From an optimization exercise on the open Yosys and OpenROAD flow, aimed at small area, a short achievable clock period and few clock cycles; shortcuts taken in it are not production practice. Where RTL was checked, it was by simulation tests only, not by an equivalence proof against the original. Not every run is shown, and edits may drop behaviour that the tests do not exercise. Only the layout flow was run in runs 6 and 7; the RTL was not checked for function there. Power figures rest on the tool's default switching activity, not on a simulated workload.

<file path="run.sh">
#!/bin/bash
# synth_recipe.tcl (not shown) runs the flow's synth.tcl, then flattens the netlist and writes it again
# the make line also repeats each setting of config.mk as NAME=value (left out here)
make -C /OpenROAD-flow-scripts/flow DESIGN_CONFIG=/design/flow/config.mk WORK_HOME=/design/flow/orfs CLKGATE_MAP_FILE= SYNTH_SCRIPT=/design/flow/synth_recipe.tcl finish
</file>
<file path="config.mk">
export PLATFORM = sky130hd
export DESIGN_NAME = SD
export DESIGN_NICKNAME = SD
export VERILOG_FILES = /design/flow/design.v
export SDC_FILE = /design/flow/constraint.sdc
export NUM_CORES = 4
export LEC_CHECK = 0
export CAP_MARGIN = 20
export CORE_MARGIN = 2
export CORE_UTILIZATION = 40
export SLEW_MARGIN = 20
</file>
<file path="constraint.sdc">
create_clock -name core_clock -period 8.5 [get_ports {clk}]
set_input_delay 1.7000 -clock core_clock [delete_from_list [all_inputs] [get_ports {clk}]]
set_output_delay 1.7000 -clock core_clock [all_outputs]
set_load 0.01 [all_outputs]
</file>
<file path="design.v">
module SD(
    clk,
    rst_n,
	in_valid,
	in,
    out_valid,
    out
    );
input            clk, rst_n, in_valid;
input [3:0]		 in;
output reg		 out_valid;
output reg [3:0] out;
parameter INPUT  = 2'd0;
parameter SOLVE  = 2'd1;
parameter BACK   = 2'd2;
parameter OUTPUT = 2'd3;
reg [1:0] current_state, next_state;
reg [3:0] cnt_input_x, cnt_input_y;
reg [3:0] cnt_blank;
reg [3:0] cnt_output;
reg [3:0] blank_x[0:8], blank_y[0:8];
reg [8:0] row_check[0:8], col_check[0:8], squ_check[0:2][0:2];
wire [8:0] check;
reg [3:0] current;
wire [8:0] cdn;
reg back_tracking;
reg [3:0] value[0:8];
integer x, y, z;
always @(posedge clk or negedge rst_n) begin
    if(!rst_n)
        current_state <= INPUT;
    else
        current_state <= next_state;
end
always @(*) begin
    case(current_state)
		INPUT:
			if(cnt_input_x==8 & cnt_input_y==8) next_state = SOLVE;
			else next_state = INPUT;
		SOLVE:
			if(value[8]) next_state = OUTPUT;
			else if(back_tracking) next_state = BACK;
			else next_state = SOLVE;
		BACK:
			next_state = SOLVE;
		OUTPUT:
			if(cnt_output==8) next_state = INPUT;
			else next_state = OUTPUT;
		default: next_state = current_state;
    endcase
end
always @(posedge clk or negedge rst_n) begin
	if(!rst_n) begin
		cnt_input_x <= 0;
	end
	else if(in_valid) begin
		if(cnt_input_x==8) begin
			cnt_input_x <= 0;
		end
		else begin
			cnt_input_x <= cnt_input_x + 1;
		end
	end
	else if(out_valid) begin
		cnt_input_x <= 0;
	end
end
always @(posedge clk or negedge rst_n) begin
	if(!rst_n) begin
		cnt_input_y <= 0;
	end
	else if(in_valid) begin
		if(cnt_input_x==8) begin
			cnt_input_y <= cnt_input_y + 1;
		end
	end
	else if(out_valid) begin
		cnt_input_y <= 0;
	end
end
always @(posedge clk or negedge rst_n) begin
	if(!rst_n) begin
		cnt_blank <= 0;
	end
	else if(in_valid & in==0) begin
		cnt_blank <= cnt_blank + 1;
	end
	else if(out_valid) begin
		cnt_blank <= 0;
	end
end
always @(posedge clk or negedge rst_n) begin
	if(!rst_n) begin
		for(x=0; x<9; x=x+1) begin
			blank_x[x] <= 0;
		end
	end
	else if(in_valid & in==0) begin
		blank_x[8] <= cnt_input_x;
		for(x=0; x<8; x=x+1) begin
			blank_x[x] <= blank_x[x+1];
		end	
	end
end
always @(posedge clk or negedge rst_n) begin
	if(!rst_n) begin
		for(y=0; y<9; y=y+1) begin
			blank_y[y] <= 0;
		end
	end
	else if(in_valid & in==0) begin
		blank_y[8] <= cnt_input_y;
		for(y=0; y<8; y=y+1) begin
			blank_y[y] <= blank_y[y+1];
		end
	end
end
always @(posedge clk or negedge rst_n) begin
	if(!rst_n) begin
		for(y=0; y<9; y=y+1) begin
			row_check[y] <= 0;
		end
	end
	else if(in_valid) begin
		case(in)
			4'd1: row_check[cnt_input_y][0] <= 1;
			4'd2: row_check[cnt_input_y][1] <= 1;
			4'd3: row_check[cnt_input_y][2] <= 1;
			4'd4: row_check[cnt_input_y][3] <= 1;
			4'd5: row_check[cnt_input_y][4] <= 1;
			4'd6: row_check[cnt_input_y][5] <= 1;
			4'd7: row_check[cnt_input_y][6] <= 1;
			4'd8: row_check[cnt_input_y][7] <= 1;
			4'd9: row_check[cnt_input_y][8] <= 1;
		endcase
	end
	else if(current_state==SOLVE) begin
		if     (cdn[0]) row_check[blank_y[current]][0] <= 1;
		else if(cdn[1]) row_check[blank_y[current]][1] <= 1;
		else if(cdn[2]) row_check[blank_y[current]][2] <= 1;
		else if(cdn[3]) row_check[blank_y[current]][3] <= 1;
		else if(cdn[4]) row_check[blank_y[current]][4] <= 1;
		else if(cdn[5]) row_check[blank_y[current]][5] <= 1;
		else if(cdn[6]) row_check[blank_y[current]][6] <= 1;
		else if(cdn[7]) row_check[blank_y[current]][7] <= 1;
		else if(cdn[8]) row_check[blank_y[current]][8] <= 1;
	end
	else if(current_state==BACK) begin
		row_check[blank_y[current]][value[current]-1] <= 0;
	end
	else if(out_valid) begin
		for(y=0; y<9; y=y+1) begin
			row_check[y] <= 0;
		end
	end
end
always @(posedge clk or negedge rst_n) begin
	if(!rst_n) begin
		for(x=0; x<9; x=x+1) begin
			col_check[x] <= 0;
		end
	end
	else if(in_valid) begin
		case(in)
			4'd1: col_check[cnt_input_x][0] <= 1;
			4'd2: col_check[cnt_input_x][1] <= 1;
			4'd3: col_check[cnt_input_x][2] <= 1;
			4'd4: col_check[cnt_input_x][3] <= 1;
			4'd5: col_check[cnt_input_x][4] <= 1;
			4'd6: col_check[cnt_input_x][5] <= 1;
			4'd7: col_check[cnt_input_x][6] <= 1;
			4'd8: col_check[cnt_input_x][7] <= 1;
			4'd9: col_check[cnt_input_x][8] <= 1;
		endcase
	end
	else if(current_state==SOLVE) begin
		if     (cdn[0]) col_check[blank_x[current]][0] <= 1;
		else if(cdn[1]) col_check[blank_x[current]][1] <= 1;
		else if(cdn[2]) col_check[blank_x[current]][2] <= 1;
		else if(cdn[3]) col_check[blank_x[current]][3] <= 1;
		else if(cdn[4]) col_check[blank_x[current]][4] <= 1;
		else if(cdn[5]) col_check[blank_x[current]][5] <= 1;
		else if(cdn[6]) col_check[blank_x[current]][6] <= 1;
		else if(cdn[7]) col_check[blank_x[current]][7] <= 1;
		else if(cdn[8]) col_check[blank_x[current]][8] <= 1;
	end
	else if(current_state==BACK) begin
		col_check[blank_x[current]][value[current]-1] <= 0;
	end
	else if(out_valid) begin
		for(x=0; x<9; x=x+1) begin
			col_check[x] <= 0;
		end
	end
end
wire [3:0] squ_x, squ_y;
assign squ_x = ( (current_state==INPUT | current>=9) ? cnt_input_x : blank_x[current] )/3;
assign squ_y = ( (current_state==INPUT | current>=9) ? cnt_input_y : blank_y[current] )/3;
always @(posedge clk or negedge rst_n) begin
	if(!rst_n) begin
		for(y=0;y<3; y=y+1) begin
			for(x=0; x<3; x=x+1) begin
				squ_check[y][x] <= 0;
			end
		end
	end
	else if(in_valid) begin
		case(in)
			4'd1: squ_check[squ_y][squ_x][0] <= 1;
			4'd2: squ_check[squ_y][squ_x][1] <= 1;
			4'd3: squ_check[squ_y][squ_x][2] <= 1;
			4'd4: squ_check[squ_y][squ_x][3] <= 1;
			4'd5: squ_check[squ_y][squ_x][4] <= 1;
			4'd6: squ_check[squ_y][squ_x][5] <= 1;
			4'd7: squ_check[squ_y][squ_x][6] <= 1;
			4'd8: squ_check[squ_y][squ_x][7] <= 1;
			4'd9: squ_check[squ_y][squ_x][8] <= 1;
		endcase
	end
	else if(current_state==SOLVE) begin
		if     (cdn[0]) squ_check[squ_y][squ_x][0] <= 1;
		else if(cdn[1]) squ_check[squ_y][squ_x][1] <= 1;
		else if(cdn[2]) squ_check[squ_y][squ_x][2] <= 1;
		else if(cdn[3]) squ_check[squ_y][squ_x][3] <= 1;
		else if(cdn[4]) squ_check[squ_y][squ_x][4] <= 1;
		else if(cdn[5]) squ_check[squ_y][squ_x][5] <= 1;
		else if(cdn[6]) squ_check[squ_y][squ_x][6] <= 1;
		else if(cdn[7]) squ_check[squ_y][squ_x][7] <= 1;
		else if(cdn[8]) squ_check[squ_y][squ_x][8] <= 1;
	end
	else if(current_state==BACK) begin
		squ_check[squ_y][squ_x][value[current]-1] <= 0;
end
	else if(out_valid) begin
		for(y=0;y<3; y=y+1) begin
			for(x=0; x<3; x=x+1) begin
				squ_check[y][x] <= 0;
			end
		end
	end
end
assign check = (current<9) ? row_check[blank_y[current]] | col_check[blank_x[current]] | squ_check[squ_y][squ_x] : 0;
always @(posedge clk or negedge rst_n) begin
	if(!rst_n) current <= 0;
	else if(current_state==SOLVE & !back_tracking) current <= current + 1;
	else if(current_state==SOLVE & current!=0) current <= current - 1;
	else if(in_valid) current <= 0;
end
assign cdn[0] = (current<9) ? (check[0]==0 & value[current]==0) : 0;
assign cdn[1] = (current<9) ? (check[1]==0 & value[current]<2)  : 0;
assign cdn[2] = (current<9) ? (check[2]==0 & value[current]<3)  : 0;
assign cdn[3] = (current<9) ? (check[3]==0 & value[current]<4)  : 0;
assign cdn[4] = (current<9) ? (check[4]==0 & value[current]<5)  : 0;
assign cdn[5] = (current<9) ? (check[5]==0 & value[current]<6)  : 0;
assign cdn[6] = (current<9) ? (check[6]==0 & value[current]<7)  : 0;
assign cdn[7] = (current<9) ? (check[7]==0 & value[current]<8)  : 0;
assign cdn[8] = (current<9) ? (check[8]==0 & value[current]<9)  : 0;
always @(posedge clk or negedge rst_n) begin
	if(!rst_n) begin
		for(z=0; z<9; z=z+1) begin
			value[z] <= 0;
		end
	end
	else if(current_state==SOLVE) begin
		if     (cdn[0])	value[current] <= 1;
		else if(cdn[1]) value[current] <= 2;
		else if(cdn[2]) value[current] <= 3;
		else if(cdn[3]) value[current] <= 4;
		else if(cdn[4]) value[current] <= 5;
		else if(cdn[5]) value[current] <= 6;
		else if(cdn[6]) value[current] <= 7;
		else if(cdn[7]) value[current] <= 8;
		else if(cdn[8]) value[current] <= 9;
		else            value[current] <= 0;
	end
	else if(in_valid) begin
		for(z=0; z<9; z=z+1) begin
			value[z] <= 0;
		end
	end
end
always @(*) begin
	if     (cdn[0]) back_tracking = 0;
	else if(cdn[1]) back_tracking = 0;
	else if(cdn[2]) back_tracking = 0;
	else if(cdn[3]) back_tracking = 0;
	else if(cdn[4]) back_tracking = 0;
	else if(cdn[5]) back_tracking = 0;
	else if(cdn[6]) back_tracking = 0;
	else if(cdn[7]) back_tracking = 0;
	else if(cdn[8]) back_tracking = 0;
	else            back_tracking = 1;
end
wire cdn_output;
assign cdn_output = (current_state==SOLVE&current==9) | current_state==OUTPUT;
always @(posedge clk or negedge rst_n) begin
	if(!rst_n) begin
		cnt_output <= 0;
	end
	else if(cdn_output) begin
		cnt_output <= cnt_output + 1;
	end
	else if(in_valid) begin
		cnt_output <= 0;
	end
end
always @(posedge clk or negedge rst_n) begin
	if(!rst_n) begin
		out_valid <= 0;
	end
	else if(cdn_output) begin
		out_valid <= 1;
	end
	else begin
		out_valid <= 0;
	end
end
always @(posedge clk or negedge rst_n) begin
	if(!rst_n) begin
		out <= 0;
	end
	else if(cdn_output) begin
		case(cnt_output)
			4'd0: out <= value[0];
			4'd1: out <= value[1];
			4'd2: out <= value[2];
			4'd3: out <= value[3];
			4'd4: out <= value[4];
			4'd5: out <= value[5];
			4'd6: out <= value[6];
			4'd7: out <= value[7];
			4'd8: out <= value[8];
		endcase
	end
	else begin
		out <= 0;
	end
end
endmodule
</file>
run_1/final_all.png
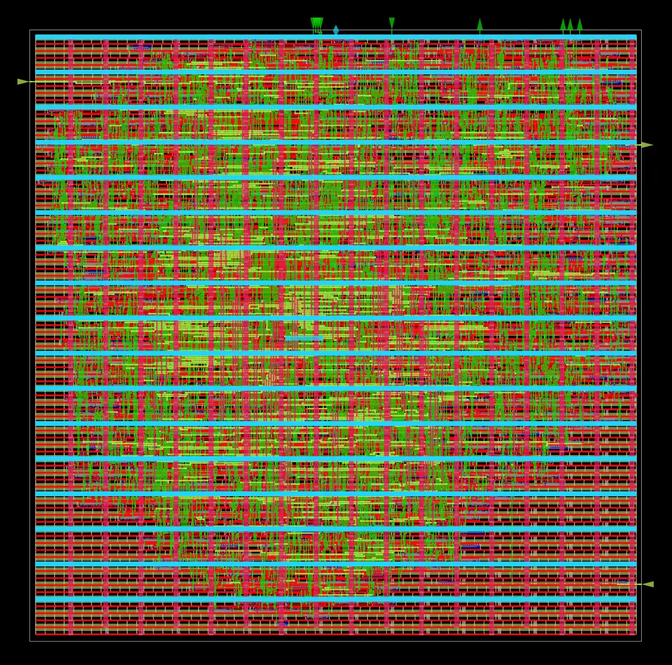
Die Ht: 236.6 µm
IO Count: 12

run_1/metal_stack.png
Drawn at 1.5 px/µm. Only two layers are drawn.
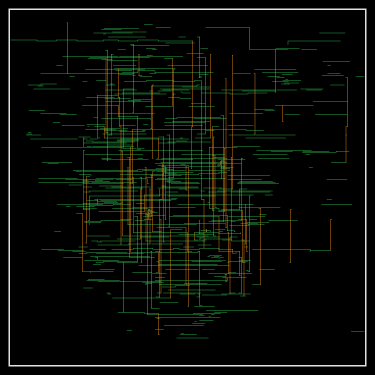
color	layer	wire length
orange	met4	3700 µm
green	met3	7760 µm
global-route total usage across every layer: 0.2863
final routed wire length divided by cell count: 26.47 µm
final wirelength: 81530 µm

run_1/cell_classes.png
Drawn at 2 px/µm.
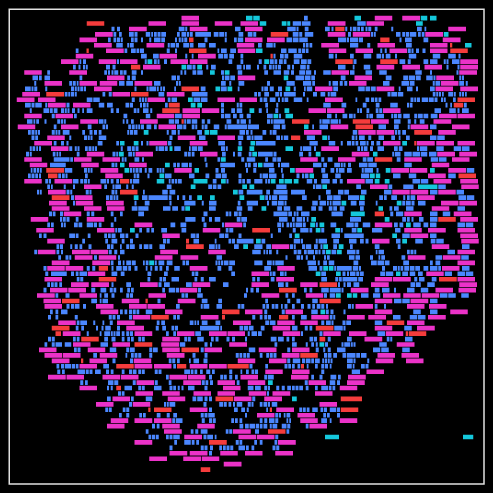
color	class	cells	share of their area
magenta	flip-flops	374	40%
blue	all other logic	1814	50%
cyan	other buffers and delay cells	119	4.2%
red	clock drivers and dummy loads	77	6.2%
summed area of non-filler cells in the final layout: 24350 µm²
Core Util, Final: 0.4534
row cnt: 85

-- run 1: through the flow --
| step | utilization | total power (µW) | TNS, ns |
|---|---|---|---|
| after floorplan | - | 4518 | 0 |
| after global placement | 0.4234 | 5789 | 0 |
| after detailed placement | 0.4234 | 5831 | -1.609 |
| after CTS | 0.4508 | 7784 | 0 |
| after global routing | 0.4534 | 8283 | 0 |
| final | 0.4534 | 7943 | 0 |
-- run 1: registers in the layout, summed over array words and instances, names as in the netlist, 36 cells and up --
| register | cells |
|---|---|
| value | 36 |
| squ_check | 81 |
| row_check | 81 |
| blank_y | 36 |
| col_check | 81 |
| blank_x | 36 |
-- run 1: routing by layer --
layer  track usage  vias to the layer above  wire length (µm)
met2        0.4268                      974             35730
li1              -                     8765                 -
met1        0.4048                     9946             34330
met5             0                        -                12
met4        0.1262                        2              3695
met3       0.05409                      210              7763
-- run 1: cells by family (layout without fill, tap and decap cells) --
logic type	count (synthesis)	in the layout
mux	135	135
buf+inv	239	258
fa+ha+maj	42	42
simple gates	646	646
compound gates	914	914
xor+xnor	15	15
flops	374	374
==> results.rst, run 1 <==
.. list-table::
   :header-rows: 1

   * - Metric
     - Value
   * - Resize count post-CTS
     - 3
   * - Initial cell density of the core
     - 0.4030
   * - Biggest power consumer among the groups
     - combinational cells
   * - Sequential cell fraction of total power
     - 0.315
   * - Count of hold-fix buffers inserted at cts
     - 0
   * - Switching power total
     - around 3400 µW
   * - Kind of capture point of the worst setup path
     - flip-flop
   * - Logic pwr share
     - 0.441
   * - Leakage power
     - between 0.01 and 0.015 µW
   * - Count of different cell masters after synthesis
     - around 100
   * - Worst Path Required
     - approximately 9 ns
   * - Post-synthesis net count
     - 2414
   * - RD Place Congestion
     - between 1 and 1.5
   * - Simple logic cell fraction of the synthesized area
     - 0.1450
   * - Crit share post-route
     - 0.9498
   * - Remaining antenna violation count after routing
     - 0
   * - First-pass GRT wire length
     - between 100000 and 150000 µm
   * - Non-clock buffer contribution to total cell area
     - 0.04084
   * - Root buffer cell
     - clkbuf_16
   * - Capturing element of the worst setup path
     - col_check[7][6]
   * - Outcome
     - finished clean
   * - Share of cell area taken by muxes after synthesis
     - 0.07059
   * - Area of placed instances
     - ~23000 µm²
   * - Total number of sequential cells
     - around 370
   * - Multi-Input Combinational
     - 1752
   * - Largest fanout on the critical path
     - 20
   * - Reported max-cap violation count
     - 0
   * - Setup repair bufs after CTS
     - 0
   * - Largest family of logic cells by synthesized area
     - compound AO/OA/AOI/OAI gates
   * - Number of vias per cell after detailed routing
     - between 6 and 7
   * - Post-synthesis area per instance
     - ~9.2 µm²
   * - Crit path from
     - current[0]
   * - Residual overflow from global routing
     - 0
   * - Buffer and inverter count on the worst path
     - 7
   * - Clock edge transition at the registers on the reported setup and hold paths
     - about 0.06 ns
   * - Path depth of the worst reg2reg path
     - 30
   * - Initial antenna violation count
     - 2
   * - Number of enable flip-flop cells after synthesis
     - 0
   * - Vias in the first global route
     - roughly 19000
   * - Unrepaired setup endpoints after global routing
     - false
   * - XOR/XNOR Fraction of Synth Area
     - 0.006070
   * - Worst Skew
     - 0.02108 ns
   * - Area growth, synth to finish
     - 12.52%
   * - Half-perimeter wire length after detailed placement
     - 57520 µm
   * - Timing-limited maximum frequency
     - roughly 120 MHz
   * - Die footprint
     - 55980 µm²
   * - Cell count after synthesis
     - between 2000 and 2500
   * - Plain + repair buffers
     - 119
   * - Final Non-Filler Cells
     - a little over 3000
   * - Commonest non-fill, non-tap cells in the layout
     - o21ai_0 (430), dfrtp_1 (374), nand2_1 (240), nor2_1 (104), buf_4 (98)
   * - Area used by multi-input combinational logic
     - 11440 µm²
   * - Buffers from clock root to sink, at most
     - 3
   * - Total number of cells along the worst setup path
     - 30
   * - Category of cells accounting for the largest share of critical-path delay
     - compound AO/OA/AOI/OAI gates
   * - Number of antenna diodes
     - 0
   * - Min Hold Slack
     - approximately 0.48 ns
   * - Layout Nets
     - 2401
   * - R2r setup slk
     - around 0.43 ns
   * - Final hold viol count
     - 0
   * - Die width
     - around 240 µm
   * - Post-synthesis adder-cell area fraction
     - 0.02532
   * - Power in the clock group
     - 1930 µW
   * - Number of max-slew violations in the final report
     - 0
   * - Warnings, synthesis
     - 7
   * - Hold wc startpoint
     - squ_check[3][1]
   * - Netlist Area Pre-Place
     - around 22000 µm²
   * - Async set-or-reset flop fraction in the synthesized netlist
     - 1.000
   * - Starting DRT DRC Count
     - between 2000 and 2500
   * - Fraction of area in clock buffers and inverters
     - 0.05985
Testbench counts for the RTL of run 1, summed over its fixed seeds: cycles 31,704.
## Run 2: files that changed since run 1, shown whole
==> design.v <==
module SD(
    clk,
    rst_n,
    in_valid,
    in,
    out_valid,
    out
    );
input            clk, rst_n, in_valid;
input      [3:0] in;
output reg       out_valid;
output reg [3:0] out;
localparam P_IN  = 2'd0;
localparam P_SLV = 2'd1;
localparam P_OUT = 2'd2;
reg [1:0] phase;
reg [1:0] xo, xs, yo, ys;
wire last_x   = (xo == 2'd2) & (xs == 2'd2);
wire last_y   = (yo == 2'd2) & (ys == 2'd2);
wire first_x  = (xo == 2'd0) & (xs == 2'd0);
wire first_y  = (yo == 2'd0) & (ys == 2'd0);
wire start    = in_valid & first_x & first_y;    
wire last_in  = in_valid & last_x & last_y;      
wire is_blank = in_valid & (in == 4'd0);
wire [8:0] din;
genvar g, h;
generate
    for (g = 0; g < 9; g = g + 1) begin : g_din
        assign din[g] = in_valid & (in == g + 1);
    end
endgenerate
reg [8:0] colr [0:8];
wire [8:0] col_old = (first_y ? 9'd0 : colr[8]);
integer i;
always @(posedge clk) begin
    colr[0] <= in_valid ? (col_old | din) : colr[8];
    for (i = 1; i < 9; i = i + 1)
        colr[i] <= colr[i-1];
end
reg [8:0] boxm [0:2];
wire box_new = (yo == 2'd0) & (xo == 2'd0);
generate
    for (g = 0; g < 3; g = g + 1) begin : g_box
        always @(posedge clk)
            if (in_valid & (xs == g))
                boxm[g] <= (box_new ? 9'd0 : boxm[g]) | din;
    end
endgenerate
wire [8:0] box_old = box_new ? 9'd0 : boxm[xs];
reg [8:0] rowm;
wire [8:0] row_old = first_x ? 9'd0 : rowm;
always @(posedge clk)
    if (in_valid) rowm <= row_old | din;
reg  [8:0] ex;               
wire [8:0] ex_base = start ? 9'd0 : ex;
wire [8:0] create  = is_blank ? ({ex_base[7:0], 1'b1} & ~ex_base) : 9'd0;
always @(posedge clk or negedge rst_n)
    if (!rst_n) ex <= 9'd0;
    else if (in_valid) ex <= ex_base | create;
reg [8:0] cand  [0:8];       
reg [1:0] bxs   [0:8];       
reg [1:0] bxo   [0:8];
reg [8:0] inrow;             
reg [8:0] inband;            
wire [8:0] related;          
wire [8:0] new_cand = ~(col_old | box_old | row_old);
generate
    for (g = 0; g < 9; g = g + 1) begin : g_blank
        wire same_stack = (bxs[g] == xs);
        assign related[g] = inrow[g] | (inband[g] & same_stack) | (same_stack & (bxo[g] == xo));
        always @(posedge clk) begin
            if (create[g]) begin
                cand[g] <= new_cand;
                bxs[g]  <= xs;
                bxo[g]  <= xo;
            end
            else if (related[g])
                cand[g] <= cand[g] & ~din;
            if (create[g])
                inrow[g] <= ~last_x;
            else if (in_valid & last_x)
                inrow[g] <= 1'b0;
            if (create[g])
                inband[g] <= ~(last_x & (yo == 2'd2));
            else if (in_valid & last_x & (yo == 2'd2))
                inband[g] <= 1'b0;
        end
    end
endgenerate
reg [8:0] rel [0:8];
generate
    for (g = 1; g < 9; g = g + 1) begin : g_rel
        always @(posedge clk)
            if (create[g]) rel[g] <= related & ((9'd1 << g) - 9'd1);
    end
endgenerate
reg  [3:0] val [0:8];        
reg  [9:0] cur;              
reg        retry;            
wire [8:0] voh [0:8];
generate
    for (g = 0; g < 9; g = g + 1) begin : g_voh
        for (h = 0; h < 9; h = h + 1) begin : g_b
            assign voh[g][h] = (val[g] == h + 1);
        end
    end
endgenerate
wire [8:0] below;
assign below[0] = |cur[9:1];
generate
    for (g = 1; g < 9; g = g + 1) begin : g_below
        assign below[g] = below[g-1] & ~cur[g];
    end
endgenerate
wire [8:0] viol;
wire [8:0] jmp;
generate
    for (g = 0; g < 9; g = g + 1) begin : g_viol
        assign viol[g] = below[g] & ~|(voh[g] & cand[g]);
        if (g == 0) begin : g0
            assign jmp[g] = viol[g];
        end else begin : gn
            assign jmp[g] = viol[g] & ~|viol[g-1:0];
        end
    end
endgenerate
wire any_viol = |viol;
reg  [8:0] cand_c;
reg  [8:0] rel_c;
reg  [3:0] val_c;
always @(*) begin
    cand_c = 9'd0;
    rel_c  = 9'd0;
    val_c  = (cur[9] ? val[0] : 4'd0);
    for (i = 0; i < 9; i = i + 1) begin
        cand_c = cand_c | ({9{cur[i]}} & cand[i]);
        rel_c  = rel_c  | ({9{cur[i]}} & (i == 0 ? 9'd0 : rel[i]));
        val_c  = val_c  | ({4{cur[i]}} & val[i]);
    end
end
reg [8:0] used;
always @(*) begin
    used = 9'd0;
    for (i = 0; i < 9; i = i + 1)
        used = used | ({9{rel_c[i]}} & voh[i]);
end
reg [8:0] above;
always @(*) begin
    for (i = 0; i < 9; i = i + 1)
        above[i] = ~retry | (val_c < i + 1);
end
wire [8:0] avail = cand_c & ~used & above;
reg  [3:0] pick_val;
reg        found;
always @(*) begin
    pick_val = 4'd0;
    found    = 1'b0;
    for (i = 8; i >= 0; i = i - 1)
        if (avail[i]) begin
            pick_val = i + 1;
            found    = 1'b1;
        end
end
wire searching = (phase != P_OUT) & ~start;
wire can_step  = |(cur[8:0] & ex);
always @(posedge clk or negedge rst_n) begin
    if (!rst_n) begin
        cur   <= 10'd1;
        retry <= 1'b0;
    end
    else if (start) begin
        cur   <= 10'd1;
        retry <= 1'b0;
    end
    else if (phase == P_OUT) begin
        cur   <= cur[9] ? 10'd1 : {cur[8:0], 1'b0};
        retry <= 1'b0;
    end
    else if (any_viol) begin
        cur   <= {1'b0, jmp};
        retry <= 1'b1;
    end
    else if (phase == P_SLV & cur[9]) begin
        cur   <= 10'd2;
        retry <= 1'b0;
    end
    else if (can_step) begin
        cur   <= found ? {cur[8:0], 1'b0} : {1'b0, cur[9:1]};
        retry <= ~found;
    end
end
generate
    for (g = 0; g < 9; g = g + 1) begin : g_val
        always @(posedge clk)
            if (searching & ~any_viol & cur[g] & ex[g])
                val[g] <= pick_val;
    end
endgenerate
wire done = (phase == P_SLV) & cur[9] & ~any_viol;
always @(posedge clk or negedge rst_n) begin
    if (!rst_n)
        phase <= P_IN;
    else case (phase)
        P_IN:    if (last_in) phase <= P_SLV;
        P_SLV:   if (done) phase <= P_OUT;
        default: if (cur[9]) phase <= P_IN;
    endcase
end
always @(posedge clk or negedge rst_n) begin
    if (!rst_n) begin
        xo <= 2'd0; xs <= 2'd0; yo <= 2'd0; ys <= 2'd0;
    end
    else if (in_valid) begin
        xo <= (xo == 2'd2) ? 2'd0 : xo + 2'd1;
        if (xo == 2'd2) begin
            xs <= (xs == 2'd2) ? 2'd0 : xs + 2'd1;
            if (xs == 2'd2) begin
                yo <= (yo == 2'd2) ? 2'd0 : yo + 2'd1;
                if (yo == 2'd2)
                    ys <= (ys == 2'd2) ? 2'd0 : ys + 2'd1;
            end
        end
    end
end
wire emit = done | ((phase == P_OUT) & ~cur[9]);
always @(posedge clk or negedge rst_n) begin
    if (!rst_n) begin
        out_valid <= 1'b0;
        out       <= 4'd0;
    end
    else begin
        out_valid <= emit;
        out       <= emit ? val_c : 4'd0;
    end
end
endmodule
run_2/metal_stack.png
Drawn at 2 px/µm. Only two layers are drawn.
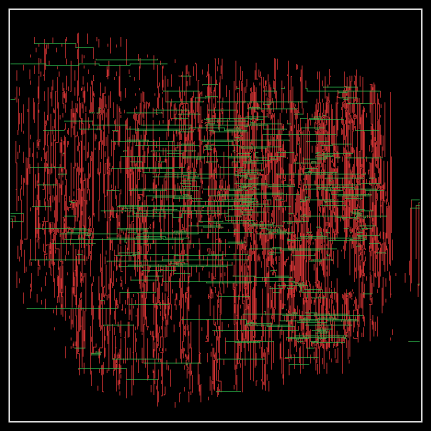
color	layer	wire length
green	met3	4900 µm
red	met2	21.9 mm
vias after detailed routing: 12390
final wirelength: 50510 µm
global-route total usage across every layer: 0.2442
final routed wire length divided by cell count: 25.19 µm

run_2/final_all.png
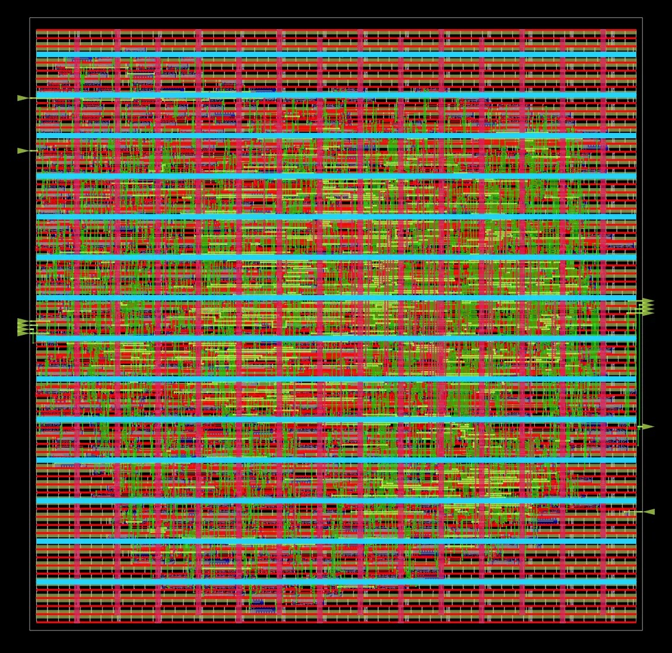
Die Ht: 205.5 µm
Core Util, Final: 0.4516
die footprint: 42210 µm²

==> results.rst, run 2 <==
.. list-table::
   :header-rows: 1

   * - Metric
     - Value
   * - Top layer reached by signal wires
     - met4
   * - Crit share post-route
     - 0.6112 (-0.3386)
   * - Layout Nets
     - 1463 (-39%)
   * - Largest family of logic cells by synthesized area
     - simple AND/OR/NAND/NOR gates
   * - Number of clock buffer instances in the layout
     - 48
   * - Kind of capture point of the worst setup path
     - flip-flop
   * - Commonest non-fill, non-tap cells in the layout
     - edfxtp_1 (243), nand2_1 (222), nand3_1 (131), o21ai_0 (105), dfxtp_1 (81)
   * - Setup repair bufs after CTS
     - 0 (unchanged)
   * - IO Count
     - 12 (unchanged)
   * - Top Registers
     - cand: 81 flops, colr: 81 flops
   * - Wire length on met1
     - 21610 µm (-37%)
   * - Area of placed instances
     - 16710 µm² (-27%)
   * - Min Hold Slack
     - 0.3233 ns (-0.1566 ns)
   * - Total number of sequential cells
     - 359 (-4.0%)
   * - Worst Path Required
     - 8.74 ns (-0.22 ns)
   * - Count of hold-fix buffers inserted at cts
     - 0 (unchanged)
   * - Area used by multi-input combinational logic
     - 5907 µm² (-48%)
   * - Path depth of the worst reg2reg path
     - 8 (-73%)
   * - Area growth, synth to finish
     - 11.04%
   * - Logic pwr share
     - 0.319 (-0.122)
   * - Starting DRT DRC Count
     - 1589 (-32%)
   * - Post-synthesis net count
     - 1494 (-38%)
   * - Total length of routed met3 wires
     - 4903 µm (-37%)
   * - XOR/XNOR Fraction of Synth Area
     - 0.01942 (+0.01335)
   * - Count of different cell masters after synthesis
     - 82 (-20%)
   * - Multi-Input Combinational
     - 995 (-43%)
   * - Non-clock buffer contribution to total cell area
     - 0.01374 (-0.02710)
   * - Leakage power
     - 0.006794 µW (-34%)
   * - Residual overflow from global routing
     - 0 (unchanged)
   * - Switching power total
     - 2391 µW (-30%)
   * - Cell count after synthesis
     - 1482 (-37%)
   * - Root buffer cell
     - clkbuf_16
   * - Plain + repair buffers
     - 30 (-75%)
   * - Number of max-slew violations in the final report
     - 0 (unchanged)
   * - Summed area of non-filler cells in the final layout
     - 18030 µm² (-26%)
   * - Worst Setup Slack post-DPL
     - between 2 and 3 ns
   * - Category of cells accounting for the largest share of critical-path delay
     - simple AND/OR/NAND/NOR gates
   * - Number of antenna diodes
     - 0 (unchanged)
   * - RD Place Congestion
     - 0.9814 (-4.0%)
   * - Non-clock inverter count
     - 27
   * - Buffer and inverter count on the worst path
     - 3 (-4)
   * - Vias in the first global route
     - 11630 (-38%)
   * - Half-perimeter wire length after detailed placement
     - 35100 µm (-39%)
   * - Remaining antenna violation count after routing
     - 0 (unchanged)
   * - Post-route total power
     - 6324 µW (-20%)
   * - Die width
     - 205.5 µm (-13%)
   * - Reported max-cap violation count
     - 0 (unchanged)
   * - Clock edge transition at the registers on the reported setup and hold paths
     - 0.06 ns (about the same)
   * - Warnings, synthesis
     - 8 (+1)
   * - Fraction of area in clock buffers and inverters
     - 0.07315 (+0.01330)
   * - Timing-limited maximum frequency
     - 192.5 MHz (+55%)
   * - Post-synthesis area per instance
     - 10.95 µm² (+20%)
   * - Buffers from clock root to sink, at most
     - 3 (unchanged)
   * - Share of cell area taken by muxes after synthesis
     - 0.01765 (-0.05294)
   * - Initial antenna violation count
     - 0 (-2)
   * - Async set-or-reset flop fraction in the synthesized netlist
     - 0.09749 (-0.9025)
   * - Initial cell density of the core
     - 0.4067 (+0.003745)
   * - Simple logic cell fraction of the synthesized area
     - 0.1887 (+0.04362)
   * - Final Non-Filler Cells
     - 2005 (-35%)
   * - Unrepaired setup endpoints after global routing
     - false
   * - Capturing element of the worst setup path
     - cand[8][6]
   * - First-pass GRT wire length
     - 76030 µm (-38%)
   * - Resize count post-CTS
     - 0 (-3)
   * - Number of vias per cell after detailed routing
     - 6.181 (-4.3%)
   * - Largest fanout on the critical path
     - 24 (+20%)
   * - Most frequent cells after synthesis
     - edfxtp_1 (243), nand2_1 (222), nand3_1 (131), o21ai_0 (105), dfxtp_1 (81)
   * - Outcome
     - finished clean
   * - Total number of cells along the worst setup path
     - 8 (-73%)
   * - Setup tns final
     - 0 ns (unchanged)
   * - Crit path from
     - in_valid
   * - R2r setup slk
     - 3.70 ns (+3.27 ns)
   * - Number of enable flip-flop cells after synthesis
     - 243 (+243)
   * - Final hold viol count
     - 0 (unchanged)
   * - Biggest power consumer among the groups
     - registers
   * - Post-synthesis adder-cell area fraction
     - 0.003854 (-0.02147)
   * - Sequential cell fraction of total power
     - 0.407 (+0.092)
   * - Netlist Area Pre-Place
     - 16230 µm² (-25%)
Testbench counts for the RTL of run 2, summed over its fixed seeds: cycles 28,832.
run_2/clock_map.png
Drawn at 2 px/µm.
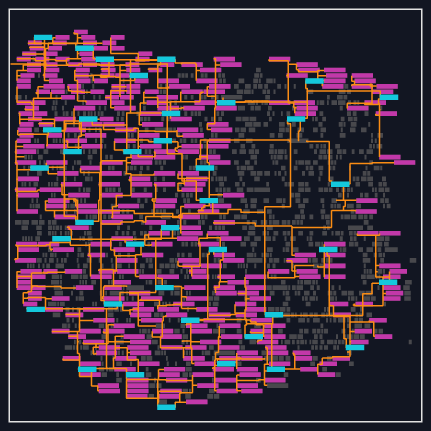
[cyan] cells driving clock nets | count: 38
[magenta] flip-flops | count: 359
[orange] clock wires | length: 4500 µm
routed clock nets	39
relative contribution of the clock network to total power: 0.274
Worst Skew: 0.03327 ns
clock network latency to the later pin of the worst-skew pair: 0.58 ns
power in the clock group: 1730 µW

run_2/cell_classes.png
Drawn at 3 px/µm.
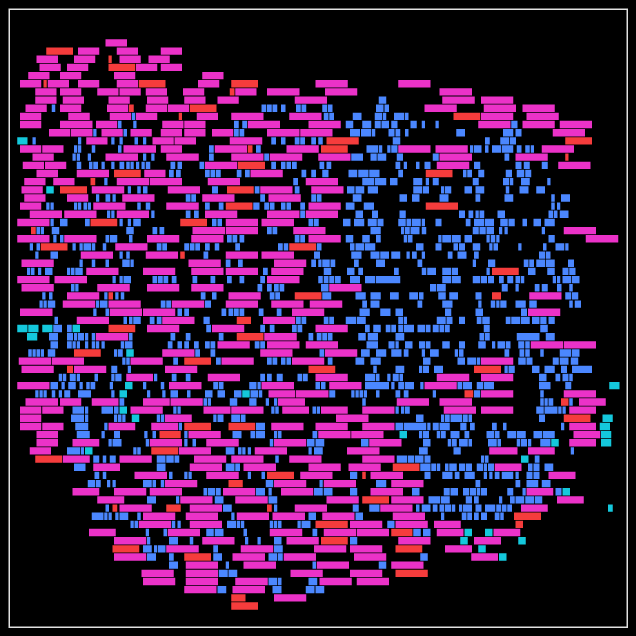
color	class	cells	share of their area
cyan	other buffers and delay cells	30	1.4%
red	clock drivers and dummy loads	69	7.6%
magenta	flip-flops	359	56%
blue	all other logic	1022	35%
core outline area: 39910 µm²
share of cell area taken by flip-flops and latches: 0.5434
row cnt: 73

-- run 2: cell count changes in the layout (fill, tap and decap cells not counted), sizes merged, moves of 31 or more --
cell / change
a21oi: -66
buf: -90
dfrtp: -340
dfxtp: +81
edfxtp: +243
ha: -34
inv: -31
mux2: -82
nand3: +49
nor2: -35
o21ai: -342
o31ai: -35
-- run 2: worst min path at each step --
| stage | start | to | slack, ns | cells past startpoint |
|---|---|---|---|---|
| final | colr[3][0] | colr[4][0] | 0.32 | 0 |
| after global routing | colr[7][6] | colr[8][6] | 0.33 | 0 |
| after CTS | colr[3][4] | colr[4][4] | 0.33 | 0 |
| after detailed placement | colr[7][4] | colr[8][4] | 0.31 | 0 |
| after global placement | colr[0][4] | colr[1][4] | 0.31 | 0 |
| after floorplan | colr[0][0] | colr[1][0] | 0.31 | 0 |
-- run 2: metal layers --
layer | vias up | GRT usage
met4 | 0 | 0.1046
met3 | 125 | 0.04419
met2 | 734 | 0.3639
li1 | 5471 | -
met1 | 6062 | 0.3491
met5 | - | 0
==> run 3, diff against run 2 <==
--- a/design.v
+++ b/design.v
@@ -20,5 +20,4 @@
 wire first_x  = (xo == 2'd0) & (xs == 2'd0);
 wire first_y  = (yo == 2'd0) & (ys == 2'd0);
-wire start    = in_valid & first_x & first_y;    
 wire last_in  = in_valid & last_x & last_y;      
 wire is_blank = in_valid & (in == 4'd0);
@@ -53,9 +52,5 @@
     if (in_valid) rowm <= row_old | din;
 reg  [8:0] ex;               
-wire [8:0] ex_base = start ? 9'd0 : ex;
-wire [8:0] create  = is_blank ? ({ex_base[7:0], 1'b1} & ~ex_base) : 9'd0;
-always @(posedge clk or negedge rst_n)
-    if (!rst_n) ex <= 9'd0;
-    else if (in_valid) ex <= ex_base | create;
+wire [8:0] slot = {ex[7:0], 1'b1} & ~ex;
 reg [8:0] cand  [0:8];       
 reg [1:0] bxs   [0:8];       
@@ -70,19 +65,19 @@
         assign related[g] = inrow[g] | (inband[g] & same_stack) | (same_stack & (bxo[g] == xo));
         always @(posedge clk) begin
-            if (create[g]) begin
-                cand[g] <= new_cand;
-                bxs[g]  <= xs;
-                bxo[g]  <= xo;
+            if (slot[g]) begin
+                cand[g]   <= new_cand;
+                bxs[g]    <= xs;
+                bxo[g]    <= xo;
+                inrow[g]  <= ~last_x;
+                inband[g] <= ~(last_x & (yo == 2'd2));
             end
-            else if (related[g])
-                cand[g] <= cand[g] & ~din;
-            if (create[g])
-                inrow[g] <= ~last_x;
-            else if (in_valid & last_x)
-                inrow[g] <= 1'b0;
-            if (create[g])
-                inband[g] <= ~(last_x & (yo == 2'd2));
-            else if (in_valid & last_x & (yo == 2'd2))
-                inband[g] <= 1'b0;
+            else begin
+                if (related[g])
+                    cand[g] <= cand[g] & ~din;
+                if (in_valid & last_x)
+                    inrow[g] <= 1'b0;
+                if (in_valid & last_x & (yo == 2'd2))
+                    inband[g] <= 1'b0;
+            end
         end
     end
@@ -92,5 +87,5 @@
     for (g = 1; g < 9; g = g + 1) begin : g_rel
         always @(posedge clk)
-            if (create[g]) rel[g] <= related & ((9'd1 << g) - 9'd1);
+            if (slot[g]) rel[g] <= related & ((9'd1 << g) - 9'd1);
     end
 endgenerate
@@ -162,12 +157,8 @@
         end
 end
-wire searching = (phase != P_OUT) & ~start;
+wire searching = (phase != P_OUT);
 wire can_step  = |(cur[8:0] & ex);
 always @(posedge clk or negedge rst_n) begin
     if (!rst_n) begin
-        cur   <= 10'd1;
-        retry <= 1'b0;
-    end
-    else if (start) begin
         cur   <= 10'd1;
         retry <= 1'b0;
@@ -198,4 +189,8 @@
 endgenerate
 wire done = (phase == P_SLV) & cur[9] & ~any_viol;
+always @(posedge clk or negedge rst_n)
+    if (!rst_n) ex <= 9'd0;
+    else if (done) ex <= 9'd0;
+    else if (is_blank) ex <= ex | slot;
 always @(posedge clk or negedge rst_n) begin
     if (!rst_n)
run_3/density.png
Drawn at 2 px/µm. The die is cut into 21 by 21 equal tiles; dark purple is low, yellow is high, 0 to 100% covered.
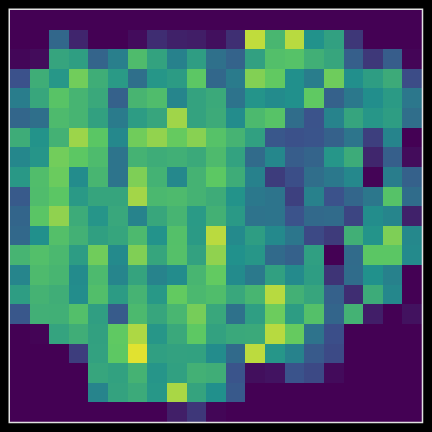
emptiest ninth of the die	lower right
mean over tiles	41%
tiles over 75% full	7.9%
nearly empty tiles	20%
fullest tile	96%

run_3/clock_map.png
Drawn at 2 px/µm.
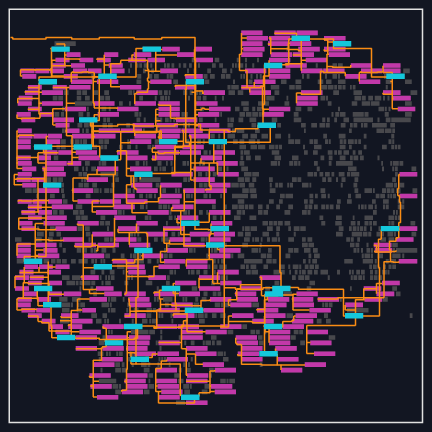
[cyan] cells driving clock nets | count: 39
[magenta] flip-flops | count: 359
[orange] clock wires | length: 4450 µm
routed clock nets	40
flops lie	widely spread
clock network latency to the later pin of the worst-skew pair: 0.56 ns
power in the clock group: 1790 µW
Worst Skew: 0.01874 ns

==> results.rst, run 3 <==
.. list-table::
   :header-rows: 1

   * - Metric
     - Value
   * - Outcome
     - finished clean
   * - Root buffer cell
     - clkbuf_16
   * - Crit path from
     - cur[5]
   * - Async set-or-reset flop fraction in the synthesized netlist
     - 0.09749 (unchanged)
   * - IO Count
     - 12 (unchanged)
   * - First-pass GRT wire length
     - 73000 µm (-4.0%)
   * - Initial antenna violation count
     - 1 (+1)
   * - Kind of capture point of the worst setup path
     - flip-flop
   * - Capturing element of the worst setup path
     - val[5][1]
   * - Multi-Input Combinational
     - 918 (-7.7%)
   * - R2r setup slk
     - 4.58 ns (+0.88 ns)
   * - Vias after detailed routing
     - 11920 (-3.8%)
   * - Top Registers
     - cand: 81 flops, colr: 81 flops
   * - Number of antenna diodes
     - 0 (unchanged)
   * - Count of different cell masters after synthesis
     - 94 (+15%)
   * - Residual overflow from global routing
     - 0 (unchanged)
   * - Simple logic cell fraction of the synthesized area
     - 0.1416 (-0.04707)
   * - Post-route total power
     - 5512 µW (-13%)
   * - Share of cell area taken by flip-flops and latches
     - 0.5404 (-0.003001)
   * - XOR/XNOR Fraction of Synth Area
     - 0.01934 (-0.00008198)
   * - Final hold viol count
     - 0 (unchanged)
   * - Final wirelength
     - 48920 µm (-3.1%)
   * - RD Place Congestion
     - 1.004 (+2.3%)
   * - Cell count after synthesis
     - 1399 (-5.6%)
   * - Total length of routed met3 wires
     - 4281 µm (-13%)
   * - M1 GR Usage
     - 0.3187 (-0.03045)
   * - Starting DRT DRC Count
     - 1693 (+6.5%)
   * - Half-perimeter wire length after detailed placement
     - 34400 µm (-2.0%)
   * - Count of hold-fix buffers inserted at cts
     - 0 (unchanged)
   * - Non-clock inverter count
     - 26 (-3.7%)
   * - Number of max-slew violations in the final report
     - 0 (unchanged)
   * - Number of clock buffer instances in the layout
     - 53 (+10%)
   * - Timing-limited maximum frequency
     - 254.8 MHz (+32%)
   * - Die footprint
     - 42390 µm² (+0.41%)
   * - Post-synthesis area per instance
     - 11.65 µm² (+6.4%)
   * - Global-route total usage across every layer
     - 0.2316 (-0.01256)
   * - Vias in the first global route
     - 11280 (-3.0%)
   * - Fraction of area in clock buffers and inverters
     - 0.07599 (+0.002840)
   * - Busiest grt layer
     - met2
   * - Buffer and inverter count on the worst path
     - 0 (-3)
   * - Core outline area
     - 40010 µm² (+0.23%)
   * - Post-synthesis net count
     - 1411 (-5.6%)
   * - Largest fanout on the critical path
     - 23 (-4.2%)
   * - Netlist Area Pre-Place
     - 16300 µm² (+0.42%)
   * - Path depth of the worst reg2reg path
     - 9 (+1)
   * - Area used by multi-input combinational logic
     - 5922 µm² (+0.25%)
   * - Crit share post-route
     - 0.4617 (-0.1496)
   * - Non-clock buffer contribution to total cell area
     - 0.01532 (+0.001581)
   * - Global-route track usage on met3
     - 0.04636 (+0.002170)
   * - Worst Path Required
     - 8.76 ns (+0.02 ns)
   * - Top layer reached by signal wires
     - met5
   * - Resize count post-CTS
     - 0 (unchanged)
   * - Warnings, synthesis
     - 8 (unchanged)
   * - Clock edge transition at the registers on the reported setup and hold paths
     - 0.06 ns (about the same)
   * - Commonest non-fill, non-tap cells in the layout
     - edfxtp_1 (243), nand2_1 (166), nor2_1 (84), o22ai_1 (82), dfxtp_1 (81)
   * - Most frequent cells after synthesis
     - edfxtp_1 (243), nand2_1 (166), nor2_1 (85), o22ai_1 (82), dfxtp_1 (81)
   * - Buffers from clock root to sink, at most
     - 3 (unchanged)
   * - Worst min-delay path endpoint
     - colr[4][3]
   * - Unrepaired setup endpoints after global routing
     - false
   * - Hold-critical path depth
     - 0 (unchanged)
   * - Post-synthesis adder-cell area fraction
     - 0.003837 (-0.00001627)
   * - Number of enable flip-flop cells after synthesis
     - 243 (unchanged)
   * - Setup repair bufs after CTS
     - 0 (unchanged)
   * - Initial cell density of the core
     - 0.4075 (+0.0007915)
   * - Number of vias per cell after detailed routing
     - 6.169 (-0.19%)
   * - Total number of cells along the worst setup path
     - 9 (+1)
Testbench counts for the RTL of run 3, summed over its fixed seeds: cycles 28,832.
run_3/final_all.png
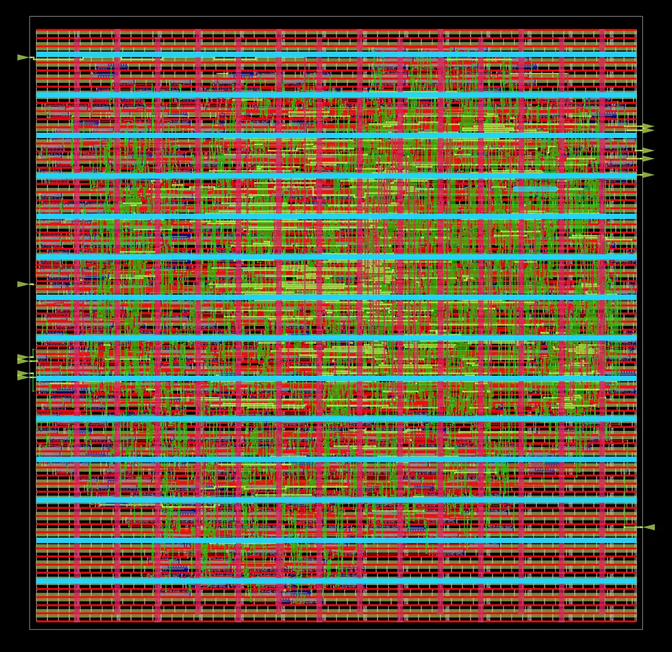
die width: 205.9 µm
Die Ht: 205.9 µm

run_3/cell_classes.png
Drawn at 3 px/µm.
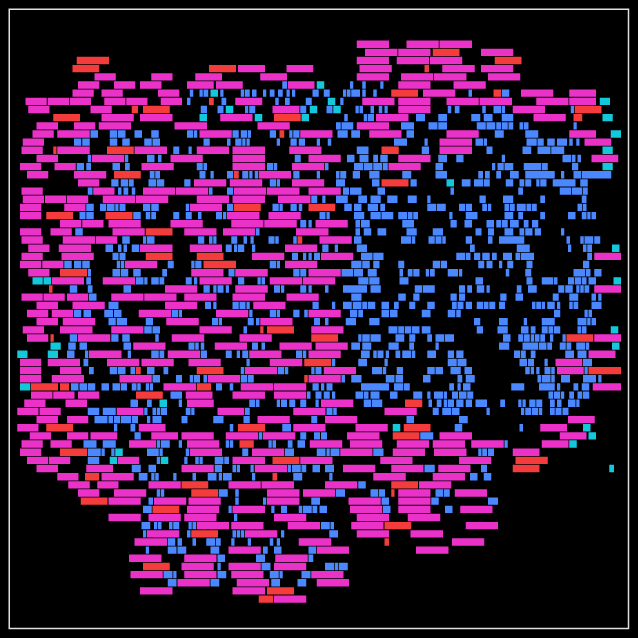
color	class	cells	share of their area
red	clock drivers and dummy loads	71	7.9%
blue	all other logic	944	34%
cyan	other buffers and delay cells	34	1.6%
magenta	flip-flops	359	56%

-- run 3: cell count changes in the layout (fill, tap and decap cells not counted), sizes merged, moves of 8 or more --
cell / change
o211ai: -10
a21oi: +12
nor2: +13
nand2: -56
a22oi: +10
o31ai: +8
o22ai: +78
nand4: -12
nand3: -102
o21ai: -70
nand2b: +18
a21o: +45
-- run 3: where the power goes --
| part | leakage, µW | total [µW] | internal (µW) | switching [µW] |
|---|---|---|---|---|
| clock | 0.000682 | 1790 | 1080 | 702 |
| sequential | 0.00337 | 2670 | 2350 | 313 |
| combinational | 0.00277 | 1060 | 356 | 706 |
-- run 3: per-stage QoR --
step / area (µm²) / instances / hold slack [ns] / setup WS (ns) / util
detailed placement: 16750 / 1862 / 0.3121 / 4.302 / 0.4186
global route: 18130 / 1933 / 0.3303 / 4.348 / 0.4531
global placement: 16750 / 1862 / 0.3110 / 4.311 / 0.4186
finish: 18130 / 1933 / 0.3235 / 4.576 / 0.4531
CTS: 18120 / 1933 / 0.3256 / 4.635 / 0.4531
floorplan: 16300 / 1399 / 0.3096 / 5.405 / -
==> run 4, diff against run 3 <==
--- a/config.mk
+++ b/config.mk
@@ -6,6 +6,8 @@
 export NUM_CORES = 4
 export LEC_CHECK = 0
+export ABC_CLOCK_PERIOD_IN_PS = 3000
 export CAP_MARGIN = 20
 export CORE_MARGIN = 2
-export CORE_UTILIZATION = 40
+export CORE_UTILIZATION = 60
+export SETUP_SLACK_MARGIN = 5
 export SLEW_MARGIN = 20
run_4/final_all.png
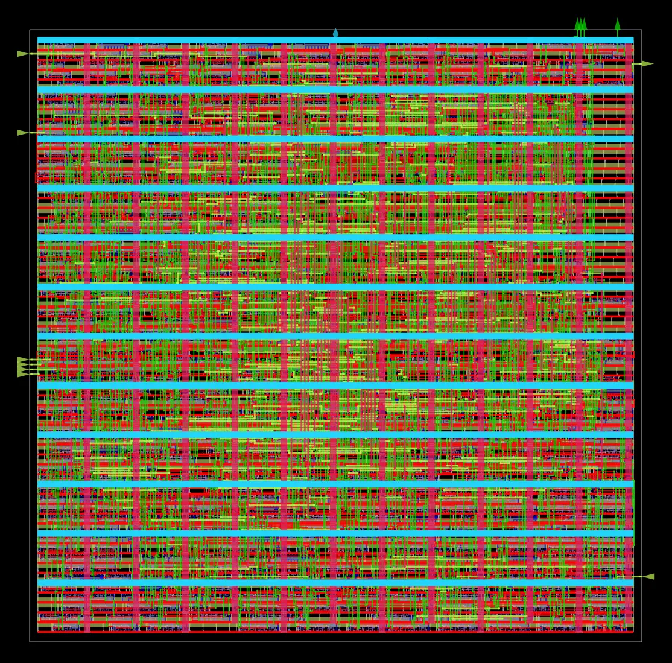
Core Util, Final: 0.6666
die footprint: 28510 µm²
Die Ht: 168.8 µm
final wirelength: 48680 µm

run_4/clock_map.png
Drawn at 2 px/µm.
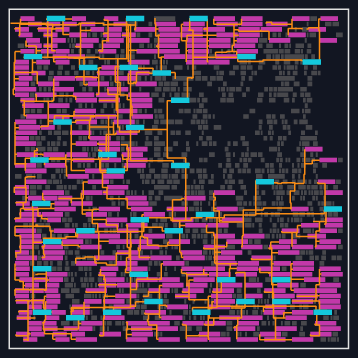
[cyan] cells driving clock nets | count: 36
[orange] clock wires | length: 3750 µm
[magenta] flip-flops | count: 359
routed clock nets	37

==> results.rst, run 4 <==
.. list-table::
   :header-rows: 1

   * - Metric
     - Value
   * - Layout Nets
     - about 1400
   * - Count of different cell masters after synthesis
     - 94 (unchanged)
   * - Top Registers
     - cand: 81 flops, colr: 81 flops
   * - Commonest non-fill, non-tap cells in the layout
     - edfxtp_1 (243), nand2_1 (165), o22ai_1 (82), dfxtp_1 (81), nor2_1 (73)
   * - Non-clock inverter count
     - 26 (unchanged)
   * - Clock network latency to the later pin of the worst-skew pair
     - 0.53 ns (-0.03 ns)
   * - Vias after detailed routing
     - 12270 (+2.9%)
   * - Warnings, synthesis
     - 8 (unchanged)
   * - Unrepaired setup endpoints after global routing
     - true
   * - Timing-limited maximum frequency
     - 285.2 MHz (+12%)
   * - Clock edge transition at the registers on the reported setup and hold paths
     - 0.06 ns (about the same)
   * - Starting DRT DRC Count
     - 1926 (+14%)
   * - Min Hold Slack
     - 0.3220 ns (-0.001556 ns)
   * - IO Count
     - 12 (unchanged)
   * - Netlist Area Pre-Place
     - 16300 µm² (unchanged)
   * - Post-synthesis net count
     - 1411 (unchanged)
   * - Number of clock buffer instances in the layout
     - 54 (+1.9%)
   * - Final Non-Filler Cells
     - 1750 (-9.5%)
   * - Final hold viol count
     - 0 (unchanged)
   * - Count of hold-fix buffers inserted at cts
     - 0 (unchanged)
   * - R2r setup slk
     - 5.12 ns (+0.54 ns)
   * - Hold-critical path depth
     - 0 (unchanged)
   * - DRC violations left
     - 0
   * - Vias in the first global route
     - 11750 (+4.1%)
   * - Residual overflow from global routing
     - 0 (unchanged)
   * - Capturing element of the worst setup path
     - cand[0][4]
   * - Setup CP Type
     - primary input to flip-flop
   * - PnR worst setup slack
     - 4.994 ns (+0.4184 ns)
   * - Multi-Input Combinational
     - 918 (unchanged)
   * - Type of origin of the critical path
     - primary input
   * - Plain + repair buffers
     - 39
   * - Worst Skew
     - 0.02360 ns (+0.004862 ns)
   * - Outcome
     - finished clean
   * - Root buffer cell
     - clkbuf_16
   * - Drt first pass iters
     - 8
   * - First-pass GRT wire length
     - 72750 µm (-0.34%)
   * - Most used standard cell by instance count after synthesis
     - edfxtp_1
   * - Number of enable flip-flop cells after synthesis
     - 243 (unchanged)
   * - Area of placed instances
     - 16500 µm² (-1.5%)
   * - Buffers from clock root to sink, at most
     - 3 (unchanged)
   * - Fraction of area in clock buffers and inverters
     - 0.06773 (-0.008267)
   * - # setup viols final
     - 0
   * - Fraction of synthesized cell area taken by the top area cell type
     - 0.4476
   * - Reported max-cap violation count
     - 0
   * - Half-perimeter wire length after detailed placement
     - 34200 µm (-0.60%)
   * - Crit path from
     - in_valid
   * - Total placed cells including tap cells
     - 1676 (-10%)
   * - Number of vias per cell after detailed routing
     - 7.011 (+14%)
   * - Post-route total power
     - 5318 µW (-3.5%)
   * - RD Place Congestion
     - 1.023 (+1.8%)
   * - Number of antenna diodes
     - 1 (+1)
   * - Summed area of non-filler cells in the final layout
     - 17860 µm² (-1.4%)
   * - Number of max-slew violations in the final report
     - 0 (unchanged)
   * - Share of the final layout cell area in multi-input gates
     - 0.3367
   * - Post-synthesis sequential element count
     - roughly 360
   * - Initial antenna violation count
     - 0 (-1)
   * - Async set-or-reset flop fraction in the synthesized netlist
     - 0.09749 (unchanged)
   * - Most frequent cells after synthesis
     - edfxtp_1 (243), nand2_1 (166), nor2_1 (85), o22ai_1 (82), dfxtp_1 (81)
   * - Non-clock buffer contribution to total cell area
     - 0.01765 (+0.002327)
   * - Storage element area
     - a little under 10000 µm²
   * - Die width
     - 168.8 µm (-18%)
   * - Path depth of the worst reg2reg path
     - 7 (-2)
   * - Kind of capture point of the worst setup path
     - flip-flop
   * - Setup tns final
     - 0 ns
   * - Post-synthesis area per instance
     - 11.65 µm² (unchanged)
   * - Crit share post-route
     - 0.4124 (-0.04923)
   * - Initial cell density of the core
     - 0.6083 (+0.2008)
   * - Worst Setup Slack post-DPL
     - 4.198 ns (-0.1039 ns)
   * - Largest fanout on the critical path
     - 22 (-4.3%)
   * - Worst min-delay path endpoint
     - colr[3][1]
   * - Peak supply drop
     - ~0.26 mV
   * - Cell count after synthesis
     - 1399 (unchanged)
   * - Global-route total usage across every layer
     - 0.3410 (+0.1094)
   * - Area used by multi-input combinational logic
     - 6016 µm² (+1.6%)
   * - Worst Path Required
     - 8.72 ns (-0.04 ns)
run_4/cell_classes.png
Drawn at 3 px/µm.
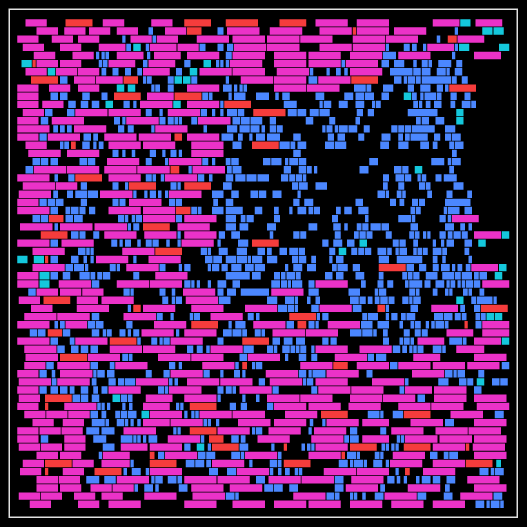
color	class	cells	share of their area
blue	all other logic	944	35%
red	clock drivers and dummy loads	66	6.9%
magenta	flip-flops	359	56%
cyan	other buffers and delay cells	39	1.8%
share of cell area taken by flip-flops and latches: 0.5484
row cnt: 60
core outline area: 26800 µm²

run_4/density.png
Drawn at 2 px/µm. The die is cut into 17 by 17 equal tiles; dark purple is low, yellow is high, 0 to 100% covered.
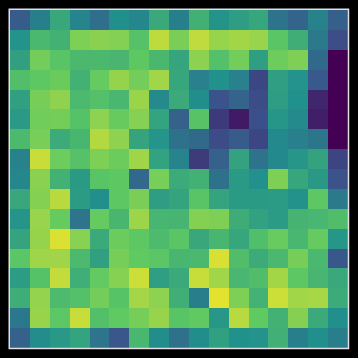
tiles over 75% full	29%
fullest tile	96%
mean over tiles	61%

-- run 4: metal layers --
metal  share of wire  GRT usage  wire length [µm]  vias to the layer above
met2            0.46     0.5383             22560                      769
met4           0.048     0.1567              2335                        0
li1                -          -                 -                     5288
met5               0          0                 0                        -
met1            0.39     0.4637             19190                     6039
met3           0.094    0.06336              4594                      173
-- run 4: power by group --
group | internal, µW | switching (µW)
combinational | 350 | 694
sequential | 2350 | 343
clock | 926 | 654
total | 3630 | 1690
-- run 4: logic make-up after synthesis --
group                      count (synthesis)  synth area share
muxes                                     27           0.01926
AOI/OAI and AO/OA                        401            0.1784
xor gates and xnor gates                  36           0.01934
DFF                                      359            0.6008
adders and majority gates                  5          0.003837
and+or+nand+nor                          449            0.1416
buffers and inverters                    122           0.03668
-- run 4: what timing repair did --
| item | 4_1_cts | 5_1_grt |
|---|---|---|
| pin swaps | 1 | 3 |
| cloned | 0 | 0 |
| endpoints found under the hold margin | 0 | 0 |
| buffers inserted | 2 | 5 |
| setup endpoints to repair | 107 | 115 |
| gates resized for setup | 6 | 20 |
-- run 4: critical path, cell delays in order --
cell and delay [ns]:
clkdlybuf4s50_1 0.46, buf_4 0.26, nand3b_1 0.20, nor2_1 0.88
o22ai_1 0.21
==> run 5, diff against run 4 <==
==> flow/run.sh (new file) <==
#!/bin/bash
# The standard layout, with two changes to how it is made:
#  - port buffers are buf_2 cells (buffer_ports would otherwise pick a delay cell)
#  - timing repair aims past the target period (the clock period is unchanged)
set -euo pipefail
MARGIN=$(cat flow/margin.txt)
bash standard.sh finish \
  "BUFFER_PORTS_ARGS=-buffer_cell sky130_fd_sc_hd__buf_2" \
  "SETUP_SLACK_MARGIN=${MARGIN}" > standard.log 2>&1
==> flow/margin.txt (new file) <==
5.5
==> standard.sh (new file) <==
#!/bin/bash
# synth_recipe.tcl (not shown) runs the flow's synth.tcl, then flattens the netlist and writes it again
# the make line also repeats each setting of config.mk as NAME=value (left out here)
make -C /OpenROAD-flow-scripts/flow DESIGN_CONFIG=/design/flow/config.mk WORK_HOME=/design/flow/orfs CLKGATE_MAP_FILE= SYNTH_SCRIPT=/design/flow/synth_recipe.tcl "${@:-finish}"
--- a/config.mk
+++ b/config.mk
@@ -10,4 +10,3 @@
 export CORE_MARGIN = 2
 export CORE_UTILIZATION = 60
-export SETUP_SLACK_MARGIN = 5
 export SLEW_MARGIN = 20
removed: run.sh
run_5/clock_map.png
Drawn at 2 px/µm.
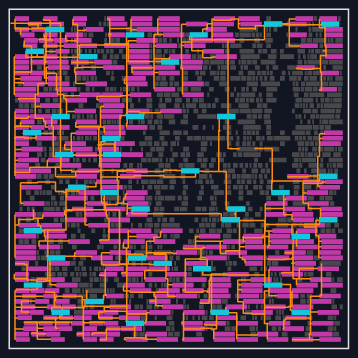
[cyan] cells driving clock nets | count: 37
[magenta] flip-flops | count: 359
[orange] clock wires | length: 3900 µm
flops lie	widely spread

run_5/cell_classes.png
Drawn at 3 px/µm.
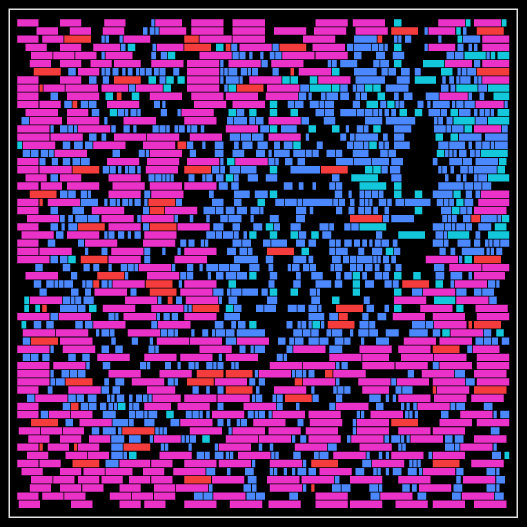
color	class	cells	share of their area
blue	all other logic	945	35%
cyan	other buffers and delay cells	125	6.2%
red	clock drivers and dummy loads	68	6.8%
magenta	flip-flops	359	52%
summed area of non-filler cells in the final layout: 19300 µm²
share of cell area taken by flip-flops and latches: 0.5086
Core Util, Final: 0.7202

==> results.rst, run 5 <==
.. list-table::
   :header-rows: 1

   * - Metric
     - Value
   * - Outcome
     - finished clean
   * - Setup tns final
     - 0 ns (unchanged)
   * - Min Hold Slack
     - 0.3229 ns (+0.0009500 ns)
   * - Vias after detailed routing
     - 12900 (+5.2%)
   * - Crit share post-route
     - 0.3751 (-0.03734)
   * - Number of max-slew violations in the final report
     - 0 (unchanged)
   * - Largest fanout on the critical path
     - 13 (-41%)
   * - Number of vias per cell after detailed routing
     - 7.016 (about the same)
   * - Reported max-cap violation count
     - 0 (unchanged)
   * - Most used standard cell by instance count after synthesis
     - edfxtp_1
   * - Vias in the first global route
     - 11800 (+0.48%)
   * - Biggest power consumer among the groups
     - registers
   * - Commonest non-fill, non-tap cells in the layout
     - edfxtp_1 (243), nand2_1 (164), buf_4 (91), o22ai_1 (82), dfxtp_1 (81)
   * - Async set-or-reset flop fraction in the synthesized netlist
     - 0.09749 (unchanged)
   * - Kind of capture point of the worst setup path
     - flip-flop
   * - Clock network latency to the later pin of the worst-skew pair
     - 0.54 ns (about the same)
   * - Sequential cell fraction of total power
     - 0.493 (-0.014)
   * - Setup repair bufs after CTS
     - 26 (+24)
   * - Half-perimeter wire length after detailed placement
     - 34250 µm (+0.15%)
   * - PnR worst setup slack
     - 5.312 ns (+0.3174 ns)
   * - Timing-limited maximum frequency
     - 313.6 MHz (+10%)
   * - Global-route total usage across every layer
     - 0.3483 (+0.007292)
   * - Most frequent cells after synthesis
     - edfxtp_1 (243), nand2_1 (166), nor2_1 (85), o22ai_1 (82), dfxtp_1 (81)
   * - First-pass GRT wire length
     - 73810 µm (+1.5%)
   * - Initial antenna violation count
     - 2 (+2)
   * - Core outline area
     - 26800 µm² (unchanged)
   * - Non-clock buffer contribution to total cell area
     - 0.06087 (+0.04322)
   * - Power in sequential cells
     - 2680 µW (about the same)
   * - Multi-Input Combinational
     - 919 (+0.11%)
   * - Power in the clock group
     - 1680 µW (+6%)
   * - Residual overflow from global routing
     - 0 (unchanged)
   * - Share of the final layout cell area in multi-input gates
     - 0.3364 (about the same)
   * - Buffers from clock root to sink, at most
     - 3 (unchanged)
   * - DRC violations left
     - 0 (unchanged)
   * - Crit path from
     - cur[7]
   * - Final wirelength
     - 52100 µm (+7.0%)
   * - Die width
     - 168.8 µm (unchanged)
   * - Post-synthesis area per instance
     - 11.65 µm² (unchanged)
   * - Setup CP Type
     - flip-flop to flip-flop
   * - Plain + repair buffers
     - 125 (+220%)
   * - Number of antenna diodes
     - 1 (unchanged)
   * - Fraction of synthesized cell area taken by the top area cell type
     - 0.4476 (unchanged)
   * - Internal power summed over all cells
     - 3707 µW (+2.2%)
   * - Number of clock buffer instances in the layout
     - 48 (-11%)
   * - Unrepaired setup endpoints after global routing
     - true
   * - Number of enable flip-flop cells after synthesis
     - 243 (unchanged)
   * - Area used by multi-input combinational logic
     - 6494 µm² (+7.9%)
   * - Cells along the critical path
     - buf_12 > clkbuf_16 > nand2_1 > and3_4 > or4_1 > o2111ai_2 > nor4bb_2 > buf_4 > nor3_4 > buf_4 > and3_4 > buf_4 > a31oi_4 > a21oi_2
   * - Count of different cell masters after synthesis
     - 94 (unchanged)
   * - R2r setup slk
     - 5.31 ns (+0.19 ns)
   * - Root buffer cell
     - clkbuf_16
   * - Non-clock inverter count
     - 26 (unchanged)
   * - # setup viols final
     - 0 (unchanged)
   * - Resize count post-CTS
     - 58 (+52)
   * - Storage element area
     - 9817 µm² (+0.20%)
   * - Switching power total
     - 1739 µW (+2.9%)
run_5/metal_stack.png
Drawn at 2 px/µm. Only two layers are drawn.
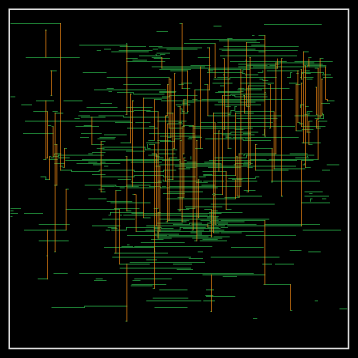
color	layer	wire length
green	met3	5410 µm
orange	met4	2880 µm

run_5/density.png
Drawn at 2 px/µm. The die is cut into 17 by 17 equal tiles; dark purple is low, yellow is high, 0 to 100% covered.
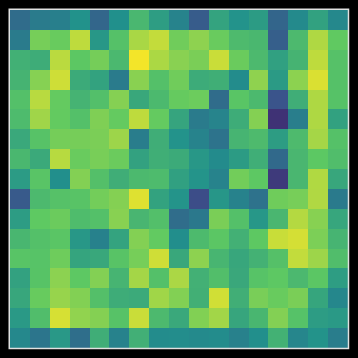
fullest tile	98%
tiles over 75% full	33%
mean over tiles	66%
initial cell density of the core: 0.6083

run 5: changes by cell type in the layout (fill, tap and decap cells not counted), moves of 6 or more:
cell	before	now
a221oi_1	20	13
a221oi_2	1	8
a31oi_1	17	11
buf_12	0	12
buf_2	1	11
buf_4	28	91
clkbuf_16	38	46
clkdlybuf4s50_1	10	0
dfrtp_1	33	26
nor2_1	73	65
nor3_4	0	6
o21ai_0	29	23
o21ai_2	0	7
run 5: logic make-up after synthesis:
group | share of synthesized area
AOI/OAI and AO/OA | 0.1784
muxes | 0.01926
DFF | 0.6008
xor gates and xnor gates | 0.01934
and+or+nand+nor | 0.1416
buffers and inverters | 0.03668
adders and majority gates | 0.003837
run 5: routing by layer:
metal,global-route usage,part of all wire
met3,0.07038,0.10
met5,0,0.00029
met2,0.5451,0.45
met1,0.4766,0.39
met4,0.1533,0.055
run 5: worst max-delay path, delay by kind of cell, from the launching register on:
| family | cells | cell delay [ns] |
|---|---|---|
| buffers and inverters | 5 | 0.80 |
| AND/OR/NAND/NOR | 6 | 1.49 |
| AO/OA/AOI/OAI | 3 | 0.34 |
| flip-flops | 1 | 0.46 |
==> run 6, diff against run 5 <==
--- a/design.v
+++ b/design.v
@@ -90,15 +90,7 @@
     end
 endgenerate
-reg  [3:0] val [0:8];        
+reg  [8:0] val [0:8];        
 reg  [9:0] cur;              
 reg        retry;            
-wire [8:0] voh [0:8];
-generate
-    for (g = 0; g < 9; g = g + 1) begin : g_voh
-        for (h = 0; h < 9; h = h + 1) begin : g_b
-            assign voh[g][h] = (val[g] == h + 1);
-        end
-    end
-endgenerate
 wire [8:0] below;
 assign below[0] = |cur[9:1];
@@ -112,5 +104,5 @@
 generate
     for (g = 0; g < 9; g = g + 1) begin : g_viol
-        assign viol[g] = below[g] & ~|(voh[g] & cand[g]);
+        assign viol[g] = below[g] & ~|(val[g] & cand[g]);
         if (g == 0) begin : g0
             assign jmp[g] = viol[g];
@@ -123,13 +115,13 @@
 reg  [8:0] cand_c;
 reg  [8:0] rel_c;
-reg  [3:0] val_c;
+reg  [8:0] val_c;
 always @(*) begin
     cand_c = 9'd0;
     rel_c  = 9'd0;
-    val_c  = (cur[9] ? val[0] : 4'd0);
+    val_c  = (cur[9] ? val[0] : 9'd0);
     for (i = 0; i < 9; i = i + 1) begin
         cand_c = cand_c | ({9{cur[i]}} & cand[i]);
         rel_c  = rel_c  | ({9{cur[i]}} & (i == 0 ? 9'd0 : rel[i]));
-        val_c  = val_c  | ({4{cur[i]}} & val[i]);
+        val_c  = val_c  | ({9{cur[i]}} & val[i]);
     end
 end
@@ -137,26 +129,24 @@
 always @(*) begin
     used = 9'd0;
-    for (i = 0; i < 9; i = i + 1)
-        used = used | ({9{rel_c[i]}} & voh[i]);
-end
-reg [8:0] above;
-always @(*) begin
-    for (i = 0; i < 9; i = i + 1)
-        above[i] = ~retry | (val_c < i + 1);
-end
+    for (i = 0; i < 8; i = i + 1)
+        used = used | ({9{rel_c[i]}} & val[i]);
+end
+wire [8:0] above;
+assign above[0] = ~retry;
+generate
+    for (g = 1; g < 9; g = g + 1) begin : g_above
+        assign above[g] = ~retry | (|val_c[g-1:0]);
+    end
+endgenerate
 wire [8:0] avail = cand_c & ~used & above;
-reg  [3:0] pick_val;
-reg        found;
-always @(*) begin
-    pick_val = 4'd0;
-    found    = 1'b0;
-    for (i = 8; i >= 0; i = i - 1)
-        if (avail[i]) begin
-            pick_val = i + 1;
-            found    = 1'b1;
-        end
-end
-wire searching = (phase != P_OUT);
-wire can_step  = |(cur[8:0] & ex);
+wire [8:0] pick;              
+assign pick[0] = avail[0];
+generate
+    for (g = 1; g < 9; g = g + 1) begin : g_pick
+        assign pick[g] = avail[g] & ~|avail[g-1:0];
+    end
+endgenerate
+wire found = |avail;
+wire can_step = |(cur[8:0] & ex);
 always @(posedge clk or negedge rst_n) begin
     if (!rst_n) begin
@@ -184,6 +174,6 @@
     for (g = 0; g < 9; g = g + 1) begin : g_val
         always @(posedge clk)
-            if (searching & ~any_viol & cur[g] & ex[g])
-                val[g] <= pick_val;
+            if (cur[g] & (phase != P_OUT))
+                val[g] <= pick;
     end
 endgenerate
@@ -226,5 +216,8 @@
     else begin
         out_valid <= emit;
-        out       <= emit ? val_c : 4'd0;
+        out       <= emit ? {val_c[7] | val_c[8],
+                                 val_c[3] | val_c[4] | val_c[5] | val_c[6],
+                                 val_c[1] | val_c[2] | val_c[5] | val_c[6],
+                                 val_c[0] | val_c[2] | val_c[4] | val_c[6] | val_c[8]} : 4'd0;
     end
 end
run_6/cell_classes.png
Drawn at 3 px/µm.
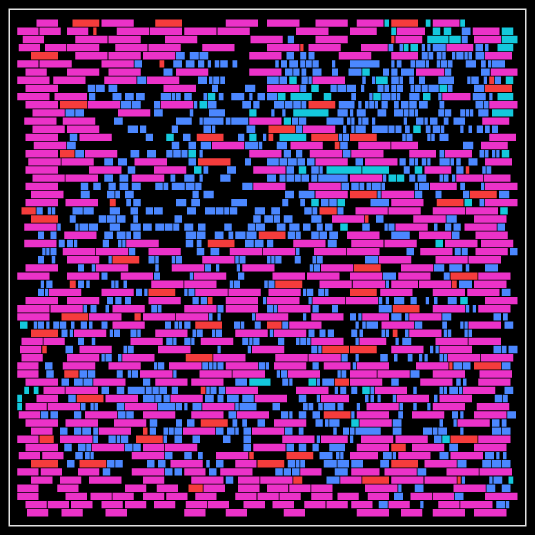
color	class	cells	share of their area
magenta	flip-flops	404	59%
cyan	other buffers and delay cells	62	3.2%
blue	all other logic	858	30%
red	clock drivers and dummy loads	74	7.0%

run_6/metal_stack.png
Drawn at 2 px/µm. Only two layers are drawn.
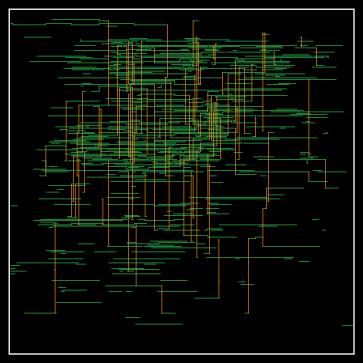
color	layer	wire length
orange	met4	2230 µm
green	met3	6930 µm
final wirelength: 52310 µm
global-route total usage across every layer: 0.3568
final routed wire length divided by cell count: 29.44 µm
vias after detailed routing: 12560

==> results.rst, run 6 <==
.. list-table::
   :header-rows: 1

   * - Metric
     - Value
   * - Outcome
     - finished clean
   * - Internal power summed over all cells
     - 4006 µW (+8.1%)
   * - Worst Setup Slack post-DPL
     - approximately 4.5 ns
   * - Biggest power consumer among the groups
     - registers
   * - Switching power total
     - 1904 µW (+9.5%)
   * - Drt first pass iters
     - 10
   * - TritonCTS clock tree
     - yes
   * - Sw Ratio
     - 0.3221
   * - Post-synthesis sequential element count
     - just over 400
   * - Async set-or-reset flop fraction in the synthesized netlist
     - 0.08663 (-0.01086)
   * - Post-synthesis adder-cell area fraction
     - 0.003709 (-0.0001281)
   * - Number of max-slew violations in the final report
     - 0 (unchanged)
   * - Warnings, synthesis
     - 8
   * - Area of placed instances
     - roughly 17000 µm²
   * - Category of cells accounting for the largest share of critical-path delay
     - compound AO/OA/AOI/OAI gates
   * - Resize count post-CTS
     - 53 (-8.6%)
   * - Total power divided by cell area
     - 307.0 nW/µm²
   * - Clock edge transition at the registers on the reported setup and hold paths
     - about 0.06 ns
   * - Count of hold-fix buffers inserted at cts
     - 0
   * - IO Count
     - 12
   * - Reported max-cap violation count
     - 0 (unchanged)
   * - Core outline area
     - 27710 µm² (+3.4%)
   * - XOR/XNOR Fraction of Synth Area
     - 0.01869 (-0.0006456)
   * - Endpoint arrival time on the critical path
     - ~3.6 ns
   * - Measured slew at the worst slew-check pin
     - roughly 1.1 ns
   * - Die width
     - 171.7 µm (+1.7%)
   * - Share of cell area taken by muxes after synthesis
     - 0.006899 (-0.01236)
   * - Setup CP Type
     - flip-flop to flip-flop
   * - Clock network latency to the later pin of the worst-skew pair
     - 0.56 ns (+0.02 ns)
   * - Most used standard cell by instance count after synthesis
     - edfxtp_1
   * - Unrepaired setup endpoints after global routing
     - true
   * - Layout Nets
     - 1378
   * - Starting DRT DRC Count
     - between 2000 and 2500
   * - Most frequent cells after synthesis
     - edfxtp_1 (288), nand2_1 (164), a22oi_1 (87), o22ai_1 (86), dfxtp_1 (81)
   * - Slowest-stage cell, CP
     - dfrtp_2
   * - Leakage power
     - slightly above 0.007 µW
   * - Largest family of logic cells by synthesized area
     - compound AO/OA/AOI/OAI gates
   * - Maximum number of pins on one net before global-route repair
     - 38
   * - Share of the synthesized area in compound gates (AO/OA/AOI/OAI)
     - 0.1816 (+0.003168)
   * - # setup viols final
     - 0 (unchanged)
   * - Buffer and inverter count on the worst path
     - 2 (-3)
   * - Hold crit path type
     - flip-flop to flip-flop
   * - Initial antenna violation count
     - 2 (unchanged)
   * - Setup repair bufs after CTS
     - 16 (-38%)
   * - Initial cell density of the core
     - 0.6088 (about the same)
   * - Storage element area
     - 11150 µm² (+14%)
   * - First-pass GRT wire length
     - 76580 µm (+3.7%)
   * - Root buffer cell
     - clkbuf_16
   * - Final hold viol count
     - 0
   * - Fraction of synthesized cell area taken by the top area cell type
     - 0.5128 (+0.06518)
   * - Count of different cell masters after synthesis
     - 70 (-26%)
   * - Netlist Area Pre-Place
     - approximately 17000 µm²
   * - Type of origin of the critical path
     - flip-flop
   * - Setup tns final
     - 0 ns (unchanged)
   * - Post-synthesis net count
     - 1355
   * - Clock H-tree levels
     - 2
   * - PnR worst setup slack
     - 5.389 ns (+0.07713 ns)
   * - Ratio of cells with drive above 1 in the final layout
     - 0.1502
   * - Number of buffers created by CTS
     - 40
   * - Residual overflow from global routing
     - 0 (unchanged)
   * - Largest fanout on the critical path
     - 10 (-3)
   * - Number of vias per cell after detailed routing
     - 7.069 (+0.75%)
   * - Power in sequential cells
     - 3010 µW (+12%)
   * - Minimum clock period after layout
     - around 3.1 ns
   * - Min Hold Slack
     - 0.3221 ns (-0.0008410 ns)
   * - Cell accounting for the most synthesized area
     - edfxtp_1
   * - Area used by multi-input combinational logic
     - 5595 µm² (-14%)
   * - Remaining antenna violation count after routing
     - 0
   * - Total combinational power
     - 1150 µW
   * - Timing-limited maximum frequency
     - 321.4 MHz (+2.5%)
   * - Kind of capture point of the worst setup path
     - flip-flop
   * - Half-perimeter wire length after detailed placement
     - 34520 µm (+0.79%)
   * - Sequential cell area fraction in the yosys report
     - 0.6609
   * - DRC violations left
     - 0 (unchanged)
   * - Vias in the first global route
     - 11520 (-2.4%)
   * - Area growth, synth to finish
     - 14.12%
   * - Logic pwr share
     - 0.195
   * - Summed area of non-filler cells in the final layout
     - 19250 µm² (-0.27%)
   * - Commonest non-fill, non-tap cells in the layout
     - edfxtp_1 (288), nand2_1 (159), o22ai_1 (85), dfxtp_1 (81), a22oi_1 (80)
   * - Buffers from clock root to sink, at most
     - 3 (unchanged)
   * - Cell count after synthesis
     - ~1300
   * - Cells along the critical path
     - clkbuf_16 > and2_2 > a221o_1 > a221o_1 > a2111o_1 > o2111ai_1 > and4bb_4 > and2_4 > buf_4 > a311oi_2 > nor3_1
   * - Die Ht
     - between 150 and 200 µm
   * - Post-synthesis area per instance
     - 12.56 µm² (+7.8%)
   * - Simple logic cell fraction of the synthesized area
     - 0.1005 (-0.04108)
   * - Sequential cell fraction of total power
     - 0.509 (+0.016)
   * - Number of enable flip-flop cells after synthesis
     - 288 (+19%)
   * - Crit share post-route
     - 0.3660 (-0.009074)
run_6/clock_map.png
Drawn at 2 px/µm.
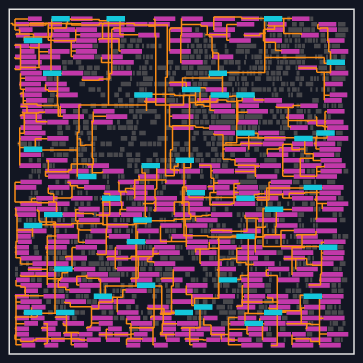
[orange] clock wires | length: 4510 µm
[magenta] flip-flops | count: 404
[cyan] cells driving clock nets | count: 40
routed clock nets	41
power in the clock group: 1750 µW
Worst Skew: 0.02127 ns
relative contribution of the clock network to total power: 0.296

run_6/final_all.png
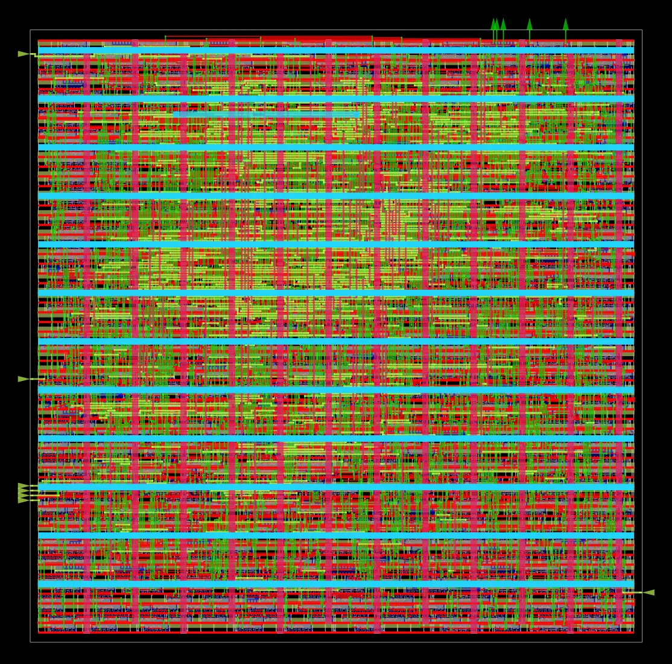
die footprint: 29470 µm²
Core Util, Final: 0.6948
row cnt: 61

-- run 6: cell types whose count changed after synthesis, moves of 17 or more --
| cell | delta |
|---|---|
| edfxtp_1 | +45 |
| a22oi_1 | +36 |
| nand2b_1 | -22 |
| a22o_1 | +17 |
| nor2_1 | -17 |
-- run 6: final timing paths --
check	startpoint	to	slack, ns	cells after the start
hold / removal	colr[5][2]	colr[6][2]	0.32	0
hold reg to reg	colr[5][2]	colr[6][2]	0.32	0
min in group asynchronous	rst_n	xs[0]	1.25	1
setup reg to reg	cur[8]	cur[0]	5.39	11
setup / recovery	cur[8]	cur[0]	5.39	11
max in group asynchronous	rst_n	cur[3]	6.59	1
-- run 6: routing by layer --
metal  GRT usage  routed length [µm]
met5           0                  50
met2      0.5265               22850
met1      0.5118               20250
met3      0.1035                6931
met4      0.1153                2232
-- run 6: final cells by class --
class,instances,area share
flip-flops and latches,404,0.5795
multi-input cells,832,0.2907
clock buffers,56,0.06149
repair buffers,62,0.03166
well taps,378,0.02457
clock inverters,18,0.006890
inverters,26,0.005070
diodes,1,0.0001300
==> run 7, diff against run 6 <==
==> run.sh (new file) <==
#!/bin/bash
# synth_recipe.tcl (not shown) runs the flow's synth.tcl, then flattens the netlist and writes it again
# the make line also repeats each setting of config.mk as NAME=value (left out here)
make -C /OpenROAD-flow-scripts/flow DESIGN_CONFIG=/design/flow/config.mk WORK_HOME=/design/flow/orfs CLKGATE_MAP_FILE= SYNTH_SCRIPT=/design/flow/synth_recipe.tcl finish
--- a/config.mk
+++ b/config.mk
@@ -10,3 +10,4 @@
 export CORE_MARGIN = 2
 export CORE_UTILIZATION = 60
+export SETUP_SLACK_MARGIN = 5
 export SLEW_MARGIN = 20
removed: flow/run.sh
removed: flow/margin.txt
removed: standard.sh
run_7/density.png
Drawn at 2 px/µm. The die is cut into 17 by 17 equal tiles; dark purple is low, yellow is high, 0 to 100% covered.
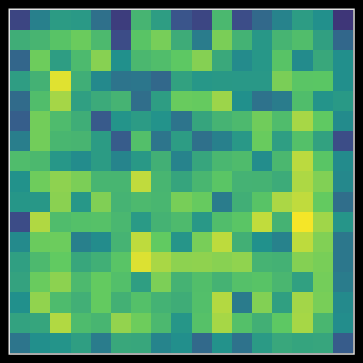
fullest tile	99%
tiles over 75% full	24%
mean over tiles	62%
initial cell density of the core: 0.6088
Core Util, Final: 0.6748
core outline area: 27710 µm²

run_7/clock_map.png
Drawn at 2 px/µm.
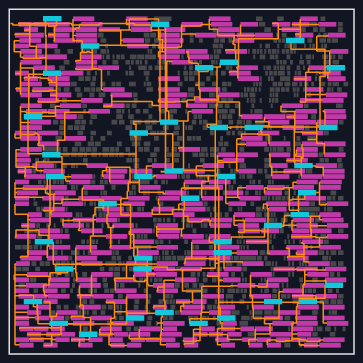
[cyan] cells driving clock nets | count: 41
[magenta] flip-flops | count: 404
[orange] clock wires | length: 4610 µm
flops lie	widely spread
power in the clock group: 1840 µW
Worst Skew: 0.02332 ns

==> results.rst, run 7 <==
.. list-table::
   :header-rows: 1

   * - Metric
     - Value
   * - Crit share post-route
     - 0.4058 (+0.03974)
   * - Total number of cells along the worst setup path
     - 5 (-6)
   * - Remaining antenna violation count after routing
     - 0 (unchanged)
   * - Layout Nets
     - 1346 (-2.3%)
   * - Endpoint arrival time on the critical path
     - 3.71 ns (+0.16 ns)
   * - Warnings, synthesis
     - 8 (unchanged)
   * - Storage element area
     - 11150 µm² (about the same)
   * - Final hold viol count
     - 0 (unchanged)
   * - Reported max-cap violation count
     - 0 (unchanged)
   * - Setup tns final
     - 0 ns (unchanged)
   * - Cell accounting for the most synthesized area
     - edfxtp_1
   * - Unrepaired setup endpoints after global routing
     - true
   * - Kind of capture point of the worst setup path
     - flip-flop
   * - Async set-or-reset flop fraction in the synthesized netlist
     - 0.08663 (unchanged)
   * - Area growth, synth to finish
     - 10.84%
   * - Row cnt
     - 61 (unchanged)
   * - Min Hold Slack
     - 0.3243 ns (+0.002214 ns)
   * - TritonCTS clock tree
     - yes
   * - Hold wc startpoint
     - colr[7][5]
   * - Root buffer cell
     - clkbuf_16
   * - Sequential cell area fraction in the yosys report
     - 0.6609 (unchanged)
   * - Half-perimeter wire length after detailed placement
     - 34250 µm (-0.80%)
   * - R2r setup slk
     - 5.11 ns (-0.28 ns)
   * - Final routed wire length divided by cell count
     - 29.24 µm (-0.69%)
   * - # setup viols final
     - 0 (unchanged)
   * - Worst min-delay path endpoint
     - colr[8][5]
   * - IO Count
     - 12 (unchanged)
   * - Buffers from clock root to sink, at most
     - 3 (unchanged)
   * - Ratio of cells with drive above 1 in the final layout
     - 0.08778 (-0.06243)
   * - Hold-critical path depth
     - 0 (unchanged)
   * - Post-synthesis sequential element count
     - 404 (unchanged)
   * - Cells along the critical path
     - clkdlybuf4s50_1 > buf_4 > or3b_2 > nor2_2 > o22ai_1
   * - Worst R2R End
     - cur[1]
   * - PnR worst setup slack
     - 5.051 ns (-0.3377 ns)
   * - Hold crit path type
     - flip-flop to flip-flop
   * - Area used by multi-input combinational logic
     - 5336 µm² (-4.6%)
   * - Clock network latency to the later pin of the worst-skew pair
     - 0.56 ns (about the same)
   * - Capturing element of the worst setup path
     - cand[0][1]
   * - Worst Setup Slack post-DPL
     - 4.223 ns (-0.3037 ns)
   * - Area of placed instances
     - 17200 µm² (about the same)
   * - Slowest-stage cell, CP
     - or3b_2
   * - Clock H-tree levels
     - 2 (unchanged)
   * - Timing-limited maximum frequency
     - 289.9 MHz (-9.8%)
   * - Maximum number of pins on one net before global-route repair
     - 40 (+5.3%)
   * - First-pass GRT wire length
     - 75540 µm (-1.4%)
   * - Total power divided by cell area
     - 320.0 nW/µm² (+4.2%)
   * - Count of different cell masters after synthesis
     - 70 (unchanged)
   * - Minimum clock period after layout
     - 3.449 ns (+0.3377 ns)
   * - Vias in the first global route
     - 11680 (+1.5%)
   * - Netlist Area Pre-Place
     - 16870 µm² (unchanged)
   * - Post-synthesis net count
     - 1355 (unchanged)
   * - Die width
     - 171.7 µm (unchanged)
   * - DRC violations left
     - 0 (unchanged)
   * - Outcome
     - finished clean
   * - Residual overflow from global routing
     - 0 (unchanged)
   * - Number of buffers created by CTS
     - 41 (+2.5%)
   * - Path depth of the worst reg2reg path
     - 10 (-1)
run_7/metal_stack.png
Drawn at 2 px/µm. Only two layers are drawn.
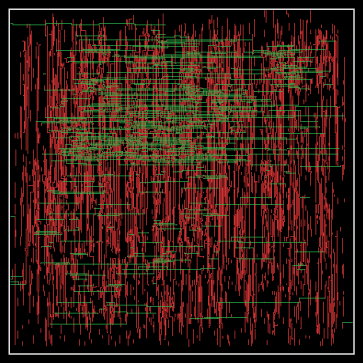
color	layer	wire length
red	met2	22.4 mm
green	met3	6100 µm
vias after detailed routing: 12350
global-route total usage across every layer: 0.3519

run_7/final_all.png
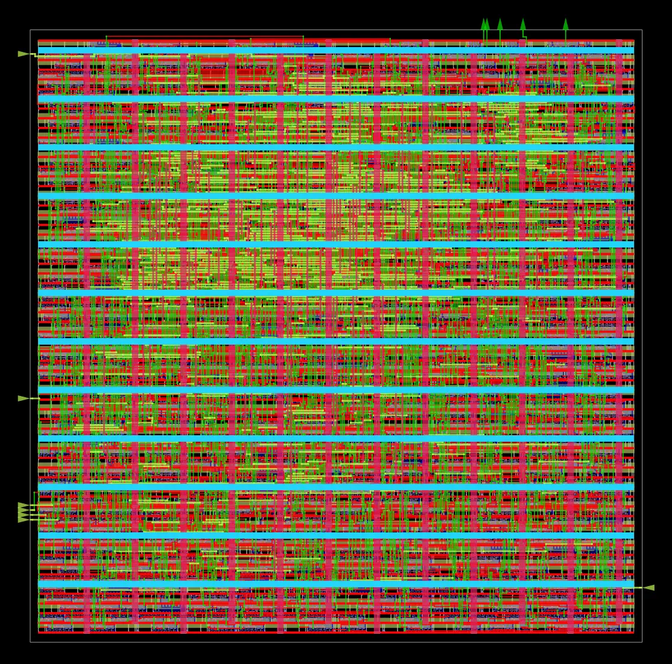
Final Non-Filler Cells: 1745
final wirelength: 51020 µm
summed area of non-filler cells in the final layout: 18690 µm²

## run 7: cell type report
type                       count  area share
sequential                   404      0.5963
tap                          378     0.02530
multi-input combinational    831      0.2855
inverter                      26    0.005221
clock buffer                  63     0.06666
timing repair buffer          30     0.01325
clock inverter                13    0.007764
## run 7: timing repair
action | in CTS | in global routing
cloned | 0 | 0
hold buffers | 0 | 0
pin swaps | 2 | 3
setup endpoints to repair | 59 | 41
resized for setup | 8 | 7
setup buffers | 2 | 3
## run 7: routing by layer
layer | track usage | wire length, µm
met1 | 0.5068 | 20460
met2 | 0.5275 | 22400
met5 | 0 | 0
met3 | 0.08790 | 6097
met4 | 0.1146 | 2052
## run 7: cell families after synthesis
kind of cell / after synthesis / synth area share
AO/OA/AOI/OAI: 416 / 0.1816
flip-flops: 404 / 0.6609
AND/OR/NAND/NOR: 363 / 0.1005
buffers and inverters: 108 / 0.02767
XOR/XNOR: 36 / 0.01869
multiplexers: 11 / 0.006899
adder cells (fa/ha/maj): 5 / 0.003709
## run 7: report_power, final
part	leakage, µW	internal (µW)	switching (µW)
clock network	0.000691	1080	761
logic	0.00264	388	754
registers	0.00368	2630	367
total	0.00701	4100	1880
--- run 8 (changed files replaced; the others as in run 7) ---
removed: run.sh
==> design.v <==
module SD(
    clk,
    rst_n,
    in_valid,
    in,
    out_valid,
    out
    );
input            clk, rst_n, in_valid;
input      [3:0] in;
output reg       out_valid;
output reg [3:0] out;
localparam P_IN  = 2'd0;     
localparam P_SLV = 2'd1;     
localparam P_OUT = 2'd2;     
reg  [1:0] phase;
wire       ph_in  = (phase == P_IN);
wire       ph_out = (phase == P_OUT);
reg [1:0] xo, xs, yo, ys;
wire last_x   = (xo == 2'd2) & (xs == 2'd2);
wire last_y   = (yo == 2'd2) & (ys == 2'd2);
wire first_x  = (xo == 2'd0) & (xs == 2'd0);
wire first_y  = (yo == 2'd0) & (ys == 2'd0);
wire last_in  = in_valid & last_x & last_y;      
wire is_blank = in_valid & (in == 4'd0);
wire [8:0] din;
genvar g;
generate
    for (g = 0; g < 9; g = g + 1) begin : g_din
        assign din[g] = (in == g + 1);
    end
endgenerate
reg [8:0] colr [0:8];
wire [8:0] col_old = first_y ? 9'd0 : colr[8];
integer i;
always @(posedge clk) begin
    colr[0] <= col_old | din;
    for (i = 1; i < 9; i = i + 1)
        colr[i] <= colr[i-1];
end
reg [8:0] boxm [0:2];
wire box_new = (yo == 2'd0) & (xo == 2'd0);
generate
    for (g = 0; g < 3; g = g + 1) begin : g_box
        always @(posedge clk)
            if (xs == g)
                boxm[g] <= (box_new ? 9'd0 : boxm[g]) | din;
    end
endgenerate
wire [8:0] box_old = box_new ? 9'd0 : boxm[xs];
reg [8:0] rowm;
wire [8:0] row_old = first_x ? 9'd0 : rowm;
always @(posedge clk)
    rowm <= row_old | din;
reg  [8:0] ex;               
wire [8:0] slot = {ex[7:0], 1'b1} & ~ex;
reg [8:0] cand  [0:8];       
reg [1:0] bxs   [0:8];       
reg [1:0] bxo   [0:8];
reg [8:0] inrow;             
reg [8:0] inband;            
wire [8:0] related;          
wire [8:0] new_cand = ~(col_old | box_old | row_old);
generate
    for (g = 0; g < 9; g = g + 1) begin : g_blank
        wire same_stack = (bxs[g] == xs);
        assign related[g] = inrow[g] | (inband[g] & same_stack) | (same_stack & (bxo[g] == xo));
        always @(posedge clk) begin
            if (slot[g]) begin
                cand[g]   <= new_cand;
                bxs[g]    <= xs;
                bxo[g]    <= xo;
                inrow[g]  <= ~last_x;
                inband[g] <= ~(last_x & (yo == 2'd2));
            end
            else begin
                if (related[g] & ph_in)
                    cand[g] <= cand[g] & ~din;
                if (last_x)
                    inrow[g] <= 1'b0;
                if (last_x & (yo == 2'd2))
                    inband[g] <= 1'b0;
            end
        end
    end
endgenerate
reg [35:0] relt;
generate
    for (g = 1; g < 9; g = g + 1) begin : g_rel
        always @(posedge clk)
            if (slot[g]) relt[g*(g-1)/2 +: g] <= related[g-1:0];
    end
endgenerate
reg  [8:0] val [0:8];        
reg  [9:0] cur;              
reg        retry;            
reg        fail_r;           
reg  [8:0] jmp_r;            
wire [8:0] below;
assign below[0] = |cur[9:1];
generate
    for (g = 1; g < 9; g = g + 1) begin : g_below
        assign below[g] = below[g-1] & ~cur[g];
    end
endgenerate
wire [8:0] viol;
wire [8:0] jmp;
generate
    for (g = 0; g < 9; g = g + 1) begin : g_viol
        assign viol[g] = below[g] & ~|(val[g] & cand[g]);
        if (g == 0) begin : g0
            assign jmp[g] = viol[g];
        end else begin : gn
            assign jmp[g] = viol[g] & ~|viol[g-1:0];
        end
    end
endgenerate
wire any_viol = |viol;
wire [8:0] jmp_now = jmp_r & (below | cur[8:0]);
wire       do_jmp  = |jmp_now;
reg  [8:0] cand_c;
reg  [8:0] rel_c;
reg  [8:0] val_c;
always @(*) begin
    cand_c = 9'd0;
    rel_c  = 9'd0;
    val_c  = (cur[9] ? val[0] : 9'd0);
    for (i = 0; i < 9; i = i + 1) begin
        cand_c = cand_c | ({9{cur[i]}} & cand[i]);
        val_c  = val_c  | ({9{cur[i]}} & val[i]);
    end
    for (i = 1; i < 9; i = i + 1)
        rel_c  = rel_c  | ({9{cur[i]}} & ({9'd0, relt} >> (i*(i-1)/2)) & ((9'd1 << i) - 9'd1));
end
reg [8:0] used;
always @(*) begin
    used = 9'd0;
    for (i = 0; i < 8; i = i + 1)
        used = used | ({9{rel_c[i]}} & val[i]);
end
wire [8:0] above;
assign above[0] = ~retry;
generate
    for (g = 1; g < 9; g = g + 1) begin : g_above
        assign above[g] = ~retry | (|val_c[g-1:0]);
    end
endgenerate
wire [8:0] avail = cand_c & ~used & above;
wire [8:0] pick;              
assign pick[0] = avail[0];
generate
    for (g = 1; g < 9; g = g + 1) begin : g_pick
        assign pick[g] = avail[g] & ~|avail[g-1:0];
    end
endgenerate
wire found = |avail;
wire can_step = |(cur[8:0] & ex);
wire stepped  = ~ph_out & ~do_jmp & ~fail_r & can_step;
wire done = (phase == P_SLV) & cur[9] & ~fail_r & ~any_viol;
always @(posedge clk or negedge rst_n) begin
    if (!rst_n) begin
        cur    <= 10'd1;
        retry  <= 1'b0;
        fail_r <= 1'b0;
        jmp_r  <= 9'd0;
    end
    else begin
        fail_r <= stepped & ~found;
        jmp_r  <= ph_out ? 9'd0 : jmp;
        if (ph_out) begin
            cur   <= cur[9] ? 10'd1 : {cur[8:0], 1'b0};
            retry <= 1'b0;
        end
        else if (done) begin
            cur   <= 10'd2;
            retry <= 1'b0;
        end
        else if (do_jmp) begin
            cur   <= {1'b0, jmp_now};
            retry <= 1'b1;
        end
        else if (fail_r) begin
            cur   <= {2'b0, cur[9:2]};
            retry <= 1'b1;
        end
        else if (can_step) begin
            cur   <= {cur[8:0], 1'b0};
            retry <= 1'b0;
        end
    end
end
generate
    for (g = 0; g < 9; g = g + 1) begin : g_val
        always @(posedge clk)
            if (cur[g] & stepped)
                val[g] <= pick;
    end
endgenerate
always @(posedge clk or negedge rst_n)
    if (!rst_n) ex <= 9'd0;
    else if (done) ex <= 9'd0;
    else if (is_blank) ex <= ex | slot;
always @(posedge clk or negedge rst_n) begin
    if (!rst_n)
        phase <= P_IN;
    else case (phase)
        P_IN:    if (last_in) phase <= P_SLV;
        P_SLV:   if (done) phase <= P_OUT;
        default: if (cur[9]) phase <= P_IN;
    endcase
end
always @(posedge clk or negedge rst_n) begin
    if (!rst_n) begin
        xo <= 2'd0; xs <= 2'd0; yo <= 2'd0; ys <= 2'd0;
    end
    else if (in_valid) begin
        xo <= (xo == 2'd2) ? 2'd0 : xo + 2'd1;
        if (xo == 2'd2) begin
            xs <= (xs == 2'd2) ? 2'd0 : xs + 2'd1;
            if (xs == 2'd2) begin
                yo <= (yo == 2'd2) ? 2'd0 : yo + 2'd1;
                if (yo == 2'd2)
                    ys <= (ys == 2'd2) ? 2'd0 : ys + 2'd1;
            end
        end
    end
end
wire emit = done | (ph_out & ~cur[9]);
always @(posedge clk or negedge rst_n) begin
    if (!rst_n) begin
        out_valid <= 1'b0;
        out       <= 4'd0;
    end
    else begin
        out_valid <= emit;
        out       <= emit ? {val_c[7] | val_c[8],
                             val_c[3] | val_c[4] | val_c[5] | val_c[6],
                             val_c[1] | val_c[2] | val_c[5] | val_c[6],
                             val_c[0] | val_c[2] | val_c[4] | val_c[6] | val_c[8]} : 4'd0;
    end
end
endmodule
==> flow/run.sh <==
#!/bin/bash
# The standard layout, with two changes to how it is made:
#  - port buffers are buf_2 cells (buffer_ports would otherwise pick a delay cell)
#  - timing repair aims past the target period (the clock period is unchanged)
set -euo pipefail
MARGIN=$(cat flow/margin.txt)
bash standard.sh finish \
  "BUFFER_PORTS_ARGS=-buffer_cell sky130_fd_sc_hd__buf_2" \
  "SETUP_SLACK_MARGIN=${MARGIN}" > standard.log 2>&1
==> flow/margin.txt <==
6.0
==> standard.sh <==
#!/bin/bash
# synth_recipe.tcl (not shown) runs the flow's synth.tcl, then flattens the netlist and writes it again
# the make line also repeats each setting of config.mk as NAME=value (left out here)
make -C /OpenROAD-flow-scripts/flow DESIGN_CONFIG=/design/flow/config.mk WORK_HOME=/design/flow/orfs CLKGATE_MAP_FILE= SYNTH_SCRIPT=/design/flow/synth_recipe.tcl "${@:-finish}"
==> config.mk <==
export PLATFORM = sky130hd
export DESIGN_NAME = SD
export DESIGN_NICKNAME = SD
export VERILOG_FILES = /design/flow/design.v
export SDC_FILE = /design/flow/constraint.sdc
export NUM_CORES = 4
export LEC_CHECK = 0
export ABC_CLOCK_PERIOD_IN_PS = 3000
export CAP_MARGIN = 20
export CORE_MARGIN = 2
export CORE_UTILIZATION = 60
export SLEW_MARGIN = 20
export TNS_END_PERCENT = 10
run_8/clock_map.png
Drawn at 2 px/µm.
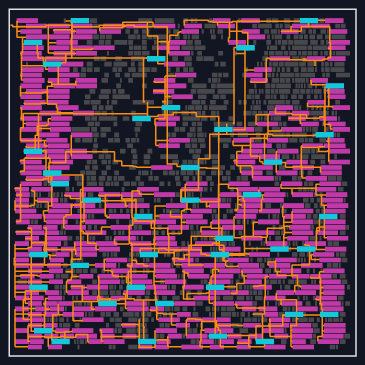
[magenta] flip-flops | count: 414
[orange] clock wires | length: 4550 µm
[cyan] cells driving clock nets | count: 40
flops lie	widely spread

run_8/metal_stack.png
Drawn at 2 px/µm. Only two layers are drawn.
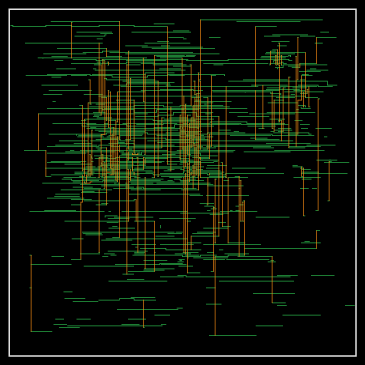
color	layer	wire length
orange	met4	3100 µm
green	met3	7600 µm

==> results.rst, run 8 <==
.. list-table::
   :header-rows: 1

   * - Metric
     - Value
   * - Internal power summed over all cells
     - 3928 µW (-4.2%)
   * - Netlist Area Pre-Place
     - 17050 µm² (+1.1%)
   * - XOR/XNOR Fraction of Synth Area
     - 0.01849 (-0.0002030)
   * - Largest family of logic cells by synthesized area
     - compound AO/OA/AOI/OAI gates
   * - Non-clock inverter count
     - 24 (-7.7%)
   * - Resize count post-CTS
     - 73 (+65)
   * - Non-clock buffer contribution to total cell area
     - 0.05527 (+0.04202)
   * - Number of well taps
     - 378 (unchanged)
   * - Total number of sequential cells
     - 414 (+2.5%)
   * - Final hold viol count
     - 0 (unchanged)
   * - Total number of cells along the worst setup path
     - 10 (+5)
   * - Timing-limited maximum frequency
     - 347.2 MHz (+20%)
   * - Endpoint arrival time on the critical path
     - 3.33 ns (-0.38 ns)
   * - Logic pwr share
     - 0.195 (+0.004)
   * - Minimum clock period after layout
     - 2.881 ns (-0.5684 ns)
   * - Setup tns final
     - 0 ns (unchanged)
   * - Clock network latency to the later pin of the worst-skew pair
     - 0.57 ns (about the same)
   * - Path depth of the worst reg2reg path
     - 10 (unchanged)
   * - Share of the final layout cell area in multi-input gates
     - 0.2945 (+0.009036)
   * - IO Count
     - 12 (unchanged)
   * - Reported max-cap violation count
     - 0 (unchanged)
   * - Total combinational power
     - 1110 µW (about the same)
   * - Maximum number of pins on one net before global-route repair
     - 46 (+15%)
   * - Multi-Input Combinational
     - 841 (+1.2%)
   * - Plain + repair buffers
     - 112 (+270%)
   * - Async set-or-reset flop fraction in the synthesized netlist
     - 0.1087 (+0.02206)
   * - Remaining antenna violation count after routing
     - 0 (unchanged)
   * - Min Hold Slack
     - 0.3235 ns (-0.0008180 ns)
   * - Layout Nets
     - 1445 (+7.4%)
   * - Worst Skew
     - 0.02270 ns (-0.0006177 ns)
   * - Final routed wire length divided by cell count
     - 30.97 µm (+5.9%)
   * - Unrepaired setup endpoints after global routing
     - true
   * - Half-perimeter wire length after detailed placement
     - 35720 µm (+4.3%)
   * - R2r setup slk
     - 5.62 ns (+0.51 ns)
   * - Kind of capture point of the worst setup path
     - flip-flop
   * - Row cnt
     - 61 (unchanged)
   * - Hold-critical path depth
     - 0 (unchanged)
   * - Sequential cell fraction of total power
     - 0.498 (-0.003)
   * - Count of different cell masters after synthesis
     - 71 (+1.4%)
   * - Post-synthesis sequential element count
     - 414 (+2.5%)
   * - Die width
     - 172.6 µm (+0.54%)
   * - Power in the clock group
     - 1750 µW (-5%)
   * - First-pass GRT wire length
     - 80280 µm (+6.3%)
   * - Area used by multi-input combinational logic
     - 5973 µm² (+12%)
   * - Power in sequential cells
     - 2830 µW (-6%)
   * - Largest cell class by area
     - registers
   * - Number of clock buffer instances in the layout
     - 61 (-3.2%)
   * - TritonCTS clock tree
     - yes
   * - Summed area of non-filler cells in the final layout
     - 20280 µm² (+8.5%)
   * - Outcome
     - finished clean
   * - Buffers from clock root to sink, at most
     - 3 (unchanged)
   * - Capturing element of the worst setup path
     - val[6][8]
   * - Vias after detailed routing
     - 13290 (+7.7%)
   * - Worst min-delay path endpoint
     - colr[4][1]
   * - Crit share post-route
     - 0.3389 (-0.06688)
   * - Initial cell density of the core
     - 0.6121 (+0.003311)
   * - Residual overflow from global routing
     - 0 (unchanged)
   * - Vias in the first global route
     - 12060 (+3.3%)
   * - Storage element area
     - 11320 µm² (+1.6%)
   * - Simple logic cell fraction of the synthesized area
     - 0.1116 (+0.01109)
   * - Setup repair bufs after CTS
     - 30 (+28)
   * - Root buffer cell
     - clkbuf_16
   * - Clock H-tree levels
     - 2 (unchanged)
   * - Post-synthesis adder-cell area fraction
     - 0.003669 (-0.00004028)
   * - Fraction of area in clock buffers and inverters
     - 0.06422 (-0.01021)
Testbench counts for the RTL of run 8, summed over its fixed seeds: cycles 28,838.
run_8/density.png
Drawn at 2 px/µm. The die is cut into 17 by 17 equal tiles; dark purple is low, yellow is high, 0 to 100% covered.
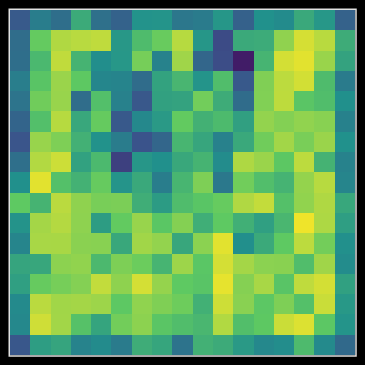
fullest tile	98%
mean over tiles	67%
tiles over 75% full	40%

run_8/cell_classes.png
Drawn at 3 px/µm.
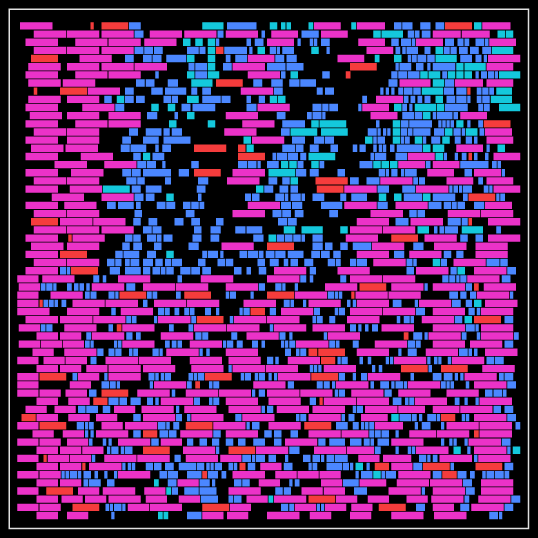
color	class	cells	share of their area
cyan	other buffers and delay cells	112	5.7%
magenta	flip-flops	414	57%
red	clock drivers and dummy loads	73	6.6%
blue	all other logic	865	31%

## run 8: cell types whose count changed in the layout (fill, tap and decap cells not counted), sizes merged, moves of 10 or more
cell and delta:
a21o -15, a221oi +12, a22oi -21, buf +86, clkdlybuf4s50 -10, dfrtp +10
nand3 +19, o21ai +11, o22ai -22
## run 8: kinds of logic (layout without fill, tap and decap cells)
family	after synthesis	count (layout)
xor+xnor	36	36
flops	414	414
compound gates	390	390
fa+ha+maj	5	5
simple gates	397	402
buf+inv	120	209
mux	8	8
## run 8: per-stage QoR
stage | instances | power (µW) | util | setup slack, ns
floorplan | 1370 | 3530 | - | 5.853
global placement | 1679 | 3876 | 0.6277 | 5.059
detailed placement | 1679 | 3931 | 0.6277 | 4.928
CTS | 1783 | 5667 | 0.6947 | 5.685
global route | 1842 | 5900 | 0.7281 | 5.503
finish | 1842 | 5690 | 0.7281 | 5.619
## run 8: routing by layer
layer / global-route usage / up-vias / share of wire
li1: - / 5423 / -
met1: 0.5199 / 6491 / 0.38
met2: 0.5484 / 1095 / 0.43
met3: 0.08575 / 279 / 0.13
met4: 0.1172 / 2 / 0.054
met5: 0 / - / 0.00065
==> run 9, diff against run 8 <==
==> flow/margin.txt (replaced) <==
5.5
--- a/config.mk
+++ b/config.mk
@@ -11,3 +11,2 @@
 export CORE_UTILIZATION = 60
 export SLEW_MARGIN = 20
-export TNS_END_PERCENT = 10
run_9/cell_classes.png
Drawn at 3 px/µm.
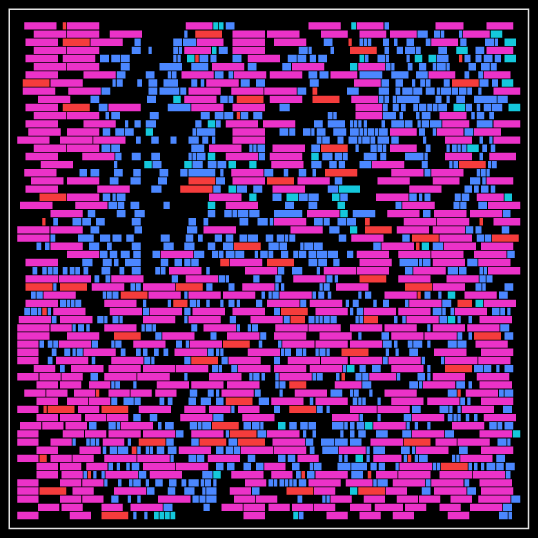
color	class	cells	share of their area
blue	all other logic	860	30%
magenta	flip-flops	414	60%
cyan	other buffers and delay cells	52	2.2%
red	clock drivers and dummy loads	76	7.3%
summed area of non-filler cells in the final layout: 19290 µm²
core outline area: 27860 µm²
share of cell area taken by flip-flops and latches: 0.5863
Core Util, Final: 0.6924

run_9/final_all.png
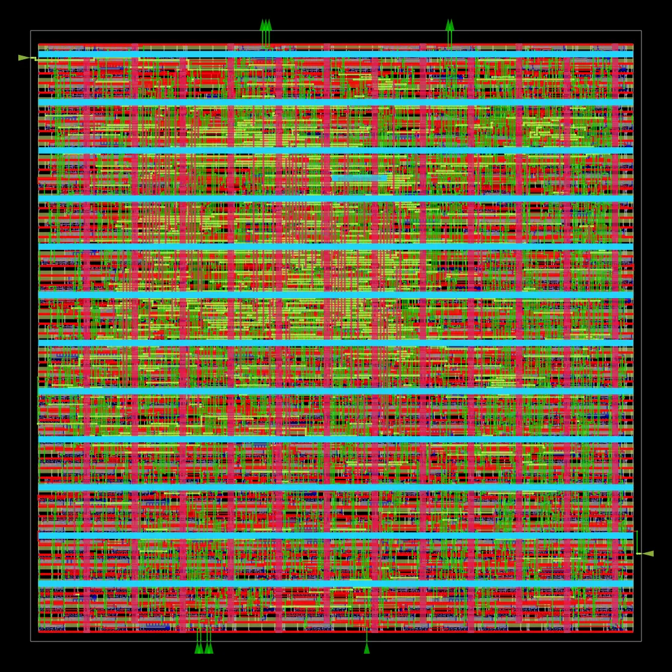
Die Ht: 172.6 µm
final wirelength: 50630 µm
die width: 172.6 µm
die footprint: 29780 µm²

==> results.rst, run 9 <==
.. list-table::
   :header-rows: 1

   * - Metric
     - Value
   * - Outcome
     - finished clean
   * - Largest fanout on the critical path
     - 33
   * - Worst-case headroom to the max-slew limit
     - 0.3029
   * - Most frequent standard cell in the layout excluding fill and tap cells
     - edfxtp_1
   * - Maximum number of pins on one net before global-route repair
     - 46 (unchanged)
   * - Worst Setup Slack post-DPL
     - 4.873 ns (-0.05453 ns)
   * - Most frequent cells after synthesis
     - edfxtp_1 (279), nand2_1 (172), dfxtp_1 (90), clkbuf_1 (87), a22oi_1 (66)
   * - Number of enable flip-flop cells after synthesis
     - around 280
   * - Flip-flop cell with the highest count after synthesis
     - edfxtp_1
   * - Count of different cell masters after synthesis
     - 71 (unchanged)
   * - TritonCTS clock tree
     - yes
   * - Area growth, synth to finish
     - 13.13%
   * - Simple logic cell fraction of the synthesized area
     - 0.1116 (unchanged)
   * - Cells along the critical path
     - buf_6 > a222oi_1 > nand3_2 > a22o_1 > nor4_4 > buf_4 > a211oi_2 > nand3_2 > and4b_4
   * - Peak per-stage delay on the critical path
     - 0.44 ns
   * - PnR worst setup slack
     - 5.545 ns (-0.07454 ns)
   * - Vias after detailed routing
     - 12500 (-5.9%)
   * - Endpoint arrival time on the critical path
     - 3.24 ns (-0.09 ns)
   * - Hold wc startpoint
     - colr[3][7]
   * - Final hold viol count
     - 0 (unchanged)
   * - Root buffer cell
     - clkbuf_16
   * - Category of cells accounting for the largest share of critical-path delay
     - simple AND/OR/NAND/NOR gates
   * - Number of buffers created by CTS
     - 42
   * - Post-synthesis adder-cell area fraction
     - 0.003669 (unchanged)
   * - Peak supply drop
     - roughly 0.26 mV
   * - Starting DRT DRC Count
     - approximately 2200
   * - Buffer and inverter count on the worst path
     - 2
   * - Unrepaired setup endpoints after global routing
     - true
   * - Kind of capture point of the worst setup path
     - flip-flop
   * - Largest family of logic cells by synthesized area
     - compound AO/OA/AOI/OAI gates
   * - First-pass GRT wire length
     - 75450 µm (-6.0%)
   * - Worst Path Required
     - roughly 9 ns
   * - Clock H-tree levels
     - 2 (unchanged)
   * - Row cnt
     - 61 (unchanged)
   * - Worst Skew
     - 0.03500 ns (+0.01230 ns)
   * - Total number of cells along the worst setup path
     - 9 (-1)
   * - Post-synthesis sequential element count
     - 414 (unchanged)
   * - CTS sink count
     - between 400 and 500
   * - Number of vias per cell after detailed routing
     - between 7 and 8
   * - Minimum clock period after layout
     - 2.955 ns (+0.07454 ns)
   * - Measured slew at the worst slew-check pin
     - 1.040 ns
   * - Share of the synthesized area in compound gates (AO/OA/AOI/OAI)
     - 0.1716
   * - XOR/XNOR Fraction of Synth Area
     - 0.01849 (unchanged)
   * - Drt first pass iters
     - 9
   * - Reported max-cap violation count
     - 0 (unchanged)
   * - Post-synthesis net count
     - 1382
   * - Total placed cells including tap cells
     - 1682 (+0.18%)
   * - Clock network latency to the later pin of the worst-skew pair
     - 0.57 ns (about the same)
   * - Min Hold Slack
     - 0.3239 ns (+0.0004010 ns)
   * - R2r setup slk
     - 5.54 ns (-0.07 ns)
   * - DRC violations left
     - 0
   * - Netlist Area Pre-Place
     - 17050 µm² (unchanged)
   * - Global-route total usage across every layer
     - 0.3369
   * - Worst min-delay path endpoint
     - colr[4][7]
   * - Buffers from clock root to sink, at most
     - 3 (unchanged)
   * - Cell repeated most along the worst path
     - nand3_2
   * - Initial antenna violation count
     - 1
   * - Capturing element of the worst setup path
     - val[7][7]
   * - Number of max-slew violations in the final report
     - 0
   * - Async set-or-reset flop fraction in the synthesized netlist
     - 0.1087 (unchanged)
   * - IO Count
     - 12 (unchanged)
   * - Crit share post-route
     - 0.3477 (+0.008769)
   * - Type of origin of the critical path
     - flip-flop
   * - Ratio of cells with drive above 1 in the final layout
     - 0.1341
   * - Hold-critical path depth
     - 0 (unchanged)
   * - Final routed wire length divided by cell count
     - 28.44 µm (-8.2%)
   * - Leakage power
     - approximately 0.0072 µW
   * - Half-perimeter wire length after detailed placement
     - 33840 µm (-5.3%)
   * - Setup tns final
     - 0 ns (unchanged)
   * - Vias in the first global route
     - 11710 (-2.9%)
   * - Post-route total power
     - 5704 µW (+0.26%)
   * - Final Non-Filler Cells
     - 1780 (-3.4%)
   * - Timing-limited maximum frequency
     - 338.4 MHz (-2.5%)
   * - Remaining antenna violation count after routing
     - 0 (unchanged)
   * - Commonest non-fill, non-tap cells in the layout
     - edfxtp_1 (279), nand2_1 (166), dfxtp_1 (90), a22oi_1 (66), o22ai_1 (64)
   * - Hold crit path type
     - flip-flop to flip-flop
   * - Cell accounting for the most synthesized area
     - edfxtp_1
   * - Port Buffers
     - 11
   * - Warnings, synthesis
     - 7
   * - RD Place Congestion
     - between 1 and 1.5
   * - Layout Nets
     - 1382 (-4.4%)
   * - Path depth of the worst reg2reg path
     - 9 (-1)
   * - Most used standard cell by instance count after synthesis
     - edfxtp_1
   * - Residual overflow from global routing
     - 0 (unchanged)
run_9/clock_map.png
Drawn at 2 px/µm.
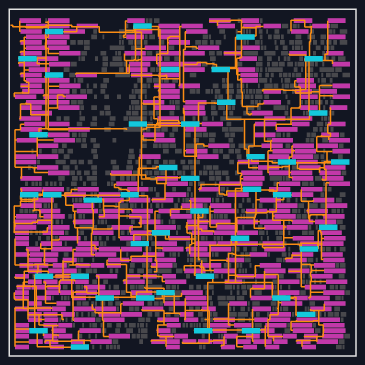
[cyan] cells driving clock nets | count: 42
[orange] clock wires | length: 4620 µm
[magenta] flip-flops | count: 414
routed clock nets	43

run_9/density.png
Drawn at 2 px/µm. The die is cut into 17 by 17 equal tiles; dark purple is low, yellow is high, 0 to 100% covered.
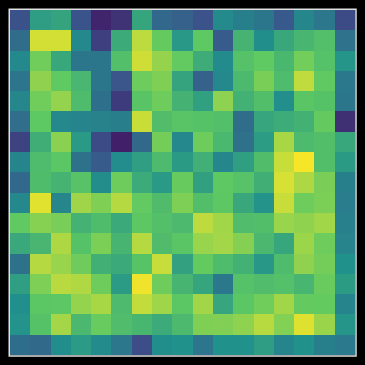
mean over tiles	63%
emptiest ninth of the die	upper left
tiles over 75% full	32%
fullest tile	99%
initial cell density of the core: 0.6121

run 9: cell counts after synthesis:
Identical to the previous run, type by type.
run 9: logic make-up after synthesis:
group | after synthesis
AND/OR/NAND/NOR | 397
AO/OA/AOI/OAI | 390
XOR/XNOR | 36
multiplexers | 8
flip-flops | 414
adder cells (fa/ha/maj) | 5
buffers and inverters | 120
run 9: what timing repair did:
action,4_1_cts,5_1_grt
cloned,0,1
pin swaps,5,12
endpoints found under the setup margin,162,222
resized for setup,43,45
hold buffers,0,0
setup buffers,6,15
run 9: cell type report:
type                            instances  area (µm²)
Sequential cell                       414       11310
Fill cell                            1998        8568
Multi-Input combinational cell        836        5623
Clock buffer                           64        1260
Tap cell                              378       473.0
Timing Repair Buffer                   52       411.6
Clock inverter                         12       122.6
Inverter                               24       90.09
run 9: where the power goes:
part           switching, µW  internal (µW)
combinational            714            356
clock                    782           1040
sequential               225           2590
run 9: layer usage:
layer,global-route usage,vias up,wire length [µm]
met1,0.4724,6152,20020
met3,0.07784,197,5329
li1,-,5297,-
met5,0,-,13
met2,0.5104,852,22720
met4,0.1439,2,2534
==> run 10, diff against run 9 <==
--- a/config.mk
+++ b/config.mk
@@ -10,3 +10,4 @@
 export CORE_MARGIN = 2
 export CORE_UTILIZATION = 60
+export CTS_BUF_LIST = sky130_fd_sc_hd__clkbuf_4 sky130_fd_sc_hd__clkbuf_8
 export SLEW_MARGIN = 20
run_10/metal_stack.png
Drawn at 2 px/µm. Only two layers are drawn.
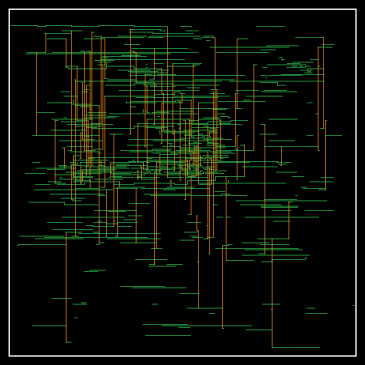
color	layer	wire length
green	met3	5430 µm
orange	met4	2620 µm
final routed wire length divided by cell count: 27.93 µm
vias after detailed routing: 12660
global-route total usage across every layer: 0.3405
final wirelength: 51020 µm

run_10/density.png
Drawn at 2 px/µm. The die is cut into 17 by 17 equal tiles; dark purple is low, yellow is high, 0 to 100% covered.
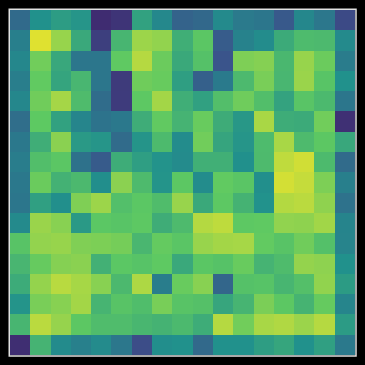
tiles over 75% full	31%
mean over tiles	64%
fullest tile	95%
emptiest ninth of the die	upper left

==> results.rst, run 10 <==
.. list-table::
   :header-rows: 1

   * - Metric
     - Value
   * - Outcome
     - finished clean
   * - Minimum clock period after layout
     - 2.959 ns (+0.004370 ns)
   * - Crit share post-route
     - 0.3482 (+0.0005141)
   * - IO Count
     - 12 (unchanged)
   * - Peak supply drop
     - 0.2198 mV (-16%)
   * - R2r setup slk
     - 5.54 ns (about the same)
   * - Reported max-cap violation count
     - 0 (unchanged)
   * - Count of different cell masters after synthesis
     - 71 (unchanged)
   * - Number of vias per cell after detailed routing
     - 6.929 (-1.3%)
   * - Die footprint
     - 29780 µm² (unchanged)
   * - Largest family of logic cells by synthesized area
     - compound AO/OA/AOI/OAI gates
   * - Detail Route met2 WL
     - 22790 µm (+0.29%)
   * - Global-route track usage on met3
     - 0.07300 (-0.004837)
   * - Worst Skew
     - 0.04197 ns (+0.006970 ns)
   * - Port Buffers
     - 11 (unchanged)
   * - Number of well taps
     - 378 (unchanged)
   * - Maximum number of pins on one net before global-route repair
     - 46 (unchanged)
   * - Total number of sequential cells
     - 414 (unchanged)
   * - Final hold viol count
     - 0 (unchanged)
   * - Flip-flop cell with the highest count after synthesis
     - edfxtp_1
   * - Share of the final layout cell area in multi-input gates
     - 0.2882 (-0.003304)
   * - Final-layout fill cell count
     - 2002 (+0.20%)
   * - TritonCTS clock tree
     - yes
   * - Most used standard cell by instance count after synthesis
     - edfxtp_1
   * - Share of cell area taken by flip-flops and latches
     - 0.5827 (-0.003602)
   * - Number of clock buffer instances in the layout
     - 98 (+53%)
   * - Top layer reached by signal wires
     - met5
   * - Simple logic cell fraction of the synthesized area
     - 0.1116 (unchanged)
   * - Measured slew at the worst slew-check pin
     - 1.053 ns (+0.01339 ns)
   * - Wire length on met1
     - 20110 µm (+0.41%)
   * - Cells along the critical path
     - buf_6 > a222oi_1 > nand3_2 > buf_12 > a222oi_1 > and3_1 > o31ai_4 > nand2_1 > nor4_4 > buf_4
   * - Storage element area
     - 11310 µm² (about the same)
   * - Post-synthesis adder-cell area fraction
     - 0.003669 (unchanged)
   * - Unrepaired setup endpoints after global routing
     - true
   * - Largest cell class by area
     - registers
   * - PnR worst setup slack
     - 5.541 ns (-0.004370 ns)
   * - Most frequent standard cell in the layout excluding fill and tap cells
     - edfxtp_1
   * - Commonest non-fill, non-tap cells in the layout
     - edfxtp_1 (279), nand2_1 (168), dfxtp_1 (90), clkbuf_8 (74), a22oi_1 (66)
   * - Initial antenna violation count
     - 2 (+1)
   * - Hold wc startpoint
     - colr[3][5]
   * - Post-synthesis net count
     - 1382 (unchanged)
   * - Die Ht
     - 172.6 µm (unchanged)
   * - Number of enable flip-flop cells after synthesis
     - 279 (unchanged)
   * - Largest fanout on the critical path
     - 33 (unchanged)
   * - Async set-or-reset flop fraction in the synthesized netlist
     - 0.1087 (unchanged)
   * - Worst Path Required
     - 8.83 ns (+0.05 ns)
   * - Warnings, synthesis
     - 7 (unchanged)
   * - Vias in the first global route
     - 12000 (+2.4%)
   * - Met2 Track Usage GR
     - 0.5139 (+0.003514)
   * - Post-route total power
     - 5797 µW (+1.6%)
   * - M1 GR Usage
     - 0.4774 (+0.005014)
   * - Non-clock buffer contribution to total cell area
     - 0.02204 (+0.0007046)
   * - Summed area of non-filler cells in the final layout
     - 19410 µm² (+0.63%)
run_10/clock_map.png
Drawn at 2 px/µm.
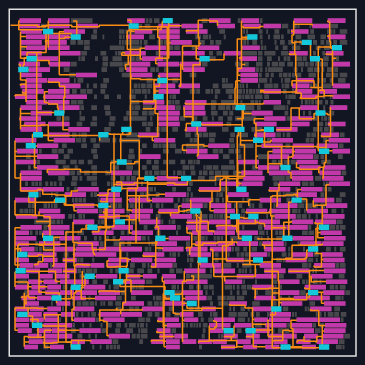
[magenta] flip-flops | count: 414
[orange] clock wires | length: 5010 µm
[cyan] cells driving clock nets | count: 67
routed clock nets	68

run_10/cell_classes.png
Drawn at 3 px/µm.
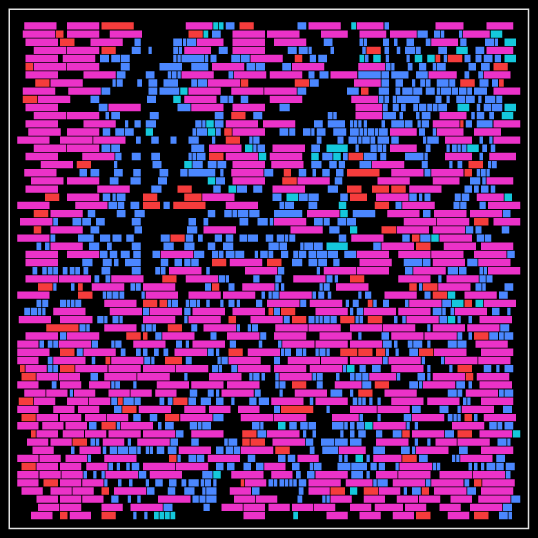
color	class	cells	share of their area
red	clock drivers and dummy loads	122	8.0%
blue	all other logic	860	30%
magenta	flip-flops	414	60%
cyan	other buffers and delay cells	52	2.3%

-- run 10: cell counts after synthesis --
No cell type changed its count.
-- run 10: power by group --
group,total [µW],internal [µW],switching [µW]
Combinational,1070,356,715
Sequential,2810,2590,223
Clock,1910,1080,828
Total,5800,4030,1770
-- run 10: critical path, delay by kind of cell, from the launching register on --
kind | cells | cell delay (ns)
AO/OA/AOI/OAI | 3 | 0.95
AND/OR/NAND/NOR | 4 | 0.76
buffers and inverters | 3 | 0.60
flip-flops | 1 | 0.38
-- run 10: how the worst max path moves through the flow --
stage	startpoint	endpoint	slack [ns]	cells after the start
after floorplan	in[3]	cand[0][3]	5.57	4
after global placement	cur[2]	val[0][6]	4.93	9
after detailed placement	cur[8]	val[2][6]	4.87	9
after CTS	cur[1]	fail_r	5.36	9
after global routing	cur[4]	cur[5]	5.46	9
final	cur[5]	val[3][8]	5.54	10
-- run 10: what timing repair did --
action                                  in CTS  in global routing
gates resized for setup                     48                 37
cloned                                       0                  1
buffers inserted                             7                 13
pin swaps                                    5                 10
endpoints found under the setup margin     163                218

==> notes/layouts.md <==
Pictures saved along the way, in no particular order.

Cell area per tile.
image #1
Drawn at 2 px/µm. The die is cut into 17 by 17 equal tiles; dark purple is low, yellow is high, 0 to 100% covered.
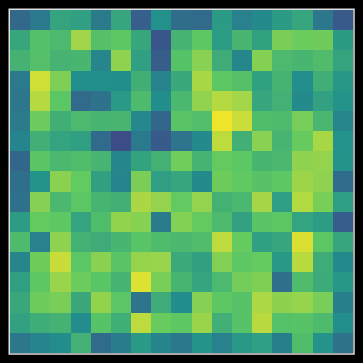
image #2
Drawn at 1.5 px/µm. The die is cut into 24 by 24 equal tiles; dark purple is low, yellow is high, 0 to 100% covered.
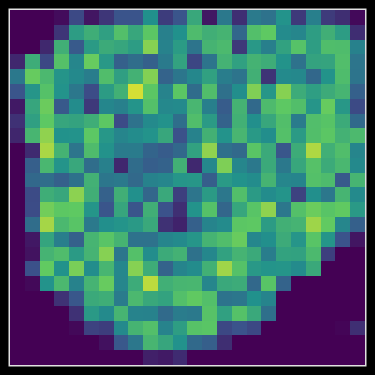
image #3
Drawn at 2 px/µm. The die is cut into 21 by 21 equal tiles; dark purple is low, yellow is high, 0 to 100% covered.
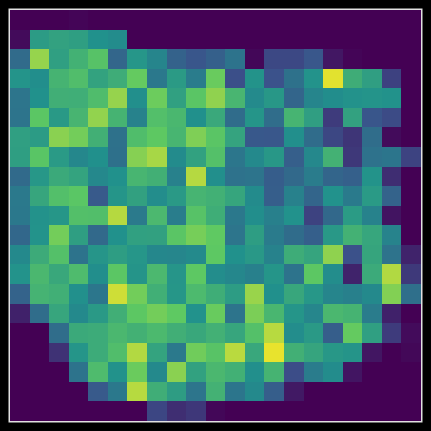
run 6 -> image #1
run 1 -> image #2
run 2 -> image #3


==> gallery <==
Signal wires by layer.
Drawn at 2 px/µm. Only two layers are drawn.
picture 1
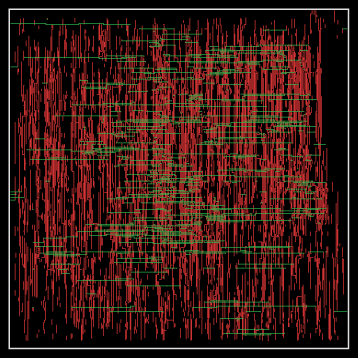
picture 2
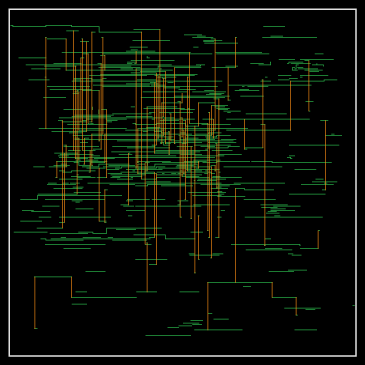
picture 3
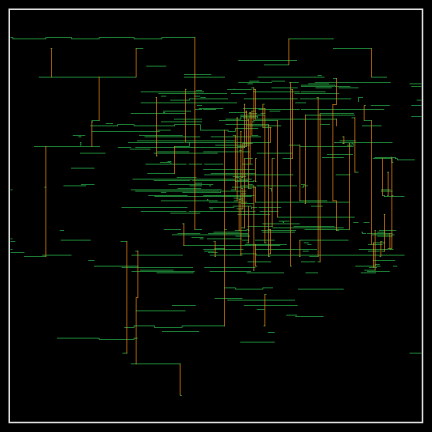
The one with the largest die is picture 3.
Picture 2 is run 9.
Picture 3 is run 3.
Picture 1 is run 4.

what the ideal ports hide:
In the flow no input, the clock included, has a driving cell. The finished layouts below were timed again as built, in two steps. Step 1 assumes that a clkbuf_16 drives the clock port and a buf_2 every other input. Step 2 also shifts input and output timing later by t, the mid clock arrival at the registers, as if the neighbouring blocks saw the same clock. a / b / c = ideal ports / drivers / drivers and shift; a / b = the first two.
run | shift t [ns] | setup WS [ns] | worst hold slack (ns) | worst setup path after step 2 | cell pins on the clock port's net
run 1 | 0.637 | 0.426 / 0.426 / 0.426 | 0.480 / 0.480 / 0.480 | register to register | 1
run 2 | 0.617 | 3.304 / 3.333 / 2.717 | 0.323 / 0.323 / 0.323 | input to register | 1
run 3 | 0.599 | 4.576 / 4.576 / 4.284 | 0.324 / 0.324 / 0.324 | input to register | 1
run 4 | 0.571 | 4.994 / 5.016 / 4.446 | 0.322 / 0.322 / 0.322 | input to register | 1
run 5 | 0.581 | 5.312 / 5.312 / 5.023 | 0.323 / 0.323 / 0.323 | input to register | 1
run 6 | 0.599 | 5.389 / 5.389 / 5.064 | 0.322 / 0.322 / 0.322 | input to register | 1
run 7 | 0.598 | 5.051 / 5.071 / 4.473 | 0.324 / 0.324 / 0.324 | input to register | 1
run 8 | 0.609 | 5.619 / 5.619 / 5.191 | 0.323 / 0.323 / 0.323 | input to register | 1
run 9 | 0.605 | 5.545 / 5.545 / 5.128 | 0.324 / 0.324 / 0.324 | input to register | 1
run 10 | 0.649 | 5.541 / 5.541 / 5.112 | 0.317 / 0.317 / 0.317 | input to register | 1
After both steps every run listed still meets setup and hold. The setup slack of run 2, which loses most, moves by +0.029 ns with the drivers and by -0.587 ns with both steps.
